Source: an optimization exercise on an open RTL-to-GDS flow (aim: small area, a short achievable clock period and few clock cycles). Production flows keep margins and buffers that such runs may drop.
At most, simulation tests tie the RTL to the original design; equivalence was not proved.
Not every run is shown, and edits may drop behaviour that the tests do not exercise.
No functional check of the RTL was part of run 2.

## flow/run.sh

```bash
#!/bin/bash
# synth_recipe.tcl (not shown) runs the flow's synth.tcl, then flattens the netlist and writes it again
# the make line also repeats each setting of config.mk as NAME=value (left out here)
make -C /OpenROAD-flow-scripts/flow DESIGN_CONFIG=/design/flow/config.mk WORK_HOME=/design/flow/orfs CLKGATE_MAP_FILE= SYNTH_SCRIPT=/design/flow/synth_recipe.tcl finish
```

## flow/config.mk

```make
export PLATFORM = sky130hd
export DESIGN_NAME = core_ahb
export DESIGN_NICKNAME = core_ahb
export VERILOG_FILES = /design/flow/design.v
export SDC_FILE = /design/flow/constraint.sdc
export NUM_CORES = 8
export LEC_CHECK = 0
export CAP_MARGIN = 20
export CORE_MARGIN = 2
export CORE_UTILIZATION = 40
export SLEW_MARGIN = 20
```

## flow/constraint.sdc

```tcl
create_clock -name core_clock -period 17.0 [get_ports {clk_i}]
set_input_delay 3.4000 -clock core_clock [delete_from_list [all_inputs] [get_ports {clk_i}]]
set_output_delay 3.4000 -clock core_clock [all_outputs]
set_load 0.01 [all_outputs]
```

## flow/design.v

```verilog
module core_ahb #(
    parameter DATA_WIDTH = 32
)(
    input clk_i,
    input reset_i,
    input   [DATA_WIDTH-1:0]    hrdata_i,
    output  reg [DATA_WIDTH-1:0]    hwdata_o,
    input                       hready_i,
    input                       hresp_i,
    output  reg [DATA_WIDTH-1:0]    haddr_o,
    output  reg                     hwrite_o,
    output                          htrans_o
);
reg                      instr_ready;
reg  [DATA_WIDTH-1:0]    instr_rdata;
wire    [DATA_WIDTH-1:0]    instr_addr;
wire                        instr_req;
reg                      data_ready;
reg   [DATA_WIDTH-1:0]    data_rdata;
wire    [DATA_WIDTH-1:0]    data_wdata; 
wire    [DATA_WIDTH-1:0]    data_addr;
wire                        data_req;
wire                        data_write;    
logic							  icache_req_pending;
logic icache_ready;
logic [DATA_WIDTH-1:0] icache_rdata;
logic cache_hit;
logic icache_req;
enum logic [2:0] {IDLE, I_ADDR, I_DATA, D_ADDR, D_DATA} arbiterThisState, arbiterNextState;
assign htrans_o = (arbiterThisState == I_ADDR) || (arbiterThisState == D_ADDR);
Svarog1_Core core(
.clk_i(clk_i),
.reset_i(reset_i),
.instr_ready_i(icache_ready),
.instr_rdata_i(icache_rdata),
.instr_addr_o(instr_addr),
.instr_req_o(instr_req),
.data_ready_i(data_ready),
.data_rdata_i(data_rdata),
.data_wdata_o(data_wdata),
.data_addr_o(data_addr),
.data_req_o(data_req),
.data_write_o(data_write)   
);
ICACHE # (
    .DATA_WIDTH(DATA_WIDTH),
    .CACHE_SIZE_BITS(5)  
    ) I1 (
    .clk_i(clk_i),
    .reset_i(reset_i),
    .core_addr_i(instr_addr),
    .core_req_i(instr_req),
    .core_ready_o(icache_ready),
    .core_rdata_o(icache_rdata),
    .cache_req_o(icache_req),
    .hrdata_i(hrdata_i),
    .hready_i(hready_i && (arbiterThisState == I_DATA))
);
always_comb begin : arbiterStateLogic
    unique case(arbiterThisState)
        IDLE : begin
            if(data_req  ) arbiterNextState = D_ADDR;
            else if((icache_req  )  ) arbiterNextState = I_ADDR;
            else arbiterNextState = IDLE;
        end
        I_ADDR : begin
            arbiterNextState = I_DATA;
        end
        I_DATA : begin  
            arbiterNextState = hready_i ? (data_req ? D_ADDR : IDLE) : I_DATA;
        end
        D_ADDR : begin
            arbiterNextState = D_DATA;
        end
        D_DATA : begin  
            arbiterNextState = hready_i ? (icache_req ? I_ADDR : IDLE) : D_DATA;
        end
		default arbiterNextState = IDLE;
    endcase
end
always_ff @(posedge clk_i or negedge reset_i) begin : arbiterStateFSM
    if(!reset_i) begin
        arbiterThisState <= IDLE;
    end
    else begin
        arbiterThisState <= arbiterNextState;
    end
end
always_comb begin : arbiterBusLogic
    unique case (arbiterThisState)
        IDLE : begin
            hwdata_o = 32'h0;
            haddr_o = 32'hFFFFFFFF;
            hwrite_o = 1'b0;
            instr_rdata = 32'h0;
            instr_ready = 1'b0;
            data_rdata = 32'h0;
            data_ready = 1'h0;
        end 
        I_ADDR : begin
            hwdata_o = 32'h0;
            haddr_o = instr_addr;
            hwrite_o = 1'b0;
            instr_rdata = 32'h0;
            instr_ready = 1'b0;
            data_rdata = 32'h0;
            data_ready = 1'h0;
        end
        I_DATA : begin
            hwdata_o = 32'h0;
            haddr_o = instr_addr;
            hwrite_o = 1'b0;
            instr_rdata = hrdata_i;
            instr_ready = hready_i;
            data_rdata = 32'h0;
            data_ready = 1'h0;         
        end
        D_ADDR : begin
            hwdata_o = 32'h0;
            haddr_o = data_addr;
            hwrite_o = data_write;
            instr_rdata = 32'h0;
            instr_ready = 1'b0;
            data_rdata = 32'h0;
            data_ready = 1'h0;
        end
        D_DATA : begin
            hwdata_o = data_write ? data_wdata : 32'h0;
            haddr_o = data_addr;
            hwrite_o = data_write;
            instr_rdata = 32'h0;
            instr_ready = 1'b0;
            data_rdata = hrdata_i;
            data_ready = hready_i;  
        end
		default : begin
            hwdata_o = 32'h0;
            haddr_o = 32'h0;
            hwrite_o = 1'b0;
            instr_rdata = 32'h0;
            instr_ready = 1'b0;
            data_rdata = 32'h0;
            data_ready = 1'h0;			
		end
    endcase
end
endmodule
module Svarog1_Core #(
parameter DATA_WIDTH=32,
parameter REGISTERS_NUMBER=32
)(
input clk_i,
input reset_i,
input                   instr_ready_i,
input  [DATA_WIDTH-1:0] instr_rdata_i,
output [DATA_WIDTH-1:0] instr_addr_o,
output                  instr_req_o,
input                   data_ready_i,
input  [DATA_WIDTH-1:0] data_rdata_i,
output reg [DATA_WIDTH-1:0] data_wdata_o,
output [DATA_WIDTH-1:0] data_addr_o,
output                  data_req_o,
output                  data_write_o
);
wire pc_branch_en;
wire [DATA_WIDTH-1:0] pc_instr_addr;
wire [DATA_WIDTH-1:0] pc_branch_addr;
wire rf_write_en;
wire [4:0] rf_write_addr;
wire [4:0] rf_read_1_addr;
wire [4:0] rf_read_2_addr;
wire [DATA_WIDTH-1:0] rf_write_data;
wire [DATA_WIDTH-1:0] rf_read_1_data;
wire [DATA_WIDTH-1:0] rf_read_2_data;
wire [DATA_WIDTH-1:0] alu_A;
wire [DATA_WIDTH-1:0] alu_B;
wire [9:0] alu_op_sel;
wire [DATA_WIDTH-1:0] alu_res;
wire alu_zero;
wire alu_neg;
wire alu_ovf;
wire alu_carry;
wire dec_br_sel;
wire [DATA_WIDTH-1:0] dec_imm_branch_addr;
wire [DATA_WIDTH-1:0] branch_link_addr;
wire [2:0] ls_extend;
wire [DATA_WIDTH-1:0] dec_a_imm;
wire [DATA_WIDTH-1:0] dec_b_imm;
wire dec_a_sel;
wire dec_b_sel;
wire dec_rf_wr_sel;
wire [DATA_WIDTH-1:0] dec_fetch_addr;
wire [DATA_WIDTH-1:0] branch_imm_with_offset;
wire data_wr_en;
wire data_rd_en;
reg [DATA_WIDTH-1:0] data_rdata_extended;
pc Program_Counter(
.clk_i(clk_i),
.reset_i(reset_i),
.pc_en_i(instr_ready_i),
.branch_en_i(pc_branch_en),
.branch_addr_i(pc_branch_addr),
.instr_addr_o(pc_instr_addr)
);
registers Register_File(
.clk_i(clk_i),
.reset_i(reset_i),
.write_en_i(rf_write_en),
.write_addr_i(rf_write_addr),
.read_1_addr_i(rf_read_1_addr),
.read_2_addr_i(rf_read_2_addr),
.write_data_i(rf_write_data),
.read_1_data_o(rf_read_1_data),
.read_2_data_o(rf_read_2_data)
);
alu ALU(
.clk_i(clk_i),
.reset_i(reset_i),
.A_i(alu_A),
.B_i(alu_B),
.Op_Sel_i(alu_op_sel),
.Res_o(alu_res),
.zero_o(alu_zero),
.carry_o(alu_carry),
.neg_o(alu_neg),
.ovf_o(alu_ovf)
);
newDecoder Decoder(
.clk_i(clk_i),
.reset_i(reset_i),
.imem_data_i(instr_rdata_i),
.imem_ready_i(instr_ready_i),
.instr_fetched_addr_o(dec_fetch_addr),
.instr_fetch_en_o(instr_req_o),
.flag_carry_i(alu_carry),
.flag_neg_i(alu_neg),
.flag_zero_i(alu_zero),
.flag_ovf_i(alu_ovf),
.br_sel_o(dec_br_sel),
.pc_addr_i(pc_instr_addr),
.pc_br_en_o(pc_branch_en),
.alu_b_imm_o(dec_b_imm),
.alu_a_sel_o(dec_a_sel),
.alu_b_sel_o(dec_b_sel),
.alu_op_sel_o(alu_op_sel),
.ls_data_extend_o(ls_extend),
.rf_wr_sel_o(dec_rf_wr_sel),
.rf_wr_en_o(rf_write_en),
.rf_rd_a_addr_o(rf_read_1_addr),
.rf_rd_b_addr_o(rf_read_2_addr),
.rf_wr_addr_o(rf_write_addr),
.dmem_ready_i(data_ready_i),
.dmem_wr_en_o(data_wr_en),
.dmem_rd_en_o(data_rd_en)	
);
Mux_2_to_1 Mux_A(
.data0_i(rf_read_1_data),
.data1_i(dec_fetch_addr),
.select_i(dec_a_sel),
.data_o(alu_A)
);
Mux_2_to_1 Mux_B(
.data0_i(rf_read_2_data),
.data1_i(dec_b_imm),
.select_i(dec_b_sel),
.data_o(alu_B)
);
Mux_4_to_1 Mux_Writeback(
.data0_i(alu_res),
.data1_i(data_rdata_extended),
.data2_i(branch_link_addr),
.data3_i(0),
.select_i({pc_branch_en, dec_rf_wr_sel}),
.data_o(rf_write_data)
);
Mux_2_to_1 Mux_Branch(
.data0_i(alu_res),
.data1_i(branch_imm_with_offset),
.select_i(dec_br_sel),
.data_o(pc_branch_addr)
);
always_comb begin : lsExtend
        unique case(ls_extend)
                3'b000 : begin  
                  data_wdata_o = { {24{rf_read_2_data[7]}},rf_read_2_data[7:0]};  
                  data_rdata_extended = { {24{data_rdata_i[7]}} ,data_rdata_i[7:0]};
                end
                3'b001 : begin  
                  data_wdata_o = { {16{rf_read_2_data[15]}}, rf_read_2_data[15:0]};
                  data_rdata_extended = { {16{data_rdata_i[15]}}, data_rdata_i[15:0]};        
                end
                3'b010 : begin  
                  data_wdata_o = rf_read_2_data[31:0];
                  data_rdata_extended = data_rdata_i[31:0];
                end
                3'b100 : begin  
                  data_wdata_o = { {24{1'b0}} , rf_read_2_data[7:0]};
                  data_rdata_extended = { {24{1'b0}}, data_rdata_i[7:0]};
                end 
                3'b101 : begin  
                  data_wdata_o = { {16{1'b0}}, rf_read_2_data[15:0]};
                  data_rdata_extended = {{16{1'b0}}, data_rdata_i[15:0]};
                end
                default : begin
                  data_wdata_o = rf_read_2_data[31:0];
                  data_rdata_extended = data_rdata_i[31:0];                        
                end
        endcase
end
assign dec_imm_branch_addr = dec_b_imm;
assign branch_imm_with_offset = dec_imm_branch_addr + dec_fetch_addr;
assign branch_link_addr = dec_fetch_addr + 4;  
assign instr_addr_o = pc_instr_addr;
assign data_write_o = (!data_rd_en && data_wr_en); 
assign data_req_o = data_rd_en || data_wr_en; 
assign data_addr_o = alu_res;
endmodule
module ICACHE #(
    parameter DATA_WIDTH = 32,
    parameter CACHE_SIZE_BITS = 4,
    parameter CACHE_LENGTH = 2 ** CACHE_SIZE_BITS,
    parameter TAG_SIZE_BITS = DATA_WIDTH - CACHE_SIZE_BITS - 2,  
    parameter BYTE_OFFSET = 2
)(
    input                       clk_i,
    input                       reset_i,
    input   [DATA_WIDTH-1:0]    core_addr_i,
    input                       core_req_i,
    output                      core_ready_o,
    output  [DATA_WIDTH-1:0]    core_rdata_o,
    output reg                  cache_hit_o,
    output reg                  cache_req_o, 
    input   [DATA_WIDTH-1:0]        hrdata_i,
    input                       hready_i,
    input                       hresp_i
);
logic                   valid_bit [0:CACHE_LENGTH-1];
logic [TAG_SIZE_BITS-1:0] cache_tag [0:CACHE_LENGTH-1];
logic [TAG_SIZE_BITS-1:0] req_tag;
logic [DATA_WIDTH-1:0]  cache_data [0:CACHE_LENGTH-1];
logic [CACHE_SIZE_BITS-1:0] cache_index;
logic cache_is_hit;
logic cache_is_miss; 
logic tag_match;
logic sram_ready;
logic sram_wr_en;
integer cnt;
enum {CACHE_IDLE, CACHE_COMPARE, CACHE_WB, CACHE_ALLOCATE} cacheThisState, cacheNextState;
assign cache_index = core_addr_i[(CACHE_SIZE_BITS+BYTE_OFFSET-1):(BYTE_OFFSET)];  
assign cache_hit_o = cache_is_hit;
assign req_tag = core_addr_i[(DATA_WIDTH-1):(CACHE_SIZE_BITS+BYTE_OFFSET)];
assign tag_match = (cache_tag[cache_index] == req_tag);
assign cache_is_hit = (tag_match && valid_bit[cache_index] && (cacheThisState == CACHE_COMPARE));  
assign cache_is_miss = ((!tag_match || !(valid_bit[cache_index])) && (cacheThisState == CACHE_COMPARE));
assign sram_ready = (cacheThisState == CACHE_COMPARE);  
assign sram_wr_en = (cacheThisState == CACHE_ALLOCATE);
assign core_rdata_o = cache_data[cache_index];
assign core_ready_o = cache_is_hit;
assign cache_req_o = (cacheThisState == CACHE_ALLOCATE);
always_ff @(posedge clk_i or negedge reset_i) begin : dataAllocate
    if(~reset_i) begin
        for(cnt=0; cnt<2 ** CACHE_SIZE_BITS; cnt++) begin
        cache_data[cnt] <= 32'h00000000;
        cache_tag[cnt] <= 22'b0;
        valid_bit[cnt] <= 1'b0;
    end
    end
    else if(sram_wr_en && hready_i) begin
        cache_data[cache_index] <= hrdata_i;
        cache_tag[cache_index] <= req_tag;
        valid_bit[cache_index] <= 1'b1;
    end
end
always_comb begin : cacheStateLogic
    unique case(cacheThisState)
        CACHE_IDLE : cacheNextState = core_req_i ? CACHE_COMPARE : CACHE_IDLE;
        CACHE_COMPARE : begin   
            cacheNextState = sram_ready ? (cache_is_hit ?  CACHE_IDLE : CACHE_ALLOCATE) : CACHE_COMPARE;
        end
        CACHE_ALLOCATE : cacheNextState = hready_i ? CACHE_COMPARE : CACHE_ALLOCATE;
        default : cacheNextState = CACHE_IDLE;
    endcase
end
always_ff @(posedge clk_i or negedge reset_i) begin : cacheStateFSM
    if(!reset_i) cacheThisState <= CACHE_IDLE; 
    else cacheThisState <= cacheNextState;
end
endmodule
module newDecoder #(
    parameter DATA_WIDTH = 32
)(
    input                       clk_i,
    input                       reset_i,
    input   [DATA_WIDTH-1:0]    imem_data_i,
    input                       imem_ready_i,
    output reg [DATA_WIDTH-1:0] instr_fetched_addr_o,
    output reg                  instr_fetch_en_o,
    input                       flag_carry_i,
    input                       flag_neg_i,
    input                       flag_zero_i,
    input                       flag_ovf_i,
    output reg                  br_sel_o, 
    input      [DATA_WIDTH-1:0] pc_addr_i,
    output reg                  pc_br_en_o,
    output reg [DATA_WIDTH-1:0] alu_b_imm_o,
    output reg                  alu_a_sel_o,
    output reg                  alu_b_sel_o,
    output reg [9:0]            alu_op_sel_o,
    output reg [2:0]            ls_data_extend_o,
    output reg                  rf_wr_sel_o,
    output reg                  rf_wr_en_o,
    output reg [4:0]            rf_rd_a_addr_o,
    output reg [4:0]            rf_rd_b_addr_o,
    output reg [4:0]            rf_wr_addr_o,
    input                       dmem_ready_i,
    output reg                  dmem_wr_en_o,
    output reg                  dmem_rd_en_o    
);
enum {ARG_REGFILE, ARG_IMM_PC} alu_arg_select;
enum {WB_ALU_PC, WB_DMEM} wb_select;
enum {PC_ALU, PC_IMM} pc_br_select;
enum {DEC_FETCH, DEC_EXEC, DEC_DMEM} decThisState, decNextState;
localparam I_LUI    =   7'b0110111;
localparam I_AUIPC  =   7'b0010111;
localparam I_JAL    =   7'b1101111;
localparam I_JALR   =   7'b1100111;
localparam I_BR     =   7'b1100011;
localparam I_LD     =   7'b0000011;
localparam I_ST     =   7'b0100011;
localparam I_IMM    =   7'b0010011;
localparam I_REG    =   7'b0110011;
localparam I_FENCE  =   7'b0001111;
localparam I_ECABR  =   7'b1110011; 
localparam BR_TYPE_BEQ  =   3'b000;
localparam BR_TYPE_BNE  =   3'b001;
localparam BR_TYPE_BLT  =   3'b100;
localparam BR_TYPE_BLTU =   3'b110;
localparam BR_TYPE_BGE  =   3'b101;
localparam BR_TYPE_BGEU =   3'b111;
localparam LD_TYPE_LB   =   3'b000;
localparam LD_TYPE_LH   =   3'b001;
localparam LD_TYPE_LW   =   3'b010;
localparam LD_TYPE_LD   =   3'b011;
localparam LD_TYPE_LBU  =   3'b100;
localparam LD_TYPE_LHU  =   3'b101;
localparam LD_TYPE_LWU  =   3'b110;
localparam ST_TYPE_SB   =   3'b000;
localparam ST_TYPE_SH   =   3'b001;
localparam ST_TYPE_SW   =   3'b010;
localparam ST_TYPE_SD   =   3'b011;
logic [DATA_WIDTH-1:0]  instr_fetch_reg;
logic [DATA_WIDTH-1:0]  instr_current_addr;
logic                   instr_is_dmem_access;
logic                   instr_is_jump;
logic                   instr_dmem_nrw;
logic                   br_addr_done;
assign instr_fetched_addr_o = instr_current_addr;
always_comb begin : dataPathLogic
    unique case(instr_fetch_reg[6:0])
            I_LUI : begin
                alu_b_imm_o = {instr_fetch_reg[31:12], 12'h000};
                alu_a_sel_o = ARG_REGFILE;
                alu_b_sel_o = ARG_IMM_PC;
                alu_op_sel_o = 10'b0;
                rf_rd_a_addr_o = 5'b0;  
                rf_rd_b_addr_o = 5'b0;  
                rf_wr_addr_o = instr_fetch_reg[11:7];
                rf_wr_sel_o = WB_ALU_PC;
                br_sel_o = PC_ALU;
                instr_is_jump = 1'b0;
                instr_is_dmem_access = 1'b0;
                instr_dmem_nrw = 1'b0;
                ls_data_extend_o = 3'b000;
            end
            I_AUIPC : begin
                alu_b_imm_o = {instr_fetch_reg[31:12], 12'h000};
                alu_a_sel_o = ARG_IMM_PC;
                alu_b_sel_o = ARG_IMM_PC;
                alu_op_sel_o = 10'b0;
                rf_rd_a_addr_o = 5'b0;  
                rf_rd_b_addr_o = 5'b0;  
                rf_wr_addr_o = instr_fetch_reg[11:7];
                rf_wr_sel_o = WB_ALU_PC;
                br_sel_o = PC_ALU;
                instr_is_jump = 1'b0;
                instr_is_dmem_access = 1'b0;
                instr_dmem_nrw = 1'b0;
                ls_data_extend_o = 3'b000;
            end
            I_JAL : begin
                alu_b_imm_o = { {11{instr_fetch_reg[31]}}, instr_fetch_reg[31], instr_fetch_reg[19:12], instr_fetch_reg[20], instr_fetch_reg[30:21], 1'b0};
                alu_a_sel_o = ARG_IMM_PC; 
                alu_b_sel_o = ARG_IMM_PC;
                alu_op_sel_o = 10'b0000000000;  
                rf_rd_a_addr_o = 5'b0;  
                rf_rd_b_addr_o = 5'b0;  
                rf_wr_addr_o = instr_fetch_reg[11:7];
                rf_wr_sel_o = WB_ALU_PC;  
                br_sel_o = PC_ALU;   
                instr_is_jump = 1'b1;
                instr_is_dmem_access = 1'b0;
                instr_dmem_nrw = 1'b0;
                ls_data_extend_o = 3'b000;
            end
            I_JALR : begin
                alu_b_imm_o = { {20{instr_fetch_reg[31]}}, instr_fetch_reg[31:20]};
                alu_a_sel_o = ARG_REGFILE;
                alu_b_sel_o = ARG_IMM_PC;
                alu_op_sel_o = 10'b0000000000;  
                rf_rd_a_addr_o = instr_fetch_reg[19:15]; 
                rf_rd_b_addr_o = 5'b0;  
                rf_wr_addr_o = instr_fetch_reg[11:7];
                rf_wr_sel_o = WB_ALU_PC;  
                br_sel_o = PC_ALU;  
                instr_is_jump = 1'b1;
                instr_is_dmem_access = 1'b0;    
                instr_dmem_nrw = 1'b0;
                ls_data_extend_o = 3'b000;
            end
            I_BR : begin
                alu_b_imm_o = { {19{instr_fetch_reg[31]}}, instr_fetch_reg[31],instr_fetch_reg[7], instr_fetch_reg[30:25], instr_fetch_reg[11:8], 1'b0};
                alu_a_sel_o = ARG_REGFILE;
                alu_b_sel_o = ARG_REGFILE;
                rf_rd_a_addr_o = instr_fetch_reg[19:15];
                rf_rd_b_addr_o = instr_fetch_reg[24:20];
                rf_wr_addr_o = 5'b0;
                rf_wr_sel_o = WB_ALU_PC; 
                br_sel_o = PC_IMM;  
                instr_is_dmem_access = 1'b0; 
                instr_dmem_nrw = 1'b0;
                ls_data_extend_o = 3'b000;
                unique case(instr_fetch_reg[14:12])
                    BR_TYPE_BEQ : begin
                        alu_op_sel_o = 10'b0100000000;  
                        instr_is_jump = flag_zero_i;
                    end
                    BR_TYPE_BNE : begin
                        alu_op_sel_o = 10'b0100000000;  
                        instr_is_jump = !flag_zero_i;
                    end 
                    BR_TYPE_BLT : begin
                        alu_op_sel_o = 10'b0000000010;  
                        instr_is_jump = !flag_zero_i;
                    end 
                    BR_TYPE_BLTU : begin 
                        alu_op_sel_o = 10'b0000000011;  
                        instr_is_jump = !flag_zero_i;
                    end
                    BR_TYPE_BGE : begin
                        alu_op_sel_o = 10'b0000000010;  
                        instr_is_jump = flag_zero_i;
                    end 
                    BR_TYPE_BGEU : begin 
                        alu_op_sel_o = 10'b0000000011;  
                        instr_is_jump = flag_zero_i;
                    end
                    default : begin
                        alu_op_sel_o = 10'b0100000000;
                        instr_is_jump = 1'b0;
                    end
                endcase
            end
            I_LD : begin
                alu_b_imm_o = { {20{instr_fetch_reg[31]}}, instr_fetch_reg[31:20]};
                alu_a_sel_o = ARG_REGFILE;
                alu_b_sel_o = ARG_IMM_PC;
                alu_op_sel_o = 10'b0000000000;  
                rf_rd_a_addr_o = instr_fetch_reg[19:15]; 
                rf_rd_b_addr_o = 5'b0;  
                rf_wr_addr_o = instr_fetch_reg[11:7];
                rf_wr_sel_o = WB_DMEM;
                br_sel_o = PC_ALU;
                instr_is_jump = 1'b0;
                instr_is_dmem_access = 1'b1;
                instr_dmem_nrw = 1'b0;
                ls_data_extend_o = instr_fetch_reg[14:12];  
            end
            I_ST : begin
                alu_b_imm_o = { {20{instr_fetch_reg[31]}}, instr_fetch_reg[31:25], instr_fetch_reg[11:7]};
                alu_a_sel_o = ARG_REGFILE;
                alu_b_sel_o = ARG_IMM_PC;           
                alu_op_sel_o = 10'b0000000000;  
                rf_rd_a_addr_o = instr_fetch_reg[19:15]; 
                rf_rd_b_addr_o = instr_fetch_reg[24:20];
                rf_wr_addr_o = 5'b00000;
                rf_wr_sel_o = WB_ALU_PC;
                br_sel_o = PC_ALU;
                instr_is_jump = 1'b0;
                instr_is_dmem_access = 1'b1;
                instr_dmem_nrw = 1'b1;
                ls_data_extend_o = instr_fetch_reg[14:12];  
            end
            I_IMM : begin
                alu_b_imm_o = { {20{instr_fetch_reg[31]}}, instr_fetch_reg[31:20]};
                alu_a_sel_o = ARG_REGFILE;
                alu_b_sel_o = ARG_IMM_PC;
                alu_op_sel_o = (instr_fetch_reg[14:12] == 3'b101) ? {1'b0, instr_fetch_reg[30], 5'b0, instr_fetch_reg[14:12]} : {7'b0, instr_fetch_reg[14:12]};  
                rf_rd_a_addr_o = instr_fetch_reg[19:15]; 
                rf_rd_b_addr_o = 5'b0;  
                rf_wr_addr_o = instr_fetch_reg[11:7];
                rf_wr_sel_o = WB_ALU_PC;
                br_sel_o = PC_ALU;
                instr_is_jump = 1'b0;
                instr_is_dmem_access = 1'b0;
                instr_dmem_nrw = 1'b0;
                ls_data_extend_o = 3'b000;   
            end
            I_REG : begin
                alu_b_imm_o = 32'b0;
                alu_a_sel_o = ARG_REGFILE;
                alu_b_sel_o = ARG_REGFILE;
                alu_op_sel_o = {instr_fetch_reg[31:25], instr_fetch_reg[14:12]};
                rf_rd_a_addr_o = instr_fetch_reg[19:15]; 
                rf_rd_b_addr_o = instr_fetch_reg[24:20];  
                rf_wr_addr_o = instr_fetch_reg[11:7];
                rf_wr_sel_o = WB_ALU_PC;
                br_sel_o = PC_ALU;
                instr_is_jump = 1'b0;
                instr_is_dmem_access = 1'b0;
                instr_dmem_nrw = 1'b0;
                ls_data_extend_o = 3'b000;                 
            end
            I_FENCE : begin
                alu_b_imm_o = 32'b0;
                alu_a_sel_o = ARG_REGFILE;
                alu_b_sel_o = ARG_REGFILE;
                alu_op_sel_o = 0;
                rf_rd_a_addr_o = 0; 
                rf_rd_b_addr_o = 0; 
                rf_wr_addr_o = 0;
                rf_wr_sel_o = WB_ALU_PC;
                br_sel_o = PC_ALU;
                instr_is_jump = 1'b0;
                instr_is_dmem_access = 1'b0;   
                instr_dmem_nrw = 1'b0;
                ls_data_extend_o = 3'b000;
            end
            I_ECABR : begin
                alu_b_imm_o = 32'b0;
                alu_a_sel_o = ARG_REGFILE;
                alu_b_sel_o = ARG_REGFILE;
                alu_op_sel_o = 0;
                rf_rd_a_addr_o = 0; 
                rf_rd_b_addr_o = 0;  
                rf_wr_addr_o = 0;
                rf_wr_sel_o = WB_ALU_PC;
                br_sel_o = PC_ALU;
                instr_is_jump = 1'b0;
                instr_is_dmem_access = 1'b0;              
                instr_dmem_nrw = 1'b0;
                ls_data_extend_o = 3'b000;
            end
            default : begin
                alu_b_imm_o = 32'b0;
                alu_a_sel_o = ARG_REGFILE;
                alu_b_sel_o = ARG_REGFILE;
                alu_op_sel_o = 0;
                rf_rd_a_addr_o = 0; 
                rf_rd_b_addr_o = 0;  
                rf_wr_addr_o = 0;
                rf_wr_sel_o = WB_ALU_PC;
                br_sel_o = PC_ALU;
                instr_is_jump = 1'b0;
                instr_is_dmem_access = 1'b0;              
                instr_dmem_nrw = 1'b0;
                ls_data_extend_o = 3'b000;
            end
    endcase
end
always_comb begin : stateLogic
        unique case(decThisState)
            DEC_FETCH   :   begin
                decNextState = imem_ready_i ? DEC_EXEC : DEC_FETCH;
                instr_fetch_en_o = 1'b0; ;  
                rf_wr_en_o = 1'b0;
                pc_br_en_o = 1'b0;
                dmem_wr_en_o = 1'b0;
                dmem_rd_en_o = 1'b0;
            end
            DEC_EXEC    :   begin
                decNextState = instr_is_dmem_access ? DEC_DMEM : (instr_is_jump ? (br_addr_done ? DEC_FETCH : DEC_EXEC) : DEC_FETCH);  
                instr_fetch_en_o = instr_is_jump ? br_addr_done : ~instr_is_dmem_access;  
                rf_wr_en_o = ~instr_is_dmem_access & ~br_addr_done;  
                pc_br_en_o = instr_is_jump & ~br_addr_done;  
                dmem_wr_en_o = (instr_dmem_nrw & instr_is_dmem_access);
                dmem_rd_en_o = (~instr_dmem_nrw & instr_is_dmem_access);
            end
            DEC_DMEM    :   begin
                decNextState = dmem_ready_i ? DEC_FETCH : DEC_DMEM;
                instr_fetch_en_o =   dmem_ready_i;  
                rf_wr_en_o = ~instr_dmem_nrw & dmem_ready_i;  
                pc_br_en_o = 1'b0;
                dmem_wr_en_o = instr_dmem_nrw;
                dmem_rd_en_o = ~instr_dmem_nrw;
            end
            default     :   begin
                decNextState = DEC_FETCH;
                instr_fetch_en_o = 1'b1;
                rf_wr_en_o = 1'b0;
                pc_br_en_o = 1'b0;
                dmem_wr_en_o = 1'b0;
                dmem_rd_en_o = 1'b0;
            end
        endcase
end
always_ff @(posedge clk_i or negedge reset_i) begin : stateFSM
    if(!reset_i)    decThisState <= DEC_EXEC;
    else            decThisState <= decNextState;
end
always_ff @( posedge clk_i or negedge reset_i ) begin : isAddrDone
    if(~reset_i) br_addr_done <= 1'b0;
    else if((decThisState == DEC_EXEC) && instr_is_jump) br_addr_done <= 1'b1;
    else br_addr_done <= 1'b0;
end
always_ff @(posedge clk_i or negedge reset_i) begin : instrFetch
    if(!reset_i) begin
        instr_fetch_reg <= 32'h0;
        instr_current_addr <= 32'h0;
    end
    else if((decThisState == DEC_FETCH) && imem_ready_i) begin
        instr_fetch_reg <= imem_data_i;
        instr_current_addr <= pc_addr_i;
    end
end
endmodule
module alu #(
parameter DATA_WIDTH=32,
parameter ADDR_BUS_WIDTH=5,
parameter OP_WIDTH=10
)(
input clk_i,
input reset_i,
input [DATA_WIDTH-1:0] A_i,
input [DATA_WIDTH-1:0] B_i,
input [OP_WIDTH-1:0] Op_Sel_i,
output reg [DATA_WIDTH-1:0] Res_o,
output reg zero_o,
output reg carry_o,
output reg neg_o,
output reg ovf_o
);
always_comb
begin
	case(Op_Sel_i)
		10'b0000000000: {carry_o, Res_o} = A_i + B_i;  
		10'b0100000000: {carry_o, Res_o} = A_i - B_i;  
		10'b0000000001: {carry_o, Res_o} = A_i << B_i[4:0];  
		10'b0000000010:  
			begin
				if($signed(A_i) < $signed(B_i)) {carry_o, Res_o} = {1'b0, 32'h00000001};
				else {carry_o, Res_o} = {1'b0, 32'h0};
			end 
		10'b0000000011:  
			begin
				if(A_i < B_i) {carry_o, Res_o} = {1'b0, 32'h00000001};
				else {carry_o, Res_o} = {1'b0, 32'h0};
			end
		10'b0000000100: {carry_o, Res_o} = A_i ^ B_i;  
		10'b0000000101: {carry_o, Res_o} = A_i >> B_i[4:0]; 
		10'b0100000101: {carry_o, Res_o} = {1'b0, $signed(A_i) >>> B_i[4:0]};  
		10'b0000000110: {carry_o, Res_o} = A_i | B_i;  
		10'b0000000111: {carry_o, Res_o} = A_i & B_i;  
		default: 		{carry_o, Res_o} = {1'b0, 32'h0};
	endcase
end
	assign zero_o = ~(|Res_o);
	assign ovf_o = ({carry_o, Res_o[31]} == 2'b01);
	assign neg_o = Res_o[31];
endmodule
module pc #(
parameter DATA_WIDTH=32,
parameter RESET_VECTOR = 32'h00000000
)
(
input	clk_i,
input	reset_i,
input pc_en_i,
input	branch_en_i,			 
input	[31:0]	branch_addr_i,
output reg [31:0] instr_addr_o
);
always_ff @(posedge clk_i or negedge reset_i)
begin
	if(~reset_i)
	begin
		instr_addr_o <= RESET_VECTOR;
	end
	else if(branch_en_i == 1'b1) instr_addr_o <= branch_addr_i;
	else if(pc_en_i == 1'b1) instr_addr_o <= instr_addr_o + 4;
	else instr_addr_o <= instr_addr_o;
end
endmodule
module registers
#(
parameter DATA_WIDTH=32,
parameter REGISTERS_NUMBER=32,
parameter ADDR_BUS_WIDTH=5
)
(
input clk_i,
input reset_i,
input write_en_i,
input [ADDR_BUS_WIDTH-1:0] write_addr_i,
input [ADDR_BUS_WIDTH-1:0] read_1_addr_i,
input [ADDR_BUS_WIDTH-1:0] read_2_addr_i,
input [DATA_WIDTH-1:0] write_data_i,
output [DATA_WIDTH-1:0] read_1_data_o,
output [DATA_WIDTH-1:0] read_2_data_o
);
wire write_en_int;
reg [DATA_WIDTH-1:0] GPRx[REGISTERS_NUMBER-1:0];
assign read_1_data_o = (read_1_addr_i == 5'b00000) ? 32'h00000000 : GPRx[read_1_addr_i];
assign read_2_data_o = (read_2_addr_i == 5'b00000) ? 32'h00000000 : GPRx[read_2_addr_i];
assign write_en_int = (write_addr_i == 5'b00000) ? 1'b0 : write_en_i;
always_ff @(posedge clk_i or negedge reset_i)
begin
 if(!reset_i)
 begin
    GPRx[1] <= 32'h00000000;
    GPRx[2] <= 32'h00000000;
    GPRx[3] <= 32'h00000000;
    GPRx[4] <= 32'h00000000;
    GPRx[5] <= 32'h00000000;
    GPRx[6] <= 32'h00000000;
    GPRx[7] <= 32'h00000000;
    GPRx[8] <= 32'h00000000;
    GPRx[9] <= 32'h00000000;
    GPRx[10] <= 32'h00000000;
    GPRx[11] <= 32'h00000000;
    GPRx[12] <= 32'h00000000;
    GPRx[13] <= 32'h00000000;
    GPRx[14] <= 32'h00000000;
    GPRx[15] <= 32'h00000000;
    GPRx[16] <= 32'h00000000;
    GPRx[17] <= 32'h00000000;
    GPRx[18] <= 32'h00000000;
    GPRx[19] <= 32'h00000000;
    GPRx[20] <= 32'h00000000;
    GPRx[21] <= 32'h00000000;
    GPRx[22] <= 32'h00000000;
    GPRx[23] <= 32'h00000000;
    GPRx[24] <= 32'h00000000;
    GPRx[25] <= 32'h00000000;
    GPRx[26] <= 32'h00000000;
    GPRx[27] <= 32'h00000000;
    GPRx[28] <= 32'h00000000;
    GPRx[29] <= 32'h00000000;
    GPRx[30] <= 32'h00000000;
    GPRx[31] <= 32'h00000000;
end
 else if(write_en_int)
	begin
			GPRx[write_addr_i] <= write_data_i;
	end
end
endmodule
module Mux_2_to_1 #(
parameter DATA_WIDTH=32
)(
input [DATA_WIDTH-1:0] data0_i,
input [DATA_WIDTH-1:0] data1_i,
input select_i,
output reg [DATA_WIDTH-1:0] data_o
);
always @(*)
begin
	case(select_i)
		2'b00: data_o  = data0_i;
		2'b01: data_o  = data1_i;
	endcase
end
endmodule
module Mux_4_to_1 #(
parameter DATA_WIDTH=32
)(
input [DATA_WIDTH-1:0] data0_i,
input [DATA_WIDTH-1:0] data1_i,
input [DATA_WIDTH-1:0] data2_i,
input [DATA_WIDTH-1:0] data3_i,
input [1:0] select_i,
output reg [DATA_WIDTH-1:0] data_o
);
always_comb
begin
	case(select_i)
		2'b00: data_o  = data0_i;
		2'b01: data_o  = data1_i;
		2'b10: data_o  = data2_i;
		2'b11: data_o = data3_i;
	endcase
end
endmodule
```

Figure 1. Wiring heat map (run 1).
The die is cut into 31 by 31 equal tiles; dark blue is low, red is high, scaled to the fullest tile. Values are wire area over tile area, all layers added.
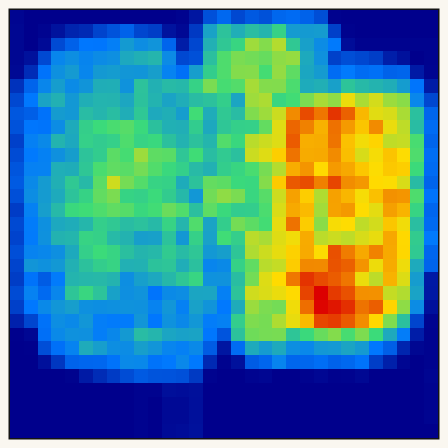
emptiest ninth of the die = south-west
mean over tiles = 0.39
fullest tile = 1.1
nearly empty tiles = 21%
tiles over half the peak = 28%
overall routing resource usage: 40.1%
Detailed Route WL: 804,000 um
DR WL/cell: 41.0 um
Vias: 141,779

Figure 2. Cell density map (run 1).
Bar = 200 um. The die is cut into 31 by 31 equal tiles; dark blue is low, red is high, 0 to 100% covered.
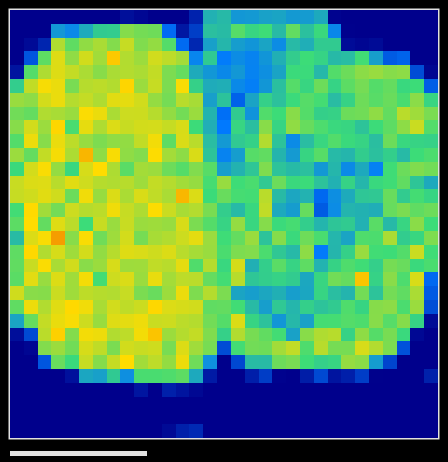
densest ninth of the die = west
fullest tile = 82%
mean over tiles = 43%
Initial Util: 40.3%
Core ar.: 0.383 sq mm
post-layout util: 45.4%

==> flow_summary.toml, run 1 <==
[outcome]
status = "timing/DRC/antenna clean"

[grt]
grt_pass1_vias = 130662
grt_use_met3_pct = 17.2
grt_util_met1_pct = 49.0
grt.busiest_layer = "met2"
grt_max_degree = 178
grt_pass1_wl_um = 1100000
antenna_found_initial = 89
grtUsageMet2_pct = 55.6
grt_overflow = 0

[synthesis]
synthArstFlopShare_pct = 100
yosysUniqueCellTypes = 120
synth_ff_type = "dfrtp_1"
synth_edf_count = 0
synthCells = 14521
syn_avg_cell_area_sq_um = 10.6
ys_seq_area_share_pct = 47.9
yosys_warnings = 19
mappedNetlistArea_sq_mm = 0.154
synth-seq-cells = 2952

[floorplan]
io_pins = 102
dieArea_sq_mm = 0.390
dieWidth_um = 625
placementRows = 227
die_height_um = 625

[finish]
layout_common_cells = "2,940 x dfrtp_1, 1,902 x mux2_2, 1,334 x nand2_1, 713 x nor2_1, 668 x buf_4"
syn_to_final_growth_pct = 12.7
largest_register_ffs = 1024
final_area_sq_mm = 0.174
final_common_cell = "dfrtp_1"
drive_gt1_share_pct = 24.7
nNetsFinal = 14338
largest-register = "I1.cache_data"

[route]
drcViolationCount = 0
dr.pass1.iters = 14
ant_nets = 0
drt_iter0_drc = 23282
post_drt_via_cell_ratio = 7.24

[cts]
cts.hold.buffers_added = 0
cts_num_sinks = 2952
htree_levels = 5
cts-buffers-inserted = 318
clock_latency_ns = 1.02
clockBufferDepth = 4
clk_pin_slew_ns = 0.06
tritoncts = "done"
clockRootBuffer = "clkbuf_16"
postCtsResizedCells = 0
cts_setup_buffers = 0

[timing]
slew_violations = 0
worst_pin_slew_ns = 1.43
setup_violations = 0
skew_ns = 0.0750
worst_slew_margin_rel_pct = 4.23
setup_total_negative_slack_ns = 0
fin_crit_sh_pct = 89.9
finalCriticalPeriod_ns = 15.29
fmax_mhz = 65.4
hold_viol_final = 0
rsz0062_at_grt = "no"

[placement]
portBuffers = 100
dp.cells = 18869
place_area_sq_mm = 0.162
gp_congestion = 1.12
dp_hpwl_um = 506000

[setup_path]
required_ns = 13.60
r2r-start = "core.Decoder.instr_fetch_reg[2]"
rrSetupSlack_ns = 3.97
ff2ff_path_depth = 33
endpoint_kind = "primary output"
worstSetupPathType = "reg2out"
path_max_fanout = 18
cp.arrival_ns = 11.89
worstSetupStartpointType = "register"
r2r_end = "core.Register_File.GPRx[23][12]"

[hold_path]
hold_path_class = "reg2reg"
worst_hold_path.endpoint = "I1.valid_bit[20]"
min_path_cells = 1
hp-start = "I1.valid_bit[20]"

[job]
drv_cap = 0

[pwr]
Testbench counts for the RTL of run 1, summed over its fixed seeds: cycles 276,941.
Figure 3. Cell placement (run 1).
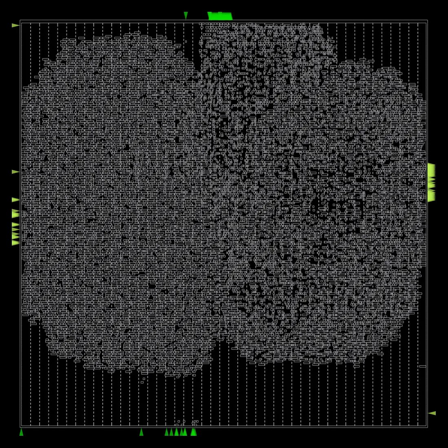
Seq area share: 42.6%
Post-Layout Cell Count: 19,596

Figure 4. Layout detail (run 1).
Bar = 20 um. Window x 444 to 494, y 444 to 494 um. Cells in grey, sequential cells in the stronger grey; small squares are vias.
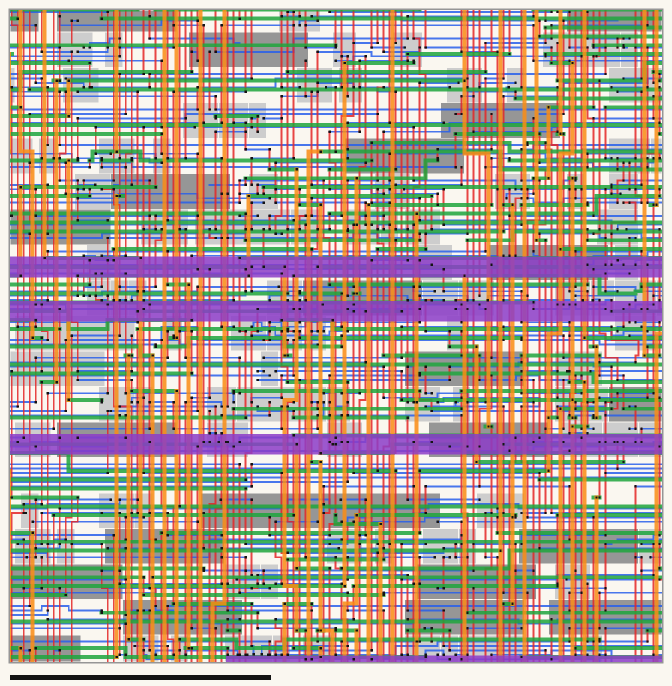
met3 -> green
met2 -> red
met5 -> purple
met1 -> blue
met4 -> orange
netlist names of flops here include = core.Register_File.GPRx (22)
cells with their middle in the window = 119
sequential cells in the window = 22
most frequent = nand2_1 (26), dfrtp_1 (22), o31ai_1 (21)

==> run 1: metrics by stage <==
step                      hold WS [ns]  utilization, %  setup slack (ns)
final                            0.463            45.4              1.71
after global routing             0.476            45.3              1.93
after CTS                        0.465            45.2              2.50
after detailed placement         0.451            42.3              3.52
after global placement           0.447            42.3              3.59
after floorplan                  0.433               -              7.11
==> run 1: cell usage after synthesis, types with 199 or more instances <==
library cell  number  area [sq um]
a21oi_1          381          1910
a221oi_1         320          2800
a22o_1           278          2430
a22oi_1          548          4110
a31oi_1          378          2360
buf_2            260          1300
clkbuf_1         965          3620
dfrtp_1         2951         73800
mux2_2          1902         21400
mux2i_1          482          4820
nand2_1         1368          5130
nand3_1          240          1200
nand4_1          243          1520
nor2_1           803          3010
nor3_1           199           996
o21ai_0          466          2330
o31ai_1          602          4520
==> run 1: worst max-delay path by stage <==
stage	slack, ns	from	to
3_5_place_dp	3.52	core.Decoder.instr_fetch_reg[2]	haddr_o[27]
2_1_floorplan	7.11	core.Decoder.instr_fetch_reg[6]	haddr_o[29]
6_report	1.71	core.Decoder.instr_fetch_reg[2]	haddr_o[30]
5_1_grt	1.93	core.Decoder.instr_fetch_reg[2]	haddr_o[27]
3_3_place_gp	3.59	core.Decoder.instr_fetch_reg[17]	haddr_o[23]
4_1_cts	2.50	core.Decoder.instr_fetch_reg[2]	haddr_o[27]
==> run 1: final cells by class <==
type	instances	area, sq um
Fill cell	35948	209000
Inverter	168	637
Timing Repair Buffer	783	6280
Tap cell	5038	6300
Antenna cell	143	358
Sequential cell	2952	73900
Clock inverter	115	1630
Clock buffer	462	9400
Multi-Input combinational cell	9935	75200
==> run 1: per-layer routing <==
metal  wire (um)  vias to the layer above
met2      323000                    12384
met3      113000                     4100
met5        1650                        -
li1            -                    54054
met1      288000                    71177
met4       78500                       64
==> run 1: worst max-delay path, stage by stage, from the launching register on <==
cell             delay, ns
dfrtp_1               0.56
nand4bb_2             0.84
buf_4                 0.53
nor2_1                0.29
nand3_1               0.23
nor2_4                0.96
buf_4                 0.60
a22oi_1               0.22
nand4_1               0.15
a2111oi_0             0.09
a21oi_1               0.90
nand2_1               0.27
nand2_1               0.41
ha_1                  0.36
or4_1                 0.66
o31ai_1               0.64
o41ai_1               0.26
o31ai_1               0.43
a21oi_1               0.18
a21bo_2               0.22
a221o_1               0.34
a211o_1               0.43
a221oi_1              0.34
o21ai_0               0.37
clkdlybuf4s50_1       0.60
==> run 1: cells by family (layout without fill, tap and decap cells) <==
group | Yosys count | in the layout | share of synthesized area (%)
AO/OA/AOI/OAI | 3925 | 3925 | 18.5
multiplexers | 2395 | 2395 | 17.2
AND/OR/NAND/NOR | 3348 | 3348 | 10.0
flip-flops | 2952 | 2952 | 47.9
buffers and inverters | 1634 | 1528 | 4.45
other | 0 | 143 | 0
adder cells (fa/ha/maj) | 144 | 144 | 1.18
XOR/XNOR | 123 | 123 | 0.699
==> run 2: a larger rewrite; changed files in full <==
==> flow/design.v <==
module core_ahb #(
    parameter DATA_WIDTH = 32
)(
    input                       clk_i,
    input                       reset_i,
    input   [DATA_WIDTH-1:0]    hrdata_i,
    output  [DATA_WIDTH-1:0]    hwdata_o,
    input                       hready_i,
    input                       hresp_i,
    output  [DATA_WIDTH-1:0]    haddr_o,
    output                      hwrite_o,
    output                      htrans_o
);
localparam SETS = 16;
localparam IW   = 4;             
localparam TW   = 7;             
reg         b_addr;              
reg         b_data;              
reg         k_fetch;             
reg         k_load;              
reg  [29:0] ha;                  
reg         hw;
reg  [31:0] hwd;
assign htrans_o = b_addr;
assign haddr_o  = {ha, 2'b00};
assign hwrite_o = hw;
assign hwdata_o = hwd;
wire b_end    = b_data & hready_i;
wire bus_free = ~b_addr & (~b_data | hready_i);
reg  [29:0] fpc;                 
reg         ff_pend;             
reg  [31:2] ir;                  
reg  [29:0] ipc;                 
reg         iv;                  
reg         ld_pend;             
reg  [31:0] rf [1:31];
reg  [31:1] rfv;                 
reg         cv0 [0:SETS-1];
reg         cv1 [0:SETS-1];
reg  [TW:0] ct0 [0:SETS-1];      
reg  [TW:0] ct1 [0:SETS-1];
reg  [29:0] cd0 [0:SETS-1];
reg  [29:0] cd1 [0:SETS-1];
reg  [18:0] rg0, rg1;            
reg         rgv0, rgv1;
reg         cur_rid;             
reg         fw;                  
reg         frid;                
reg  [15:0] lfsr;
wire [4:0] op   = ir[6:2];
wire [2:0] f3   = ir[14:12];
wire [4:0] rd   = ir[11:7];
wire [4:0] rs1  = ir[19:15];
wire [4:0] rs2  = ir[24:20];
wire is_ctrl  = op[4];                           
wire is_jal   = op[4] & op[1];
wire is_jalr  = op[4] & ~op[1] & op[0];
wire is_br    = op[4] & ~op[0];
wire is_u     = ~op[4] & op[0];                  
wire is_lui   = is_u & op[3];
wire is_mem   = ~op[4] & ~op[2] & ~op[0];
wire is_st    = is_mem & op[3];
wire is_ld    = is_mem & ~op[3];
wire is_op    = ~op[4] & op[2] & ~op[0];         
wire is_reg   = is_op & op[3];
wire [31:0] imm_i = {{20{ir[31]}}, ir[31:20]};
wire [31:0] imm_s = {{20{ir[31]}}, ir[31:25], ir[11:7]};
wire [31:0] imm_u = {ir[31:12], 12'h000};
wire [29:0] imm_b = {{19{ir[31]}}, ir[31], ir[7], ir[30:25], ir[11:9]};
wire [29:0] imm_j = {{11{ir[31]}}, ir[31], ir[19:12], ir[20], ir[30:22]};
wire [31:0] rfvz = {rfv, 1'b0};
wire [31:0] r1 = rfvz[rs1] ? rf[rs1] : 32'h0;
wire [31:0] r2 = rfvz[rs2] ? rf[rs2] : 32'h0;
wire [31:0] opb = (is_reg | is_br) ? r2 : (is_st ? imm_s : imm_i);
wire [2:0]  fn  = is_op ? f3 : 3'b000;
wire        sub = is_br | (is_op & (f3 == 3'b010 || f3 == 3'b011)) | (is_reg & ir[30] & f3 == 3'b000);
wire [32:0] sum = {1'b0, r1} + {1'b0, opb ^ {32{sub}}} + {32'h0, sub};
wire        ltu = ~sum[32];
wire        lt  = (r1[31] ^ opb[31]) ? r1[31] : sum[31];
wire [31:0] x   = r1 ^ opb;
wire        eq  = ~|x;
wire [4:0]  sh  = opb[4:0];
wire        sleft = ~f3[2];
wire [31:0] sh_in;
wire [31:0] sh_out;
wire [32:0] sh_ext = {ir[30] & ~sleft & r1[31], sh_in};
wire [32:0] sh_r   = $signed(sh_ext) >>> sh;
genvar gk;
generate for (gk = 0; gk < 32; gk = gk + 1) begin : g_rev
    assign sh_in[gk]  = sleft ? r1[31-gk] : r1[gk];
    assign sh_out[gk] = sleft ? sh_r[31-gk] : sh_r[gk];
end endgenerate
reg [31:0] alu;
always @* begin
    case (fn)
        3'b000: alu = sum[31:0];
        3'b001: alu = sh_out;
        3'b010: alu = {31'h0, lt};
        3'b011: alu = {31'h0, ltu};
        3'b100: alu = x;
        3'b101: alu = sh_out;
        3'b110: alu = r1 | opb;
        default: alu = r1 & opb;
    endcase
end
wire taken = f3[2] ? ((f3[1] ? ltu : lt) ^ f3[0]) : (eq ^ f3[0]);
wire [29:0] tgt = ipc + (is_jal ? imm_j : (is_br ? imm_b : imm_u[31:2]));
wire redirect = iv & (is_jal | is_jalr | (is_br & taken));
wire [29:0] redirect_pc = is_jalr ? sum[31:2] : tgt;
reg [31:0] ld_data;
always @* begin
    case (f3)
        3'b000: ld_data = {{24{hrdata_i[7]}}, hrdata_i[7:0]};
        3'b001: ld_data = {{16{hrdata_i[15]}}, hrdata_i[15:0]};
        3'b100: ld_data = {24'h0, hrdata_i[7:0]};
        3'b101: ld_data = {16'h0, hrdata_i[15:0]};
        default: ld_data = hrdata_i;
    endcase
end
reg [31:0] st_data;
always @* begin
    case (f3[1:0])
        2'b00: st_data = {{24{r2[7]}}, r2[7:0]};
        2'b01: st_data = {{16{r2[15]}}, r2[15:0]};
        default: st_data = r2;
    endcase
end
wire dreq    = iv & is_mem & ~ld_pend;
wire ld_done = iv & is_ld & ld_pend & b_end;
wire e_done  = iv & (~is_mem | (is_st & bus_free) | ld_done);
wire        wb_en   = (iv & ~is_mem & ~is_br) | ld_done;
wire [31:0] wb_data = ld_done ? ld_data :
                      (is_jal | is_jalr) ? {fpc, 2'b00} :
                      is_u ? (is_lui ? imm_u : {tgt, 2'b00}) : alu;
always @(posedge clk_i) begin
    if (wb_en && rd != 5'd0) rf[rd] <= wb_data;
end
always @(posedge clk_i or negedge reset_i) begin
    if (!reset_i) rfv <= 31'h0;
    else if (wb_en && rd != 5'd0) rfv[rd] <= 1'b1;
end
wire [29:0] fpc1 = fpc + 30'd1;
wire [29:0] la   = ff_pend ? fpc1 : fpc;
wire [IW-1:0] lidx = la[IW-1:0];
wire [TW-1:0] ltag = la[IW+TW-1:IW];
wire [18:0]   lreg = la[29:11];
wire rm0  = rgv0 & (rg0 == lreg);
wire rm1  = rgv1 & (rg1 == lreg);
wire rhit = rm0 | rm1;
wire lrid = rm1;
wire hw0  = cv0[lidx] & (ct0[lidx] == {lrid, ltag});
wire hw1  = cv1[lidx] & (ct1[lidx] == {lrid, ltag});
wire hit  = rhit & (hw0 | hw1);
wire [29:0] hdata = hw0 ? cd0[lidx] : cd1[lidx];
wire ir_free    = ~iv | e_done;
wire f_ret      = b_end & k_fetch;                       
wire deliver_c  = ~ff_pend & hit & ir_free & ~redirect;
wire deliver_b  = ff_pend & f_ret & ir_free & ~redirect;
wire deliver    = deliver_c | deliver_b;
wire ctrl_block = iv & is_ctrl;
wire ireq_d = ~ff_pend & rhit & ~hit & ~ctrl_block;
wire ireq_p = deliver_b & ~hrdata_i[6] & rhit & ~hit;
wire ireq   = ireq_d | ireq_p;
wire issue_d = bus_free & dreq;
wire issue_i = bus_free & ~dreq & ireq;
wire iway   = ~cv0[lidx] ? 1'b0 : (~cv1[lidx] ? 1'b1 : lfsr[0]);
wire fetch_busy = (b_addr | b_data) & k_fetch;
wire ralloc = ~ff_pend & ~rhit & ~ctrl_block & ~fetch_busy & ~redirect;
wire rvict  = ~rgv0 ? 1'b0 : (~rgv1 ? 1'b1 : ~cur_rid);
always @(posedge clk_i or negedge reset_i) begin
    if (!reset_i) begin
        b_addr  <= 1'b0;
        b_data  <= 1'b0;
        k_fetch <= 1'b0;
        k_load  <= 1'b0;
        hw      <= 1'b0;
        fpc     <= 30'h0;
        ff_pend <= 1'b0;
        iv      <= 1'b0;
        ld_pend <= 1'b0;
        rgv0    <= 1'b0;
        rgv1    <= 1'b0;
        cur_rid <= 1'b0;
        lfsr    <= 16'h1;
    end else begin
        lfsr <= {lfsr[14:0], lfsr[15] ^ lfsr[13] ^ lfsr[12] ^ lfsr[10]};
        b_addr <= issue_d | issue_i;
        b_data <= b_addr | (b_data & ~hready_i);
        if (issue_d | issue_i) begin
            k_fetch <= issue_i;
            k_load  <= issue_d & is_ld;
            hw      <= issue_d & is_st;
        end
        if (issue_d & is_ld) ld_pend <= 1'b1;
        else if (ld_done) ld_pend <= 1'b0;
        if (redirect) iv <= 1'b0;
        else if (deliver) iv <= 1'b1;
        else if (e_done) iv <= 1'b0;
        if (redirect) fpc <= redirect_pc;
        else if (deliver) fpc <= fpc1;
        if (redirect) ff_pend <= 1'b0;
        else if (issue_i) ff_pend <= 1'b1;
        else if (f_ret) ff_pend <= 1'b0;
        if (deliver_c) cur_rid <= lrid;
        else if (deliver_b) cur_rid <= frid;
        if (ralloc) begin
            if (rvict) rgv1 <= 1'b1; else rgv0 <= 1'b1;
        end
    end
end
always @(posedge clk_i) begin
    if (issue_d | issue_i) ha <= issue_d ? sum[31:2] : la;
    if (issue_d & is_st) hwd <= st_data;
    if (issue_i) begin
        fw   <= iway;
        frid <= lrid;
    end
    if (deliver) begin
        ir  <= deliver_b ? hrdata_i[31:2] : hdata;
        ipc <= fpc;
    end
    if (ralloc) begin
        if (rvict) rg1 <= lreg; else rg0 <= lreg;
    end
end
integer s;
always @(posedge clk_i or negedge reset_i) begin
    if (!reset_i) begin
        for (s = 0; s < SETS; s = s + 1) begin
            cv0[s] <= 1'b0;
            cv1[s] <= 1'b0;
        end
    end else begin
        for (s = 0; s < SETS; s = s + 1) begin
            if (ralloc && ct0[s][TW] == rvict) cv0[s] <= 1'b0;
            if (ralloc && ct1[s][TW] == rvict) cv1[s] <= 1'b0;
        end
        if (f_ret) begin
            if (fw) cv1[ha[IW-1:0]] <= 1'b1; else cv0[ha[IW-1:0]] <= 1'b1;
        end
    end
end
always @(posedge clk_i) begin
    if (f_ret) begin
        if (fw) begin
            ct1[ha[IW-1:0]] <= {frid, ha[IW+TW-1:IW]};
            cd1[ha[IW-1:0]] <= hrdata_i[31:2];
        end else begin
            ct0[ha[IW-1:0]] <= {frid, ha[IW+TW-1:IW]};
            cd0[ha[IW-1:0]] <= hrdata_i[31:2];
        end
    end
end
endmodule
==> flow_summary.toml, run 2 <==
[finish]
syn_to_final_growth_pct = 13.1
final_common_cell = "edfxtp_1"
drive_gt1_share_pct = 24.2
largest-register = "rf"
final_cells = 11113
layout_common_cells = "2,370 x edfxtp_1, 878 x mux4_2, 337 x nor2_1, 306 x mux2i_1, 286 x a21oi_1"

[setup_path]
worstSetupStartpointType = "register"
endpoint_kind = "register"
cpLargestDelayFamily = "buffers and inverters"
path_max_fanout = 92
cp.arrival_ns = 11.04
path_buf_inv = 6
slowest_stage = "dfxtp_4"
crit_path_frequent_cell = "buf_4"
critPathMaxStageDelay_ns = 0.90
required_ns = 17.75

[timing]
finalCriticalPeriod_ns = 10.30
fmax_mhz = 97.1
fin_crit_sh_pct = 60.6
skew_ns = 0.0825
setup_violations = 0
worst_slew_margin_rel_pct = 15.4
worst_pin_slew_ns = 1.26
setup_total_negative_slack_ns = 0
slew_violations = 0
rsz0062_at_grt = "no"

[grt]
antenna_found_initial = 16
grt_pass1_vias = 68912
grt_max_degree = 100
grt_pass1_wl_um = 527000
grt_overflow = 0

[synthesis]
yosys.area.top_type = "edfxtp_1"
synth_edf_count = 2370
yosysUniqueCellTypes = 100
yosysMostFrequentCell = "edfxtp_1"
ys_seq_area_share_pct = 63.9
synth_top_area_share_pct = 61.1
synth_ff_type = "edfxtp_1"
synth.area.top_cells = "edfxtp_1 61%, mux4_2 17%, mux2i_1 2.6%"
synth_commonest_cells = "2,370 x edfxtp_1, 878 x mux4_2, 406 x nor2_1"
yosys_warnings = 3
synthArstFlopShare_pct = 4.76
syn_avg_cell_area_sq_um = 17.0
mappedNetlistArea_sq_mm = 0.116

[placement]
portBuffers = 98
gp_congestion = 0.997
dp_hpwl_um = 232000
dp.cells = 10642

[route]
dr.pass1.iters = 5
drt_iter0_drc = 8542
drcViolationCount = 0
ant_nets = 0
post_drt_via_cell_ratio = 6.20

[cts]
cts-buffers-inserted = 273
cts_num_sinks = 2499
cts_setup_buffers = 0
clockBufferDepth = 4
tritoncts = "done"
htree_levels = 5
clock_latency_ns = 0.87
clockRootBuffer = "clkbuf_16"
cts.hold.buffers_added = 0
postCtsResizedCells = 0
clk_pin_slew_ns = 0.06

[hold_path]
hold_path_class = "reg2reg"

[job]
drv_cap = 0

[floorplan]
dieArea_sq_mm = 0.295
io_pins = 102
dieWidth_um = 543

[outcome]
status = "timing/DRC/antenna clean"
[run 2: cell count changes after synthesis, sizes merged, moves of 286 or more]
| cell | before | now |
|---|---|---|
| mux4 | 4 | 881 |
| edfxtp | 0 | 2370 |
| nand2 | 1371 | 239 |
| a31oi | 380 | 23 |
| o31ai | 604 | 11 |
| o21ai | 481 | 195 |
| a221oi | 321 | 28 |
| dfrtp | 2951 | 118 |
| a22oi | 548 | 73 |
| mux2 | 1903 | 70 |
| nor2 | 805 | 409 |
| clkbuf | 965 | 245 |
[run 2: metrics by stage]
stage                     cell area [sq um]  utilization [%]  hold WS (ns)  setup slack (ns)
final                                132000             45.3         0.348              6.70
after floorplan                      116000                -         0.331              8.88
after detailed placement             123000             42.4         0.341              6.78
after global placement               123000             42.4         0.337              6.75
after CTS                            132000             45.3         0.346              6.78
after global routing                 132000             45.3         0.341              6.25
[run 2: worst paths after layout]
path	from	end	slack, ns	cells past startpoint
worst min register to register	lfsr[4]	lfsr[5]	0.35	0
worst min-delay path	lfsr[4]	lfsr[5]	0.35	0
max in group asynchronous	reset_i	fpc[23]	12.98	2
min in group asynchronous	reset_i	cv1[14]	2.60	1
worst max-delay path	register	register	6.70	25
worst max register to register	register	register	6.70	25
[run 2: cells by family after synthesis]
kind of cell	count (synthesis)	synth area share, %
and+or+nand+nor	1065	4.29
muxes	1258	20.4
DFF	2499	63.9
AOI/OAI and AO/OA	1059	6.02
other	1	0.00322
xor gates and xnor gates	237	1.81
adders and majority gates	139	1.51
buffers and inverters	585	2.11
[run 2: metal layers]
layer,part of all wire (%),up-vias,global-route usage (%)
met5,0.015,-,0
met4,4.7,8,10.5
met3,7.1,733,3.75
met2,48,3141,40.9
met1,40,36732,34.1
li1,-,28280,-
[run 2: cell type report]
class	count	area, sq um
diodes	6	15.0
clock buffers	328	7170
well taps	3900	4880
fillers	25060	159000
clock inverters	135	1240
flip-flops and latches	2499	74400
repair buffers	362	3030
inverters	123	462
multi-input cells	3760	40400
[run 2: worst reg2reg max path, stage by stage (launching register included)]
cell and delay [ns]:
dfxtp_4 0.90, buf_12 0.64, buf_4 1.06, mux4_2 0.64, mux4_2 0.47, mux2i_1 0.58
nor2_1 0.20, a21oi_2 0.18, buf_4 0.39, xnor2_1 0.13, ha_1 0.38, a21o_1 0.20
a221o_1 0.38, a21oi_1 0.27, o21ai_0 0.19, a41o_1 0.31, o21ai_0 0.18, buf_4 0.20
o21ai_0 0.13, or2_2 0.31, a41o_1 0.28, nand2_2 0.07, buf_4 0.51, and2_4 0.57
buf_4 0.62, mux2_2 0.46
Figure 5. Wiring heat map (run 2).
The die is cut into 27 by 27 equal tiles; dark blue is low, red is high, scaled to the fullest tile. Values are wire area over tile area, all layers added.
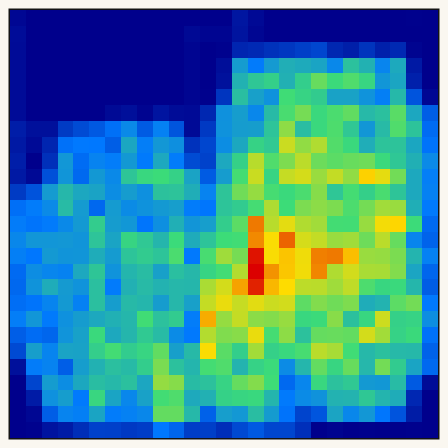
mean over tiles = 0.21
tiles over half the peak = 23%
emptiest ninth of the die = north-west
nearly empty tiles = 18%
fullest tile = 0.64
Detailed Route WL: 378,000 um
overall routing resource usage: 25.2%
Vias: 68,894
DR WL/cell: 34.0 um

Figure 6. Layout detail (run 2).
Bar = 20 um. Window x 383 to 433, y 383 to 433 um. Cells in grey, sequential cells in the stronger grey; small squares are vias.
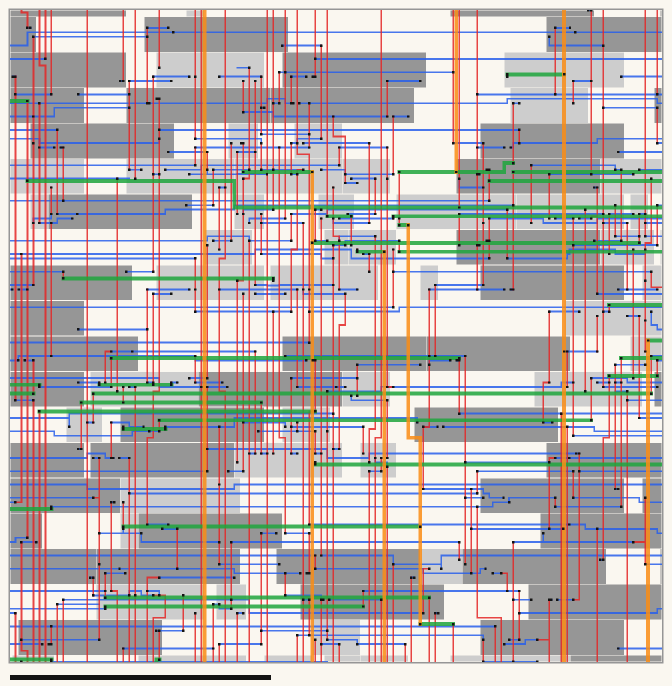
met4 -> orange
met1 -> blue
met2 -> red
met3 -> green
sequential cells in the window = 37
most frequent = edfxtp_1 (37), mux4_2 (12), mux2i_1 (7)
cells with their middle in the window = 74
netlist names of flops here include = rf (37)

Figure 7. Cell density map (run 2).
Bar = 200 um. The die is cut into 27 by 27 equal tiles; dark blue is low, red is high, 0 to 100% covered.
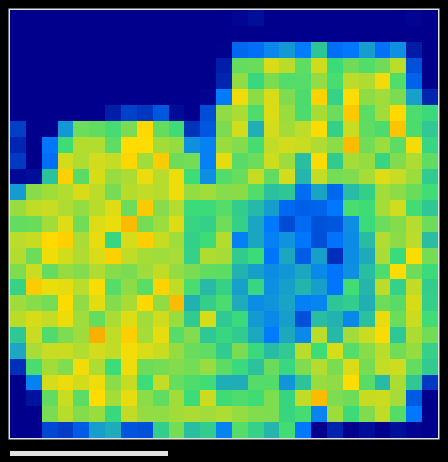
densest ninth of the die = west
fullest tile = 80%
emptiest ninth of the die = north-west
post-layout util: 45.3%
Initial Util: 40.1%
Core ar.: 0.290 sq mm

==> run 3: a larger rewrite; changed files in full <==
removed: flow/run.sh
==> flow/design.v <==
module core_ahb #(
    parameter DATA_WIDTH = 32
)(
    input                       clk_i,
    input                       reset_i,
    input   [DATA_WIDTH-1:0]    hrdata_i,
    output  [DATA_WIDTH-1:0]    hwdata_o,
    input                       hready_i,
    input                       hresp_i,
    output  [DATA_WIDTH-1:0]    haddr_o,
    output                      hwrite_o,
    output                      htrans_o
);
localparam SETS = 16;
localparam IW   = 4;             
localparam TW   = 7;             
reg         b_addr;              
reg         b_data;              
reg         k_fetch;             
reg         k_load;              
reg  [29:0] ha;                  
reg         hw;
reg  [31:0] hwd;
assign htrans_o = b_addr;
assign haddr_o  = {ha, 2'b00};
assign hwrite_o = hw;
assign hwdata_o = hwd;
wire b_end    = b_data & hready_i;
wire b_idle   = ~b_addr & ~b_data;
wire bus_free = ~b_addr & (~b_data | hready_i);
reg         rsp_fetch;           
reg         rsp_load;            
reg  [31:0] rsp_d;
reg  [IW+TW-1:0] rsp_a;
reg         rsp_way, rsp_rid;
reg         dq_v;
reg  [29:0] dq_a;
reg         dq_w;
reg  [31:0] dq_d;
reg  [29:0] fpc;                 
reg         fl_v;                
reg         fl_off;
reg  [31:2] ir;                  
reg  [29:0] ipc;                 
reg         iv;                  
reg  [31:1] oh1, oh2;            
reg         ld_pend;             
reg  [4:0]  ld_rd;               
reg  [2:0]  ld_f3;               
reg         clr;                 
reg  [4:0]  clr_n;
reg  [31:0] rf [1:31];
reg         cv0 [0:SETS-1];
reg         cv1 [0:SETS-1];
reg  [TW:0] ct0 [0:SETS-1];      
reg  [TW:0] ct1 [0:SETS-1];
reg  [29:0] cd0 [0:SETS-1];
reg  [29:0] cd1 [0:SETS-1];
reg  [18:0] rg0, rg1;            
reg         rgv0, rgv1;
reg         cur_rid;             
reg         fw;                  
reg         frid;                
reg  [15:0] lfsr;
wire [4:0] op   = ir[6:2];
wire [2:0] f3   = ir[14:12];
wire [4:0] rd   = ir[11:7];
wire [4:0] rs1  = ir[19:15];
wire [4:0] rs2  = ir[24:20];
wire is_ctrl  = op[4];                           
wire is_jal   = op[4] & op[1];
wire is_jalr  = op[4] & ~op[1] & op[0];
wire is_br    = op[4] & ~op[0];
wire is_u     = ~op[4] & op[0];                  
wire is_lui   = is_u & op[3];
wire is_mem   = ~op[4] & ~op[2] & ~op[0];
wire is_st    = is_mem & op[3];
wire is_ld    = is_mem & ~op[3];
wire is_op    = ~op[4] & op[2] & ~op[0];         
wire is_reg   = is_op & op[3];
wire [31:0] imm_i = {{20{ir[31]}}, ir[31:20]};
wire [31:0] imm_s = {{20{ir[31]}}, ir[31:25], ir[11:7]};
wire [31:0] imm_u = {ir[31:12], 12'h000};
wire [29:0] imm_b = {{19{ir[31]}}, ir[31], ir[7], ir[30:25], ir[11:9]};
wire [29:0] imm_j = {{11{ir[31]}}, ir[31], ir[19:12], ir[20], ir[30:22]};
reg  [31:0] r1, r2;
integer q;
always @* begin
    r1 = 32'h0;
    r2 = 32'h0;
    for (q = 1; q < 32; q = q + 1) begin
        r1 = r1 | ({32{oh1[q]}} & rf[q]);
        r2 = r2 | ({32{oh2[q]}} & rf[q]);
    end
end
wire [31:0] opb = (is_reg | is_br) ? r2 : (is_st ? imm_s : imm_i);
wire [2:0]  fn  = is_op ? f3 : 3'b000;
wire        sub = is_reg & ir[30] & (f3 == 3'b000);
wire [31:0] sum;
wire        cout;
ks_add #(.W(32), .L(5)) u_add (.a(r1), .b(opb ^ {32{sub}}), .ci(sub), .s(sum), .co(cout));
wire [31:0] x   = r1 ^ opb;
wire        eq  = ~|x;
wire        lt30;
cmp_lt #(.W(31)) u_cmp (.a(r1[30:0]), .b(opb[30:0]), .lt(lt30));
wire        ltu = (~r1[31] & opb[31]) | (~x[31] & lt30);
wire        lt  = (r1[31] & ~opb[31]) | (~x[31] & lt30);
wire [4:0]  sh  = opb[4:0];
wire        sleft = ~f3[2];
wire [31:0] sh_in;
wire [31:0] sh_out;
wire [32:0] sh_ext = {ir[30] & ~sleft & r1[31], sh_in};
wire [32:0] sh_r   = $signed(sh_ext) >>> sh;
genvar gk;
generate for (gk = 0; gk < 32; gk = gk + 1) begin : g_rev
    assign sh_in[gk]  = sleft ? r1[31-gk] : r1[gk];
    assign sh_out[gk] = sleft ? sh_r[31-gk] : sh_r[gk];
end endgenerate
reg [31:0] alu;
always @* begin
    case (fn)
        3'b000: alu = sum;
        3'b001: alu = sh_out;
        3'b010: alu = {31'h0, lt};
        3'b011: alu = {31'h0, ltu};
        3'b100: alu = x;
        3'b101: alu = sh_out;
        3'b110: alu = r1 | opb;
        default: alu = r1 & opb;
    endcase
end
wire taken = f3[2] ? ((f3[1] ? ltu : lt) ^ f3[0]) : (eq ^ f3[0]);
wire [29:0] tgt;
wire        tgt_co;
ks_add #(.W(30), .L(5)) u_tgt (.a(ipc), .b(is_jal ? imm_j : (is_br ? imm_b : imm_u[31:2])), .ci(1'b0), .s(tgt), .co(tgt_co));
reg [31:0] ld_data;
always @* begin
    case (ld_f3)
        3'b000: ld_data = {{24{rsp_d[7]}}, rsp_d[7:0]};
        3'b001: ld_data = {{16{rsp_d[15]}}, rsp_d[15:0]};
        3'b100: ld_data = {24'h0, rsp_d[7:0]};
        3'b101: ld_data = {16'h0, rsp_d[15:0]};
        default: ld_data = rsp_d;
    endcase
end
reg [31:0] st_data;
always @* begin
    case (f3[1:0])
        2'b00: st_data = {{24{r2[7]}}, r2[7:0]};
        2'b01: st_data = {{16{r2[15]}}, r2[15:0]};
        default: st_data = r2;
    endcase
end
wire uses1   = ~is_u & ~is_jal;
wire uses2   = is_reg | is_br | is_st;
wire writes  = ~is_br & ~is_st;
wire ld_hz   = ld_pend & (((ld_rd != 5'd0) & ((uses1 & rs1 == ld_rd) | (uses2 & rs2 == ld_rd) | (writes & rd == ld_rd))) |
                          is_ld | (writes & rsp_load));
wire e_go    = iv & ~clr & ~ld_hz & (~is_mem | ~dq_v);   
wire e_mem   = e_go & is_mem;
wire e_direct = e_mem & b_idle;                          
wire redirect = e_go & (is_jal | is_jalr | (is_br & taken));
wire [29:0] redirect_pc = is_jalr ? sum[31:2] : tgt;
wire        e_wb    = e_go & writes & ~is_ld;
wire [4:0]  wb_rd   = rsp_load ? ld_rd : (clr ? clr_n : rd);
wire [31:0] wb_data = rsp_load ? ld_data :
                      clr ? 32'h0 :
                      (is_jal | is_jalr) ? {fpc, 2'b00} :
                      is_u ? (is_lui ? imm_u : {tgt, 2'b00}) : alu;
wire        wb_en   = (rsp_load | clr | e_wb) & (wb_rd != 5'd0);
always @(posedge clk_i) begin
    if (wb_en) rf[wb_rd] <= wb_data;
end
wire          waitf = fl_v & ~fl_off;                    
wire [29:0]   fpc1  = fpc + 30'd1;
wire [29:0]   la    = waitf ? fpc1 : fpc;
wire [IW-1:0] lidx  = la[IW-1:0];
wire [TW-1:0] ltag  = la[IW+TW-1:IW];
wire [18:0]   lreg  = la[29:11];
wire rm0  = rgv0 & (rg0 == lreg);
wire rm1  = rgv1 & (rg1 == lreg);
wire rhit = rm0 | rm1;
wire lrid = rm1;
wire hw0  = cv0[lidx] & (ct0[lidx] == {lrid, ltag});
wire hw1  = cv1[lidx] & (ct1[lidx] == {lrid, ltag});
wire hit  = rhit & (hw0 | hw1);
wire [29:0] hdata = hw0 ? cd0[lidx] : cd1[lidx];
wire ir_free    = ~iv | e_go;
wire f_end      = b_end & k_fetch;                       
wire deliver_b  = f_end & waitf & ir_free;               
wire deliver_c  = ~waitf & hit & ir_free;
wire deliver    = deliver_c | deliver_b;
wire [31:2] nxt_ir = deliver_b ? hrdata_i[31:2] : hdata;
wire ctrl_block = iv & is_ctrl;
wire ireq_d  = ~fl_v & ~rsp_fetch & rhit & ~hit & ~ctrl_block;
wire ireq_p  = f_end & waitf & ~hrdata_i[6] & rhit & ~hit;
wire dq_issue = bus_free & dq_v;
wire issue_i  = bus_free & ~dq_v & ~e_direct & (ireq_d | ireq_p);
wire iway    = ~cv0[lidx] ? 1'b0 : (~cv1[lidx] ? 1'b1 : lfsr[0]);
wire fetch_busy = ((b_addr | b_data) & k_fetch) | rsp_fetch;
wire ralloc = ~fl_v & ~rhit & ~ctrl_block & ~fetch_busy;
wire rvict  = ~rgv0 ? 1'b0 : (~rgv1 ? 1'b1 : ~cur_rid);
always @(posedge clk_i or negedge reset_i) begin
    if (!reset_i) begin
        b_addr    <= 1'b0;
        b_data    <= 1'b0;
        k_fetch   <= 1'b0;
        k_load    <= 1'b0;
        hw        <= 1'b0;
        rsp_fetch <= 1'b0;
        rsp_load  <= 1'b0;
        dq_v      <= 1'b0;
        fpc       <= 30'h0;
        fl_v      <= 1'b0;
        fl_off    <= 1'b0;
        iv        <= 1'b0;
        ld_pend   <= 1'b0;
        clr       <= 1'b1;
        clr_n     <= 5'd1;
        rgv0      <= 1'b0;
        rgv1      <= 1'b0;
        cur_rid   <= 1'b0;
        lfsr      <= 16'h1;
    end else begin
        lfsr <= {lfsr[14:0], lfsr[15] ^ lfsr[13] ^ lfsr[12] ^ lfsr[10]};
        if (clr) begin
            clr_n <= clr_n + 5'd1;
            if (clr_n == 5'd31) clr <= 1'b0;
        end
        b_addr <= e_direct | dq_issue | issue_i;
        b_data <= b_addr | (b_data & ~hready_i);
        if (e_direct) begin
            k_fetch <= 1'b0;
            k_load  <= is_ld;
            hw      <= is_st;
        end else if (dq_issue) begin
            k_fetch <= 1'b0;
            k_load  <= ~dq_w;
            hw      <= dq_w;
        end else if (issue_i) begin
            k_fetch <= 1'b1;
            k_load  <= 1'b0;
            hw      <= 1'b0;
        end
        rsp_fetch <= f_end;
        rsp_load  <= b_end & k_load;
        if (e_mem & ~e_direct) dq_v <= 1'b1;
        else if (dq_issue) dq_v <= 1'b0;
        if (e_mem & is_ld) ld_pend <= 1'b1;
        else if (rsp_load) ld_pend <= 1'b0;
        if (redirect) iv <= 1'b0;
        else if (deliver) iv <= 1'b1;
        else if (e_go) iv <= 1'b0;
        if (redirect) fpc <= redirect_pc;
        else if (deliver) fpc <= fpc1;
        if (redirect) fl_v <= 1'b0;
        else if (issue_i) fl_v <= 1'b1;
        else if (f_end) fl_v <= 1'b0;
        if (issue_i) fl_off <= ireq_p & ~deliver_b;
        else if (deliver) fl_off <= 1'b0;
        if (deliver_c) cur_rid <= lrid;
        else if (deliver_b) cur_rid <= frid;
        if (ralloc) begin
            if (rvict) rgv1 <= 1'b1; else rgv0 <= 1'b1;
        end
    end
end
always @(posedge clk_i) begin
    rsp_d   <= hrdata_i;
    rsp_a   <= ha[IW+TW-1:0];
    rsp_way <= fw;
    rsp_rid <= frid;
    if (e_direct) begin
        ha  <= sum[31:2];
        hwd <= st_data;
    end else if (dq_issue) begin
        ha  <= dq_a;
        hwd <= dq_d;
    end else if (issue_i) begin
        ha  <= la;
    end
    if (e_mem & ~e_direct) begin
        dq_a <= sum[31:2];
        dq_w <= is_st;
        dq_d <= st_data;
    end
    if (e_mem & is_ld) begin
        ld_rd <= rd;
        ld_f3 <= f3;
    end
    if (issue_i) begin
        fw   <= iway;
        frid <= lrid;
    end
    if (deliver) begin
        ir  <= nxt_ir;
        ipc <= fpc;
        for (q = 1; q < 32; q = q + 1) begin
            oh1[q] <= (nxt_ir[19:15] == q);
            oh2[q] <= (nxt_ir[24:20] == q);
        end
    end
    if (ralloc) begin
        if (rvict) rg1 <= lreg; else rg0 <= lreg;
    end
end
integer s;
always @(posedge clk_i or negedge reset_i) begin
    if (!reset_i) begin
        for (s = 0; s < SETS; s = s + 1) begin
            cv0[s] <= 1'b0;
            cv1[s] <= 1'b0;
        end
    end else begin
        for (s = 0; s < SETS; s = s + 1) begin
            if (ralloc && ct0[s][TW] == rvict) cv0[s] <= 1'b0;
            if (ralloc && ct1[s][TW] == rvict) cv1[s] <= 1'b0;
        end
        if (rsp_fetch) begin
            if (rsp_way) cv1[rsp_a[IW-1:0]] <= 1'b1; else cv0[rsp_a[IW-1:0]] <= 1'b1;
        end
    end
end
always @(posedge clk_i) begin
    if (rsp_fetch) begin
        if (rsp_way) begin
            ct1[rsp_a[IW-1:0]] <= {rsp_rid, rsp_a[IW+TW-1:IW]};
            cd1[rsp_a[IW-1:0]] <= rsp_d[31:2];
        end else begin
            ct0[rsp_a[IW-1:0]] <= {rsp_rid, rsp_a[IW+TW-1:IW]};
            cd0[rsp_a[IW-1:0]] <= rsp_d[31:2];
        end
    end
end
endmodule
module cmp_lt #(
    parameter W = 31
)(
    input  [W-1:0] a,
    input  [W-1:0] b,
    output         lt
);
wire [31:0] l0 = {{(32-W){1'b0}}, ~a & b};
wire [31:0] e0 = {{(32-W){1'b1}}, ~(a ^ b)};
wire [15:0] l1, e1;
wire [7:0]  l2, e2;
wire [3:0]  l3, e3;
wire [1:0]  l4, e4;
genvar i;
generate
    for (i = 0; i < 16; i = i + 1) begin : t1
        assign l1[i] = l0[2*i+1] | (e0[2*i+1] & l0[2*i]);
        assign e1[i] = e0[2*i+1] & e0[2*i];
    end
    for (i = 0; i < 8; i = i + 1) begin : t2
        assign l2[i] = l1[2*i+1] | (e1[2*i+1] & l1[2*i]);
        assign e2[i] = e1[2*i+1] & e1[2*i];
    end
    for (i = 0; i < 4; i = i + 1) begin : t3
        assign l3[i] = l2[2*i+1] | (e2[2*i+1] & l2[2*i]);
        assign e3[i] = e2[2*i+1] & e2[2*i];
    end
    for (i = 0; i < 2; i = i + 1) begin : t4
        assign l4[i] = l3[2*i+1] | (e3[2*i+1] & l3[2*i]);
        assign e4[i] = e3[2*i+1] & e3[2*i];
    end
endgenerate
assign lt = l4[1] | (e4[1] & l4[0]);
endmodule
module ks_add #(
    parameter W = 32,
    parameter L = 5                  
)(
    input  [W-1:0] a,
    input  [W-1:0] b,
    input          ci,
    output [W-1:0] s,
    output         co
);
wire [W-1:0] g [0:L];
wire [W-1:0] p [0:L];
assign g[0] = (a & b) | {{(W-1){1'b0}}, ci & (a[0] ^ b[0])};
assign p[0] = a ^ b;
genvar i, j;
generate
    for (i = 0; i < L; i = i + 1) begin : lv
        for (j = 0; j < W; j = j + 1) begin : bt
            if (j >= (1 << i)) begin : c
                assign g[i+1][j] = g[i][j] | (p[i][j] & g[i][j-(1<<i)]);
                assign p[i+1][j] = p[i][j] & p[i][j-(1<<i)];
            end else begin : n
                assign g[i+1][j] = g[i][j];
                assign p[i+1][j] = p[i][j];
            end
        end
    end
endgenerate
assign s  = p[0] ^ {g[L][W-2:0], ci};
assign co = g[L][W-1];
endmodule
==> flow/flow/run.sh <==
#!/bin/bash
# Own layout flow: the standard flow (standard.sh) run in stages.
#  - ports are buffered with buf_4 cells (the default picks a slow delay buffer)
#  - no setup repair at floorplan, where clocks are still ideal
#  - setup repair at CTS and global route aims at MARGIN ns of slack, so the
#    tools keep shortening the critical paths well below the 17 ns period
# Each step's output goes to a log file of its own here; ORFS's own logs are
# under orfs/logs.
set -e
MARGIN=11.0
export BUFFER_PORTS_ARGS="-buffer_cell sky130_fd_sc_hd__buf_4"
SETUP_SLACK_MARGIN=0 bash standard.sh synth > run_synth.log 2>&1
SETUP_SLACK_MARGIN=0 bash standard.sh floorplan > run_floorplan.log 2>&1
SETUP_SLACK_MARGIN=0 bash standard.sh place > run_place.log 2>&1
SETUP_SLACK_MARGIN=$MARGIN bash standard.sh cts > run_cts.log 2>&1
SETUP_SLACK_MARGIN=$MARGIN bash standard.sh finish > run_finish.log 2>&1
==> flow/standard.sh <==
#!/bin/bash
# synth_recipe.tcl (not shown) runs the flow's synth.tcl, then flattens the netlist and writes it again
# the make line also repeats each setting of config.mk as NAME=value (left out here)
make -C /OpenROAD-flow-scripts/flow DESIGN_CONFIG=/design/flow/config.mk WORK_HOME=/design/flow/orfs CLKGATE_MAP_FILE= SYNTH_SCRIPT=/design/flow/synth_recipe.tcl "${@:-finish}"
==> flow_summary.toml, run 3 <==
[timing]
fmax_mhz = 163
setup_total_negative_slack_ns = 0
skew_ns = 0.100
hold_viol_final = 0
setup_violations = 0
fin_crit_sh_pct = 36.1
timing.hold.ws_ns = 0.344
worst_pin_slew_ns = 1.80
slew_violations = 3
finalCriticalPeriod_ns = 6.13
rsz0062_at_grt = "yes"
worst_slew_margin_rel_pct = -20.0

[synthesis]
synth_commonest_cells = "2,503 x edfxtp_1, 1,308 x nand2_1, 748 x a22oi_1"
mappedNetlistArea_sq_mm = 0.118
ys_seq_area_share_pct = 66.4
synth_top_area_share_pct = 63.5
yosys_warnings = 5
syn_avg_cell_area_sq_um = 13.2
yosys.area.top_type = "edfxtp_1"
synth_ff_type = "edfxtp_1"
synth_edf_count = 2503
synthCells = 8986
synth.area.top_cells = "edfxtp_1 64%, a22oi_1 4.7%, nand2_1 4.2%"
synth-seq-cells = 2647
synthArstFlopShare_pct = 3.74
yosysMostFrequentCell = "edfxtp_1"
yosysUniqueCellTypes = 102

[setup_path]
crit_chain = "buf_4, buf_4, a222oi_1, nand3_1, or4_4, o21a_1, xor2_1, ha_2, o21ai_2, nand2b_1, a31oi_4, o221ai_4, a2111o_1, o21ai_4, o21ai_4, o41ai_4, o21ai_2, xnor2_2, buf_4, a221oi_4, o31ai_4, buf_12, buf_12"
cpLargestDelayFamily = "compound AO/OA/AOI/OAI gates"
cp.depth = 23
slowest_stage = "or4_4"
cp.arrival_ns = 6.78
path_max_fanout = 19
path_buf_inv = 5
endpoint_kind = "register"
crit_path_frequent_cell = "buf_4"
ff2ff_path_depth = 23
required_ns = 17.65
worstSetupPathType = "reg2reg"
worstSetupStartpointType = "register"
critPathMaxStageDelay_ns = 0.65

[placement]
gp_congestion = 1.00
portBuffers = 98
dp_hpwl_um = 257000
dp.cells = 12640
place_area_sq_mm = 0.124

[finish]
syn_to_final_growth_pct = 17.8
nNetsFinal = 9467
layout_common_cells = "2,503 x edfxtp_1, 1,292 x nand2_1, 746 x a22oi_1, 451 x nand3_1, 440 x buf_4"
drive_gt1_share_pct = 16.3
final_common_cell = "edfxtp_1"
final_area_sq_mm = 0.139
largest_register_ffs = 992
largest-register = "rf"
final_cells = 13439

[outcome]
violations = "capacitance limit, slew limit"
status = "complete, but fails checks"

[route]
drcViolationCount = 0
wl_met3_um = 70900
wl_met2_um = 207000
post_drt_via_cell_ratio = 6.74
top_layer = "met5"
wl_met1_um = 175000
dr.pass1.iters = 13
ant_nets = 0
drt_iter0_drc = 17744

[cts]
htree_levels = 5
tritoncts = "done"
cts-buffers-inserted = 286
cts_num_sinks = 2647
clockBufferDepth = 4
clock_latency_ns = 0.94
clk_pin_slew_ns = 0.06
clockRootBuffer = "clkbuf_16"

[hold_path]
hold_path_class = "reg2reg"
min_path_cells = 0

[floorplan]
dieWidth_um = 548
dieArea_sq_mm = 0.300
io_pins = 102
die_height_um = 548
placementRows = 199

[job]
drv_cap = 1

[grt]
grt_max_degree = 188
grt_pass1_wl_um = 668000
grt_pass1_vias = 84406
grt_overflow = 0
antenna_found_initial = 34
Testbench counts for the RTL of run 3, summed over its fixed seeds: cycles 124,547.
## run 3: final cells by class
cell class	instances	area [sq um]
timing repair buffer	620	7050
inverter	138	546
tap	3919	4900
fill	25399	155000
clock buffer	354	7540
timing repair inverter	1	8.76
multi-input combinational	5576	39100
sequential	2647	78600
clock inverter	156	1550
antenna	28	70.1
## run 3: final timing paths
path | startpoint | end | slack, ns
setup / recovery | oh2[6] | rf[31][30] | 10.87
hold / removal | lfsr[7] | lfsr[8] | 0.34
setup reg to reg | oh2[6] | rf[31][30] | 10.87
hold reg to reg | lfsr[7] | lfsr[8] | 0.34
max in group asynchronous | reset_i | fpc[2] | 13.20
min in group asynchronous | reset_i | lfsr[9] | 2.51
## run 3: per-stage QoR
| step | worst slack (ns) |
|---|---|
| after floorplan | 9.77 |
| after global placement | 8.63 |
| after detailed placement | 8.64 |
| after CTS | 10.95 |
| after global routing | 10.77 |
| final | 10.87 |
## run 3: worst register-to-register path, delay by kind of cell, from the launching register on
kind | cells | cell delay, ns
buffers and inverters | 5 | 0.93
XOR/XNOR | 2 | 0.30
adder cells (fa/ha/maj) | 1 | 0.40
AO/OA/AOI/OAI | 12 | 2.85
flip-flops | 1 | 0.43
AND/OR/NAND/NOR | 3 | 0.94
## run 3: cell families after synthesis
family                   count (synthesis)  share of synthesized area, %
XOR/XNOR                               240                          1.80
other                                    1                       0.00317
adder cells (fa/ha/maj)                161                          1.72
flip-flops                            2647                          66.4
AO/OA/AOI/OAI                         2105                          12.8
buffers and inverters                  780                          2.63
multiplexers                           373                          4.08
AND/OR/NAND/NOR                       2679                          10.6
## run 3: per-layer routing
metal / vias to the layer above / track usage (%)
met5: - / 0
met4: 12 / 20.3
met3: 2186 / 10.9
met2: 7925 / 45.8
met1: 44721 / 40.3
li1: 35737 / -
## run 3: timing repair
item | CTS | global route
pin swaps | 67 | 78
cloned | 50 | 19
hold buffers | 0 | 0
setup buffers | 128 | 55
gates resized for setup | 380 | 142
endpoints found under the setup margin | 1311 | 1060
Figure 8. Wiring heat map (run 3).
The die is cut into 27 by 27 equal tiles; dark blue is low, red is high, scaled to the fullest tile. Values are wire area over tile area, all layers added.
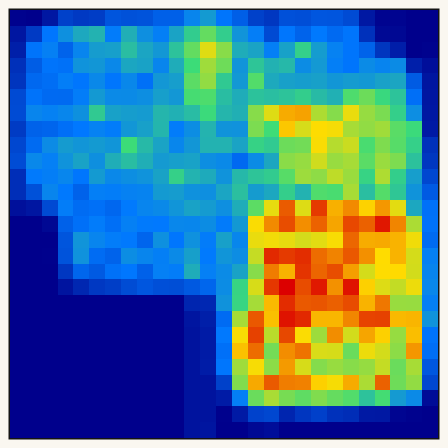
mean over tiles = 0.30
tiles over half the peak = 28%
densest ninth of the die = east
nearly empty tiles = 20%
Vias: 90,581
DR WL/cell: 36.8 um
overall routing resource usage: 31.6%
Detailed Route WL: 495,000 um

Figure 9. Cell density map (run 3).
Bar = 200 um. The die is cut into 27 by 27 equal tiles; dark blue is low, red is high, 0 to 100% covered.
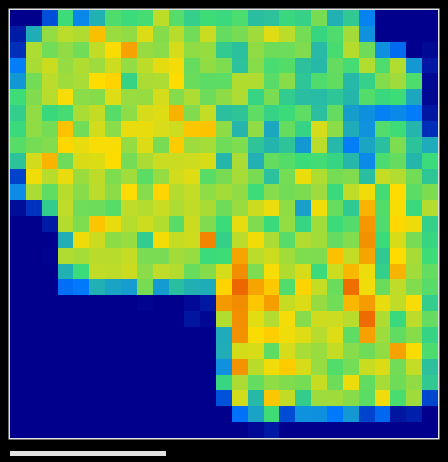
mean over tiles = 45%
fullest tile = 88%
emptiest ninth of the die = south-west
tiles over 75% full = 6.4%
Initial Util: 40.2%
post-layout util: 47.4%
Core ar.: 0.294 sq mm

Figure 10. Layout detail (run 3).
Bar = 20 um. Window x 386 to 436, y 386 to 436 um. Cells in grey, sequential cells in the stronger grey; small squares are vias.
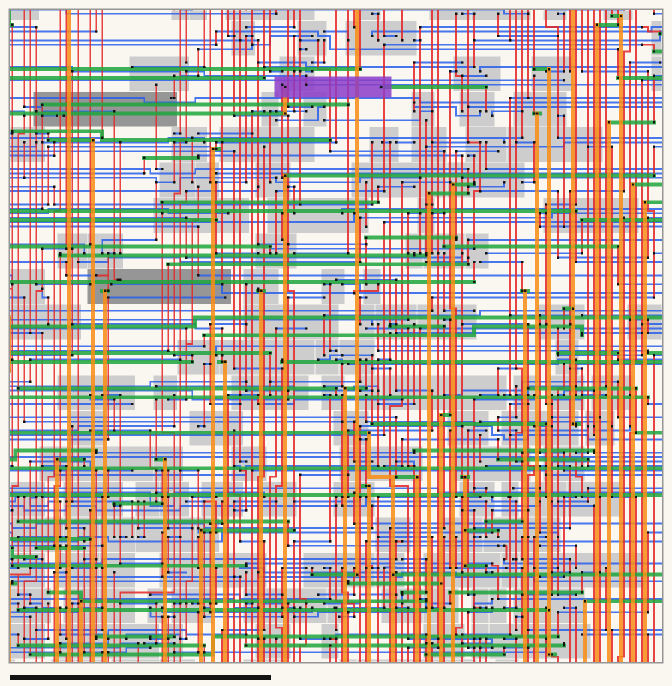
met3 -> green
met2 -> red
met1 -> blue
met4 -> orange
met5 -> purple
netlist names of flops here include = ipc (2)
cells with their middle in the window = 124
sequential cells in the window = 2
most frequent = buf_4 (13), nor2_1 (9), a21oi_2 (8)

## Run 4: what changed since run 3
--- a/flow/design.v
+++ b/flow/design.v
@@ -38,6 +38,11 @@
 reg         dq_w;
 reg  [31:0] dq_d;
 reg  [29:0] fpc;                 
+reg         redir_q;             
+reg  [29:0] rtgt;
+reg         w_v;                 
+reg  [4:0]  w_rd;
+reg  [31:0] w_d;
 reg         fl_v;                
 reg         fl_off;
 reg  [31:2] ir;                  
@@ -83,16 +88,20 @@
 wire [31:0] imm_u = {ir[31:12], 12'h000};
 wire [29:0] imm_b = {{19{ir[31]}}, ir[31], ir[7], ir[30:25], ir[11:9]};
 wire [29:0] imm_j = {{11{ir[31]}}, ir[31], ir[19:12], ir[20], ir[30:22]};
-reg  [31:0] r1, r2;
+reg  [31:0] rf1, rf2;
 integer q;
 always @* begin
-    r1 = 32'h0;
-    r2 = 32'h0;
+    rf1 = 32'h0;
+    rf2 = 32'h0;
     for (q = 1; q < 32; q = q + 1) begin
-        r1 = r1 | ({32{oh1[q]}} & rf[q]);
-        r2 = r2 | ({32{oh2[q]}} & rf[q]);
+        rf1 = rf1 | ({32{oh1[q]}} & rf[q]);
+        rf2 = rf2 | ({32{oh2[q]}} & rf[q]);
     end
 end
+wire        byp1 = w_v & (w_rd == rs1);
+wire        byp2 = w_v & (w_rd == rs2);
+wire [31:0] r1 = byp1 ? w_d : rf1;
+wire [31:0] r2 = byp2 ? w_d : rf2;
 wire [31:0] opb = (is_reg | is_br) ? r2 : (is_st ? imm_s : imm_i);
 wire [2:0]  fn  = is_op ? f3 : 3'b000;
 wire        sub = is_reg & ir[30] & (f3 == 3'b000);
@@ -161,19 +170,26 @@
 wire e_direct = e_mem & b_idle;                          
 wire redirect = e_go & (is_jal | is_jalr | (is_br & taken));
 wire [29:0] redirect_pc = is_jalr ? sum[31:2] : tgt;
-wire        e_wb    = e_go & writes & ~is_ld;
-wire [4:0]  wb_rd   = rsp_load ? ld_rd : (clr ? clr_n : rd);
-wire [31:0] wb_data = rsp_load ? ld_data :
-                      clr ? 32'h0 :
-                      (is_jal | is_jalr) ? {fpc, 2'b00} :
+wire        e_wb    = e_go & writes & ~is_ld & (rd != 5'd0);
+wire [31:0] e_res   = (is_jal | is_jalr) ? {fpc, 2'b00} :
                       is_u ? (is_lui ? imm_u : {tgt, 2'b00}) : alu;
-wire        wb_en   = (rsp_load | clr | e_wb) & (wb_rd != 5'd0);
+wire        ld_wr   = rsp_load & (ld_rd != 5'd0);
+wire        w_wr    = w_v & ~rsp_load & ~clr;
+wire [4:0]  wb_rd   = rsp_load ? ld_rd : (clr ? clr_n : w_rd);
+wire [31:0] wb_data = rsp_load ? ld_data : (clr ? 32'h0 : w_d);
+wire        wb_en   = ld_wr | clr | w_wr;
 always @(posedge clk_i) begin
     if (wb_en) rf[wb_rd] <= wb_data;
+    if (e_wb) begin
+        w_rd <= rd;
+        w_d  <= e_res;
+    end
+    rtgt <= redirect_pc;
 end
 wire          waitf = fl_v & ~fl_off;                    
-wire [29:0]   fpc1  = fpc + 30'd1;
-wire [29:0]   la    = waitf ? fpc1 : fpc;
+wire [29:0]   fa    = redir_q ? rtgt : fpc;              
+wire [29:0]   fpc1  = fa + 30'd1;
+wire [29:0]   la    = waitf ? fpc1 : fa;
 wire [IW-1:0] lidx  = la[IW-1:0];
 wire [TW-1:0] ltag  = la[IW+TW-1:IW];
 wire [18:0]   lreg  = la[29:11];
@@ -181,9 +197,9 @@
 wire rm1  = rgv1 & (rg1 == lreg);
 wire rhit = rm0 | rm1;
 wire lrid = rm1;
-wire hw0  = cv0[lidx] & (ct0[lidx] == {lrid, ltag});
-wire hw1  = cv1[lidx] & (ct1[lidx] == {lrid, ltag});
-wire hit  = rhit & (hw0 | hw1);
+wire hw0  = cv0[lidx] & (ct0[lidx][TW-1:0] == ltag) & (ct0[lidx][TW] ? rm1 : rm0);
+wire hw1  = cv1[lidx] & (ct1[lidx][TW-1:0] == ltag) & (ct1[lidx][TW] ? rm1 : rm0);
+wire hit  = hw0 | hw1;
 wire [29:0] hdata = hw0 ? cd0[lidx] : cd1[lidx];
 wire ir_free    = ~iv | e_go;
 wire f_end      = b_end & k_fetch;                       
@@ -211,6 +227,8 @@
         rsp_load  <= 1'b0;
         dq_v      <= 1'b0;
         fpc       <= 30'h0;
+        redir_q   <= 1'b0;
+        w_v       <= 1'b0;
         fl_v      <= 1'b0;
         fl_off    <= 1'b0;
         iv        <= 1'b0;
@@ -251,8 +269,11 @@
         if (redirect) iv <= 1'b0;
         else if (deliver) iv <= 1'b1;
         else if (e_go) iv <= 1'b0;
-        if (redirect) fpc <= redirect_pc;
-        else if (deliver) fpc <= fpc1;
+        redir_q <= redirect;
+        if (deliver) fpc <= fpc1;
+        else if (redir_q) fpc <= fa;
+        if (e_wb) w_v <= 1'b1;
+        else if (w_wr) w_v <= 1'b0;
         if (redirect) fl_v <= 1'b0;
         else if (issue_i) fl_v <= 1'b1;
         else if (f_end) fl_v <= 1'b0;
@@ -294,7 +315,7 @@
     end
     if (deliver) begin
         ir  <= nxt_ir;
-        ipc <= fpc;
+        ipc <= fa;
         for (q = 1; q < 32; q = q + 1) begin
             oh1[q] <= (nxt_ir[19:15] == q);
             oh2[q] <= (nxt_ir[24:20] == q);
==> flow/flow/run.sh (replaced) <==
#!/bin/bash
# Own layout flow: the standard flow (standard.sh), run step by step.
#  - synthesis: the standard script, but adders are left to ABC as plain gates
#    (ADDER_MAP_FILE empty) instead of being mapped onto full/half-adder cells
#  - ports are buffered with buf_4 cells (the default picks a slow delay buffer)
#  - clock tree: clkbuf_8/clkbuf_4 below a clkbuf_16 root, no dummy loads
#  - no setup repair at floorplan and placement, where clocks are still ideal
#  - setup repair at CTS and global route aims at MARGIN ns of slack, so the
#    tools keep shortening the critical paths well below the 17 ns period
#  - after global route, max slew / capacitance are repaired once more
#    (flow/post_grt.tcl)
# Each step's output goes to a log file of its own here; ORFS's own logs are
# under orfs/logs.
set -e
MARGIN=12
export BUFFER_PORTS_ARGS="-buffer_cell sky130_fd_sc_hd__buf_4"
export CTS_ARGS="-sink_clustering_enable -repair_clock_nets -dont_use_dummy_load -buf_list {sky130_fd_sc_hd__clkbuf_8 sky130_fd_sc_hd__clkbuf_4} -root_buf sky130_fd_sc_hd__clkbuf_16"
export POST_GLOBAL_ROUTE_TCL="$PWD/flow/post_grt.tcl"
ADDER_MAP_FILE= SETUP_SLACK_MARGIN=0 bash standard.sh synth > run_synth.log 2>&1
SETUP_SLACK_MARGIN=0 bash standard.sh floorplan > run_floorplan.log 2>&1
SETUP_SLACK_MARGIN=0 bash standard.sh place > run_place.log 2>&1
SETUP_SLACK_MARGIN=$MARGIN bash standard.sh cts > run_cts.log 2>&1
SETUP_SLACK_MARGIN=$MARGIN bash standard.sh grt > run_grt.log 2>&1
SETUP_SLACK_MARGIN=$MARGIN bash standard.sh finish > run_finish.log 2>&1
==> flow/flow/post_grt.tcl (new file) <==
# Runs at the end of global route (POST_GLOBAL_ROUTE_TCL): timing repair may
# have cloned or moved gates after the electrical repair ran, so fix max
# slew / capacitance once more, then update the routing guides.
global_route -start_incremental
repair_design_helper
detailed_placement
global_route -end_incremental
estimate_parasitics -global_routing
report_check_types -max_slew -max_capacitance -max_count 5
write_guides $::env(RESULTS_DIR)/route.guide
==> flow/config.mk (replaced) <==
export PLATFORM = sky130hd
export DESIGN_NAME = core_ahb
export DESIGN_NICKNAME = core_ahb
export VERILOG_FILES = /design/flow/design.v
export SDC_FILE = /design/flow/constraint.sdc
export NUM_CORES = 8
export LEC_CHECK = 0
export CAP_MARGIN = 30
export CORE_MARGIN = 2
export CORE_UTILIZATION = 55
export SLEW_MARGIN = 30
==> flow_summary.toml, run 4 <==
[finish]
largest-register = "rf"
layout_common_cells = "2,540 x edfxtp_1, 1,133 x nand2_1, 647 x buf_4, 644 x a22oi_1, 468 x a21oi_1"
drive_gt1_share_pct = 23.2
syn_to_final_growth_pct = 20.1
final_common_cell = "edfxtp_1"
largest_register_ffs = 992
nNetsFinal = 10180

[floorplan]
io_pins = 102
dieArea_sq_mm = 0.223
start_util_pct = 55.4
die_height_um = 472
dieWidth_um = 472

[timing]
finalCriticalPeriod_ns = 5.36
worst_pin_slew_ns = 1.19
skew_ns = 0.106
fmax_mhz = 187
timing.hold.ws_ns = 0.332
worst_slew_margin_rel_pct = 20.5
setup_violations = 0
hold_viol_final = 0
setup_total_negative_slack_ns = 0
slew_violations = 0
fin_crit_sh_pct = 31.5

[synthesis]
synthCells = 9367
yosysMostFrequentCell = "edfxtp_1"
yosysUniqueCellTypes = 118
yosys_warnings = 5
synthArstFlopShare_pct = 3.72
ys_seq_area_share_pct = 66.6
synth_ff_type = "edfxtp_1"
synth.area.top_cells = "edfxtp_1 63%, a22oi_1 4.1%, nand2_1 3.6%"
mappedNetlistArea_sq_mm = 0.121
syn_avg_cell_area_sq_um = 12.9
synth_edf_count = 2540
synth_commonest_cells = "2,540 x edfxtp_1, 1,155 x nand2_1, 652 x a22oi_1"
synth_top_area_share_pct = 63.2
synth-seq-cells = 2716
yosys.area.top_type = "edfxtp_1"

[cts]
cts_setup_buffers = 249
clock_latency_ns = 0.92
clockRootBuffer = "clkbuf_16"
clockBufferDepth = 4
tritoncts = "done"
cts_num_sinks = 2716
postCtsResizedCells = 829
clk_pin_slew_ns = 0.06
cts.hold.buffers_added = 0
htree_levels = 5
cts-buffers-inserted = 446

[route]
drt_iter0_drc = 19961
drcViolationCount = 0
post_drt_via_cell_ratio = 7.61
ant_nets = 0
dr.pass1.iters = 14

[grt]
antenna_found_initial = 31
grt_pass1_wl_um = 710000
grt_pass1_vias = 90811
grt_overflow = 0
grt_max_degree = 77

[placement]
gp_congestion = 0.990
dp_hpwl_um = 280000
portBuffers = 98

[setup_path]
endpoint_kind = "register"
critPathMaxStageDelay_ns = 0.60
crit_chain = "buf_12, buf_16, nand3b_4, a22oi_2, buf_6, nand3b_4, buf_6, nor4b_4, xnor2_2, xor2_1, or4_4, nor4_4, buf_6, nand2_4, a21oi_4, buf_12, buf_16, mux2i_1, mux2_4, or2_4, or2_4, nor2_1"
cp.arrival_ns = 6.12
worstSetupPathType = "reg2reg"
cpLargestDelayFamily = "simple AND/OR/NAND/NOR gates"
required_ns = 17.76
slowest_stage = "or4_4"
worstSetupStartpointType = "register"
path_buf_inv = 7
path_max_fanout = 7
crit_path_frequent_cell = "buf_6"

[hold_path]
hold_path_class = "reg2reg"

[job]
drv_cap = 0

[outcome]
status = "timing/DRC/antenna clean"
Testbench counts for the RTL of run 4, summed over its fixed seeds: cycles 124,547.
-- run 4: cell count changes after synthesis, moves of 96 or more --
cell,delta
nand2_1,-153
a311oi_1,-101
nand3_1,-257
ha_1,-159
a22oi_1,-96
nor2_1,+166
o22ai_1,+111
a221oi_1,+260
mux2i_1,-124
and3_1,-126
nor3_1,+126
a21oi_1,+320
-- run 4: through the flow --
stage | util (%) | instance area [sq um] | setup WS (ns) | cells
2_1_floorplan | - | 121000 | 10.36 | 9368
3_3_place_gp | 57.8 | 126000 | 9.11 | 11975
3_5_place_dp | 57.9 | 126000 | 9.01 | 11982
4_1_cts | 64.3 | 140000 | 11.65 | 12725
6_report | 66.6 | 145000 | 11.64 | 13013
-- run 4: kinds of logic (layout without fill, tap and decap cells) --
group / count (synthesis) / in the layout / share of synthesized area, %
AOI/OAI and AO/OA: 2803 / 2804 / 16.6
xor gates and xnor gates: 319 / 319 / 2.43
adders and majority gates: 37 / 37 / 0.307
buffers and inverters: 785 / 1552 / 2.54
DFF: 2716 / 2716 / 66.6
muxes: 212 / 213 / 2.13
other: 1 / 19 / 0.00311
and+or+nand+nor: 2494 / 2499 / 9.43
-- run 4: final timing paths --
| check | from | to | slack, ns | depth (start not counted) |
|---|---|---|---|---|
| max reg2reg | redir_q | oh1[8] | 11.64 | 22 |
| max in group asynchronous | reset_i | rsp_load | 13.36 | 2 |
| min | ha[2] | rsp_a[2] | 0.33 | 0 |
| max | redir_q | oh1[8] | 11.64 | 22 |
| min reg2reg | ha[2] | rsp_a[2] | 0.33 | 0 |
| min in group asynchronous | reset_i | lfsr[9] | 2.48 | 1 |
-- run 4: layer usage --
metal / track usage (%) / wire length, um / vias up
met3: 17.7 / 85200 / 2545
met4: 29.2 / 45200 / 34
met1: 59.0 / 183000 / 48684
met5: 0.952 / 602 / -
met2: 64.4 / 221000 / 9462
li1: - / - / 38282
-- run 4: area by class of cell --
cell class	count	area, sq um	share of cell area [%]
Sequential cell	2716	80300	55.4
Multi-Input combinational cell	5874	42500	29.3
Timing Repair inverter	3	28.8	0.0199
Timing Repair Buffer	1003	11500	7.97
Antenna cell	17	42.5	0.0294
Inverter	100	437	0.301
Tap cell	2854	3570	2.46
Clock buffer	446	6510	4.49
Figure 11. Cell placement (run 4).
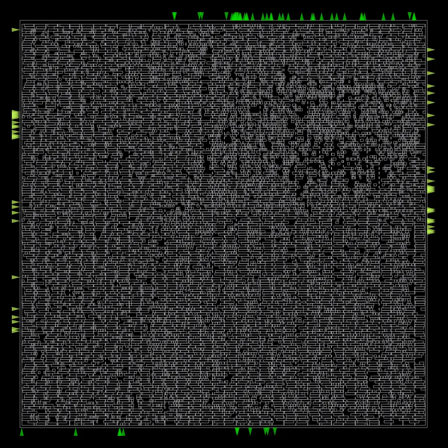
Tapcells: 2,854
Post-Layout Cell Count: 13,013
Core ar.: 0.218 sq mm
fillers: 15,885
Cell Rows: 171

Figure 12. Layout detail (run 4).
Bar = 20 um. Window x 329 to 379, y 329 to 379 um. Cells in grey, sequential cells in the stronger grey; small squares are vias.
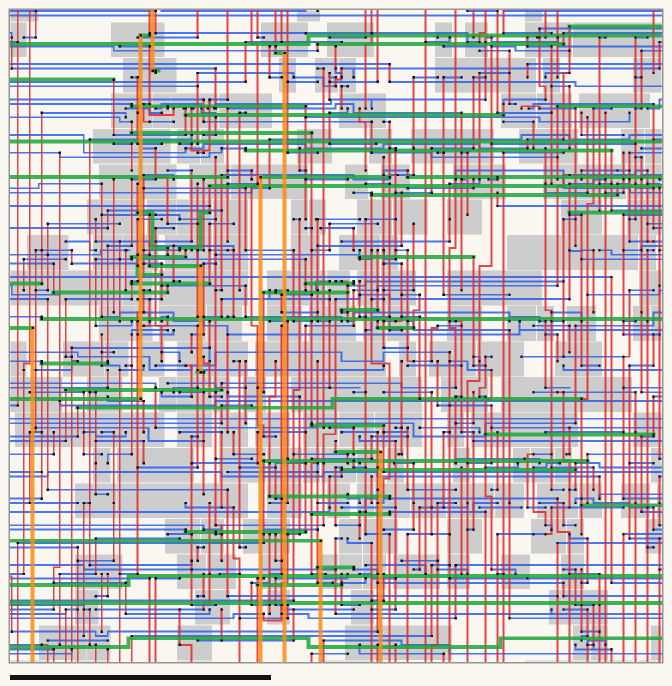
met1 -> blue
met3 -> green
met4 -> orange
met2 -> red
most frequent = buf_4 (28), nand2_1 (13), a21oi_1 (12)
cells with their middle in the window = 168
sequential cells in the window = 0

Figure 13. Wiring heat map (run 4).
The die is cut into 24 by 24 equal tiles; dark blue is low, red is high, scaled to the fullest tile. Values are wire area over tile area, all layers added.
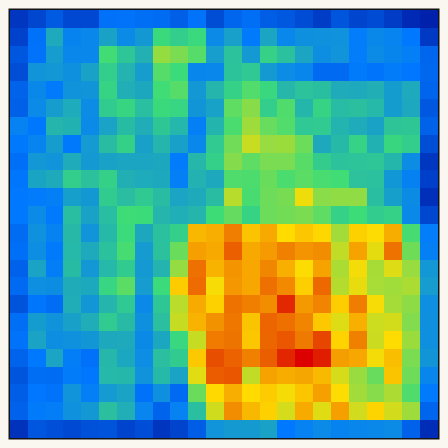
tiles over half the peak = 34%
mean over tiles = 0.45
fullest tile = 0.98
DR WL/cell: 41.1 um
overall routing resource usage: 45.7%
Detailed Route WL: 535,000 um
Vias: 99,007

## Run 5: what changed since run 4
--- a/flow/design.v
+++ b/flow/design.v
@@ -19,10 +19,11 @@
 reg         k_fetch;             
 reg         k_load;              
 reg  [29:0] ha;                  
+reg  [1:0]  hb;                  
 reg         hw;
 reg  [31:0] hwd;
 assign htrans_o = b_addr;
-assign haddr_o  = {ha, 2'b00};
+assign haddr_o  = {ha, hb};
 assign hwrite_o = hw;
 assign hwdata_o = hwd;
 wire b_end    = b_data & hready_i;
@@ -35,6 +36,7 @@
 reg         rsp_way, rsp_rid;
 reg         dq_v;
 reg  [29:0] dq_a;
+reg  [1:0]  dq_b;
 reg         dq_w;
 reg  [31:0] dq_d;
 reg  [29:0] fpc;                 
@@ -293,15 +295,19 @@
     rsp_rid <= frid;
     if (e_direct) begin
         ha  <= sum[31:2];
+        hb  <= sum[1:0];
         hwd <= st_data;
     end else if (dq_issue) begin
         ha  <= dq_a;
+        hb  <= dq_b;
         hwd <= dq_d;
     end else if (issue_i) begin
         ha  <= la;
+        hb  <= 2'b00;
     end
     if (e_mem & ~e_direct) begin
         dq_a <= sum[31:2];
+        dq_b <= sum[1:0];
         dq_w <= is_st;
         dq_d <= st_data;
     end
--- a/flow/config.mk
+++ b/flow/config.mk
@@ -7,5 +7,5 @@
 export LEC_CHECK = 0
 export CAP_MARGIN = 30
 export CORE_MARGIN = 2
-export CORE_UTILIZATION = 55
+export CORE_UTILIZATION = 45
 export SLEW_MARGIN = 30
==> flow_summary.toml, run 5 <==
[hold_path]
hold_path_class = "reg2reg"
min_path_cells = 0

[synthesis]
synth_edf_count = 2544
yosysMostFrequentCell = "edfxtp_1"
synth_ff_type = "edfxtp_1"
syn_avg_cell_area_sq_um = 12.8
synthCells = 9429
mappedNetlistArea_sq_mm = 0.121
synth_commonest_cells = "2,544 x edfxtp_1, 1,184 x nand2_1, 774 x a22oi_1"
yosys_warnings = 5
synth.area.top_cells = "edfxtp_1 63%, a22oi_1 4.8%, nand2_1 3.7%"
yosysUniqueCellTypes = 108
synthArstFlopShare_pct = 3.71
yosys.area.top_type = "edfxtp_1"
synth-seq-cells = 2720
ys_seq_area_share_pct = 66.6
synth_top_area_share_pct = 63.3

[setup_path]
cp.depth = 22
path_max_fanout = 11
path_buf_inv = 7
required_ns = 17.82
ff2ff_path_depth = 22
worstSetupPathType = "reg2reg"
slowest_stage = "or4_4"
cp.arrival_ns = 6.61
crit_chain = "buf_12, mux2i_2, buf_6, inv_8, nand2_2, or4_4, buf_12, nor4_4, xnor3_1, or4_4, nand4bb_4, or3_4, a211oi_4, buf_12, buf_16, a211oi_1, a31oi_2, o221ai_2, buf_6, o21a_4, nand3b_4, nor2_4"
cpLargestDelayFamily = "simple AND/OR/NAND/NOR gates"
crit_path_frequent_cell = "buf_12"
critPathMaxStageDelay_ns = 0.56
endpoint_kind = "register"
worstSetupStartpointType = "register"

[finish]
layout_common_cells = "2,544 x edfxtp_1, 1,159 x nand2_1, 770 x a22oi_1, 621 x buf_4, 496 x a21oi_1"
ff_latch_area_sq_mm = 0.0805
nNetsFinal = 10148
largest_register_ffs = 992
final_common_cell = "edfxtp_1"
drive_gt1_share_pct = 20.9
fill_cells = 22158
largest-register = "rf"
syn_to_final_growth_pct = 18.8
multi_input_area_sq_mm = 0.0418

[cts]
clock_latency_ns = 1.03
htree_levels = 5
cts-buffers-inserted = 440
clk_pin_slew_ns = 0.06
cts_num_sinks = 2720
postCtsResizedCells = 735
clockBufferDepth = 4
cts_setup_buffers = 205
tritoncts = "done"
cts.hold.buffers_added = 0
clockRootBuffer = "clkbuf_16"

[timing]
fin_crit_sh_pct = 34.0
worst_slew_margin_rel_pct = 17.2
skew_ns = 0.121
setup_total_negative_slack_ns = 0
setup_violations = 0
worst_pin_slew_ns = 1.23
finalCriticalPeriod_ns = 5.79
hold_viol_final = 0
fmax_mhz = 173
slew_violations = 0

[grt]
grt_pass1_vias = 91661
grt_overflow = 0
grt_usage_pct = 37.9
grt_max_degree = 136
antenna_found_initial = 28
grt_pass1_wl_um = 722000

[floorplan]
die_height_um = 522
placementRows = 190
dieArea_sq_mm = 0.272
dieWidth_um = 522
io_pins = 102

[route]
dr_total_vias = 97720
wl_per_cell_um = 39.4
post_drt_via_cell_ratio = 7.14
drcViolationCount = 0
drt_iter0_drc = 19560
dr.pass1.iters = 12
wirelength_um = 539000
ant_nets = 0

[placement]
dp_hpwl_um = 290000
gp_congestion = 0.980
portBuffers = 100

[job]
drv_cap = 0

[outcome]
status = "timing/DRC/antenna clean"
Testbench counts for the RTL of run 5, summed over its fixed seeds: cycles 124,547.
## run 5: changes by cell type in the layout (fill, tap and decap cells not counted), sizes merged, moves of 41 or more
cell / delta
a22oi: +121
a221oi: -82
o21ai: +81
buf: -80
mux2i: +65
a22o: -59
o22ai: -51
o21bai: -41
## run 5: kinds of logic (layout without fill, tap and decap cells)
| group | Yosys count | in the layout | share of synthesized area [%] |
|---|---|---|---|
| compound gates | 2802 | 2804 | 16.4 |
| xor+xnor | 318 | 318 | 2.62 |
| fa+ha+maj | 37 | 37 | 0.307 |
| buf+inv | 779 | 1449 | 2.50 |
| flops | 2720 | 2720 | 66.6 |
| mux | 233 | 233 | 2.05 |
| other cells | 0 | 26 | 0 |
| simple gates | 2540 | 2549 | 9.52 |
## run 5: final timing paths
check | from | slack, ns | endpoint
worst max register to register | redir_q | 11.21 | oh1[12]
worst min register to register | lfsr[6] | 0.33 | lfsr[7]
min in group asynchronous | reset_i | 2.42 | fpc[27]
max in group asynchronous | reset_i | 13.41 | rsp_load
worst min-delay path | lfsr[6] | 0.33 | lfsr[7]
worst max-delay path | redir_q | 11.21 | oh1[12]
## run 5: worst reg2reg max path: cells and delay by family, from the launching register on
kind,cells,cell delay (ns)
compound gates,5,0.95
xor+xnor,1,0.31
buf+inv,7,1.19
flops,1,0.50
mux,1,0.15
simple gates,8,2.54
## run 5: metrics by stage
| stage | cell area, sq um | worst slack, ns | instances | utilization, % | hold slack [ns] |
|---|---|---|---|---|---|
| floorplan | 121000 | 10.17 | 9429 | - | 0.323 |
| global placement | 127000 | 9.28 | 12790 | 47.5 | 0.332 |
| detailed placement | 127000 | 9.29 | 12792 | 47.6 | 0.329 |
| CTS | 140000 | 11.33 | 13473 | 52.2 | 0.287 |
| finish | 143000 | 11.21 | 13688 | 53.6 | 0.331 |
## run 5: layer usage
metal	routed length (um)	track usage, %
met5	193	0
met2	225000	54.5
met1	189000	48.7
met4	44400	24.0
met3	81500	13.4
## run 5: cell type report
| cell class | instances | area share (%) |
|---|---|---|
| Antenna cell | 26 | 0.0454 |
| Clock buffer | 440 | 4.48 |
| Inverter | 109 | 0.323 |
| Multi-Input combinational cell | 5941 | 29.2 |
| Sequential cell | 2720 | 56.1 |
| Tap cell | 3552 | 3.10 |
| Timing Repair Buffer | 896 | 6.70 |
| Timing Repair inverter | 4 | 0.0402 |
Figure 14. Layout detail (run 5).
Bar = 20 um. Window x 366 to 416, y 366 to 416 um. Cells in grey, sequential cells in the stronger grey; small squares are vias.
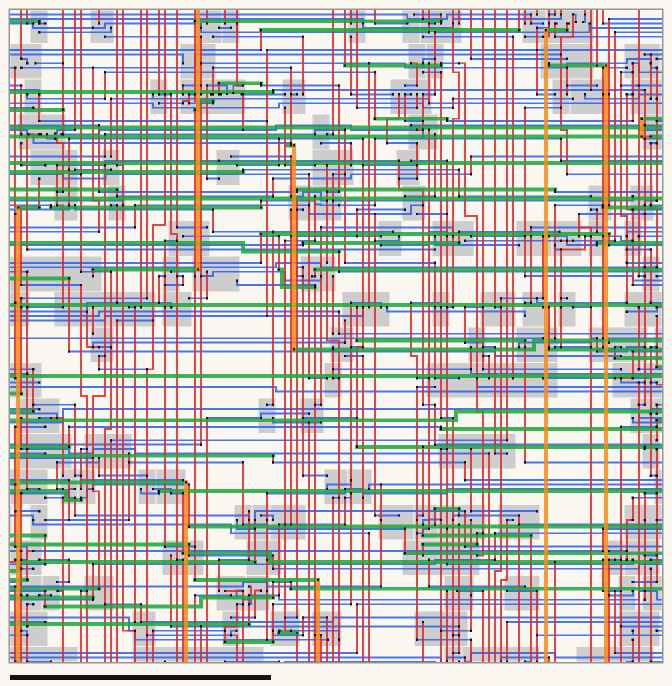
met3 -> green
met2 -> red
met4 -> orange
met1 -> blue
cells with their middle in the window = 118
sequential cells in the window = 0
most frequent = nand2_1 (20), a21oi_1 (20), nor2_1 (14)

Figure 15. Cell density map (run 5).
Bar = 200 um. The die is cut into 26 by 26 equal tiles; dark blue is low, red is high, 0 to 100% covered.
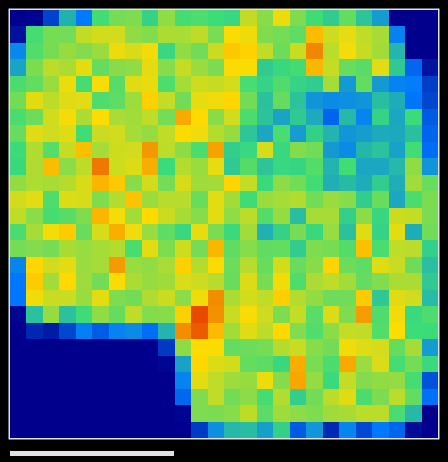
nearly empty tiles = 11%
mean over tiles = 51%
fullest tile = 91%
tiles over 75% full = 6.8%
emptiest ninth of the die = south-west
Initial Util: 45.1%
Core ar.: 0.267 sq mm
post-layout util: 53.6%

Figure 16. Cell placement (run 5).
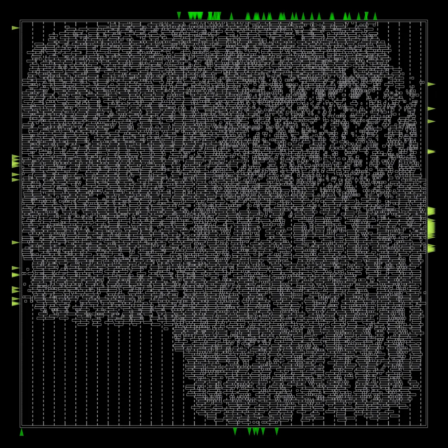
Tapcells: 3,552
Post-Layout Cell Count: 13,688

--- run 6: outline of the changes from run 5 ---
flow/design.v: 427 -> 447 lines; modules unchanged: 2
  core_ahb: edited, 362 -> 382 lines
==> flow_summary.toml, run 6 <==
[cts]
cts.hold.buffers_added = 0
clk_pin_slew_ns = 0.06
htree_levels = 5
clockRootBuffer = "clkbuf_16"
postCtsResizedCells = 633
tritoncts = "done"
cts_num_sinks = 2750
cts_setup_buffers = 179
clock_latency_ns = 1.04
clockBufferDepth = 4
cts-buffers-inserted = 442

[floorplan]
dieArea_sq_mm = 0.277
die_height_um = 526
placementRows = 191
io_pins = 102
dieWidth_um = 526
start_util_pct = 45.2
core-area_sq_mm = 0.271

[synthesis]
ys_seq_area_share_pct = 66.2
yosys_warnings = 5
yosys.area.top_type = "edfxtp_1"
synthArstFlopShare_pct = 4.76
yosysMostFrequentCell = "edfxtp_1"
mappedNetlistArea_sq_mm = 0.123
synth_top_area_share_pct = 62.3
syn_avg_cell_area_sq_um = 12.4
synth_commonest_cells = "2,544 x edfxtp_1, 1,538 x nand2_1, 693 x nand3_1"
yosysUniqueCellTypes = 109
synth-seq-cells = 2750
synth.area.top_cells = "edfxtp_1 62%, nand2_1 4.7%, a22oi_1 3.5%"
synth_edf_count = 2544
synth_ff_type = "edfxtp_1"
synthCells = 9881

[job]
drv_cap = 0

[finish]
ff_latch_area_sq_mm = 0.0812
nNetsFinal = 10454
largest_register_ffs = 992
layout_common_cells = "2,544 x edfxtp_1, 1,519 x nand2_1, 685 x nand3_1, 568 x a22oi_1, 537 x buf_4"
largest-register = "rf"
multi_input_area_sq_mm = 0.0424
fill_cells = 22733
drive_gt1_share_pct = 19.3
syn_to_final_growth_pct = 17.4
final_common_cell = "edfxtp_1"

[setup_path]
slowest_stage = "edfxtp_1"
rrSetupSlack_ns = 11.45
worstSetupPathType = "reg2reg"
cp.arrival_ns = 6.21
critPathMaxStageDelay_ns = 0.41
worstSetupStartpointType = "register"
required_ns = 17.66
ff2ff_path_depth = 22
endpoint_kind = "register"
crit_chain = "buf_12, buf_12, a22o_1, a221oi_2, and4_4, nand4_1, nand2_2, buf_4, xnor2_2, or3_1, o21ai_2, a21oi_4, o211ai_4, a211oi_4, buf_4, buf_6, buf_6, o21ai_4, a21oi_2, xor2_2, a2111oi_4, o22ai_4"
path_max_fanout = 20
r2r-start = "oh2[25]"
r2r_end = "w_d[25]"

[timing]
hold_viol_final = 0
skew_ns = 0.139
setup_total_negative_slack_ns = 0
fin_crit_sh_pct = 32.6
finalCriticalPeriod_ns = 5.55
worst_pin_slew_ns = 1.17
slew_violations = 0
setup_violations = 0
fmax_mhz = 180
worst_slew_margin_rel_pct = 21.8
timing.hold.ws_ns = 0.326

[placement]
dp.cells = 13170
dp_hpwl_um = 273000
gp_congestion = 0.996
portBuffers = 100

[grt]
grt_pass1_wl_um = 704000
antenna_found_initial = 29
grt_max_degree = 109
grt_pass1_vias = 91280
grt_overflow = 0

[hold_path]
hold_path_class = "reg2reg"
min_path_cells = 0
hp-start = "lfsr[14]"
worst_hold_path.endpoint = "lfsr[15]"

[route]
drt_iter0_drc = 19181
dr.pass1.iters = 13
drcViolationCount = 0
post_drt_via_cell_ratio = 7.06
ant_nets = 0

[outcome]
status = "timing/DRC/antenna clean"
Testbench counts for the RTL of run 6, summed over its fixed seeds: cycles 124,547.
[run 6: through the flow]
step / setup WS [ns] / instance area (sq um)
3_3_place_gp: 9.44 / 128000
3_5_place_dp: 9.35 / 128000
4_1_cts: 11.69 / 141000
6_report: 11.45 / 144000
2_1_floorplan: 11.42 / 123000
[run 6: metal layers]
metal | vias to the layer above | GRT usage [%] | share of wire (%)
li1 | 39028 | - | -
met1 | 48509 | 46.8 | 36
met2 | 8929 | 50.6 | 41
met3 | 2475 | 13.2 | 15
met4 | 26 | 22.8 | 8.4
met5 | - | 0.571 | 0.10
[run 6: cell families (layout without fill, tap and decap cells)]
kind of cell	after synthesis	in the layout	share of synthesized area [%]
AO/OA/AOI/OAI	2348	2351	13.9
adder cells (fa/ha/maj)	44	44	0.362
flip-flops	2750	2750	66.2
buffers and inverters	826	1348	2.73
AND/OR/NAND/NOR	3336	3343	12.3
XOR/XNOR	335	335	2.42
multiplexers	242	245	2.15
other	0	34	0
[run 6: how the worst max path moves through the flow]
stage / from / endpoint / slack [ns]
detailed placement: redir_q / fpc[26] / 9.35
finish: oh2[25] / w_d[25] / 11.45
global placement: redir_q / fpc[26] / 9.44
floorplan: hready_i / ha[0] / 11.42
CTS: ir[6] / lseq[22] / 11.69
[run 6: critical path, delay by kind of cell, from the launching register on]
kind / cells / cell delay (ns)
xor gates and xnor gates: 2 / 0.27
buffers and inverters: 6 / 1.02
and+or+nand+nor: 4 / 1.39
DFF: 1 / 0.41
AOI/OAI and AO/OA: 10 / 2.05
[run 6: final cells by class]
cell class                      count  area share (%)
Sequential cell                  2750            56.4
Multi-Input combinational cell   6318            29.5
Timing Repair Buffer              794            6.19
Clock buffer                      442            4.48
Tap cell                         3570            3.10
Inverter                          112           0.296
Antenna cell                       34          0.0591
Figure 17. Wiring heat map (run 6).
The die is cut into 26 by 26 equal tiles; dark blue is low, red is high, scaled to the fullest tile. Values are wire area over tile area, all layers added.
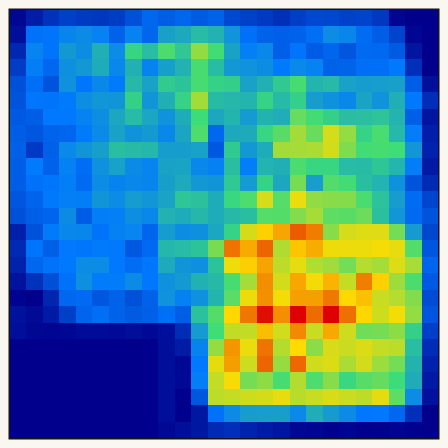
emptiest ninth of the die = south-west
tiles over half the peak = 26%
densest ninth of the die = east
fullest tile = 1.0
Vias: 98,967
Detailed Route WL: 527,000 um
overall routing resource usage: 36.0%
DR WL/cell: 37.6 um

Figure 18. Cell placement (run 6).
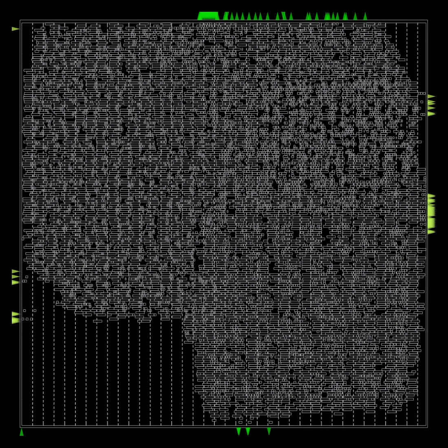
post-layout util: 53.1%
Post-Layout Cell Count: 14,020

Figure 19. Layout detail (run 6).
Bar = 20 um. Window x 369 to 419, y 369 to 419 um. Cells in grey, sequential cells in the stronger grey; small squares are vias.
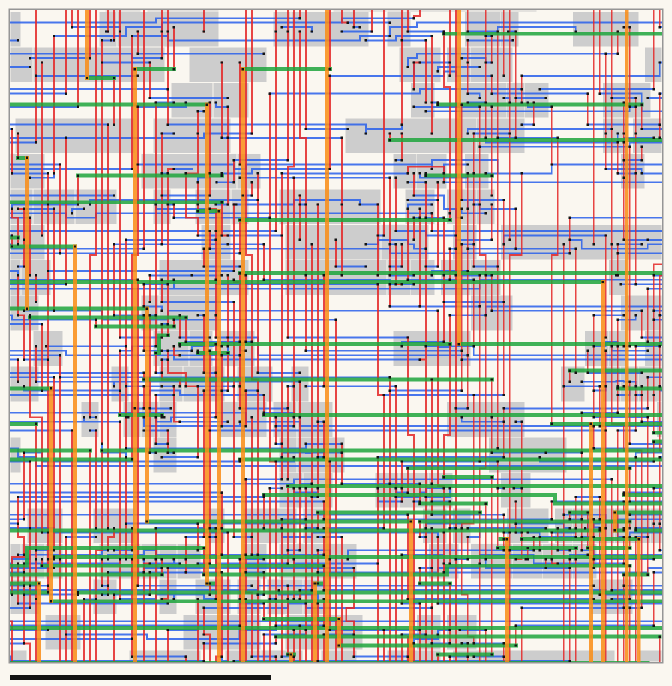
met3 -> green
met1 -> blue
met2 -> red
met4 -> orange
sequential cells in the window = 0
most frequent = a21oi_1 (15), nand2_1 (11), nor2_1 (10)
cells with their middle in the window = 136

[what the ideal ports hide]
How much do the figures lean on ideal ports? The routed layouts below were timed once more, with nothing changed but the port constraints.
Step 1 (the two cells are an assumption about what drives the block):
set clk [get_ports {clk_i}]
set_driving_cell -lib_cell sky130_fd_sc_hd__clkbuf_16 $clk
set_driving_cell -lib_cell sky130_fd_sc_hd__buf_2 [delete_from_list [all_inputs] $clk]
Step 2 adds t to the input delays and takes it off the output delays; t is the mean of the earliest and latest rising clock arrival at the registers after step 1. Input paths then give back, and output paths get back, about the clock's delay inside the block.
Three values: ideal, step 1, step 2; two values: the first two.
run	t, ns	slack for setup (ns)	hold slack, ns
run 1	1.092	1.711 / 1.598 / 2.691	0.463 / 0.463 / 0.463
run 2	0.930	6.705 / 6.705 / 6.705	0.348 / 0.348 / 0.348
run 3	0.985	10.869 / 10.869 / 10.869	0.344 / 0.344 / 0.344
run 4	0.980	11.643 / 11.643 / 11.085	0.332 / 0.332 / 0.332
run 5	1.079	11.213 / 11.213 / 11.213	0.331 / 0.331 / 0.331
run 6	1.069	11.450 / 11.410 / 11.139	0.326 / 0.326 / 0.326
For run 4, which loses most, drivers alone change the setup slack by 0.000 ns; drivers and shift together by -0.558 ns.
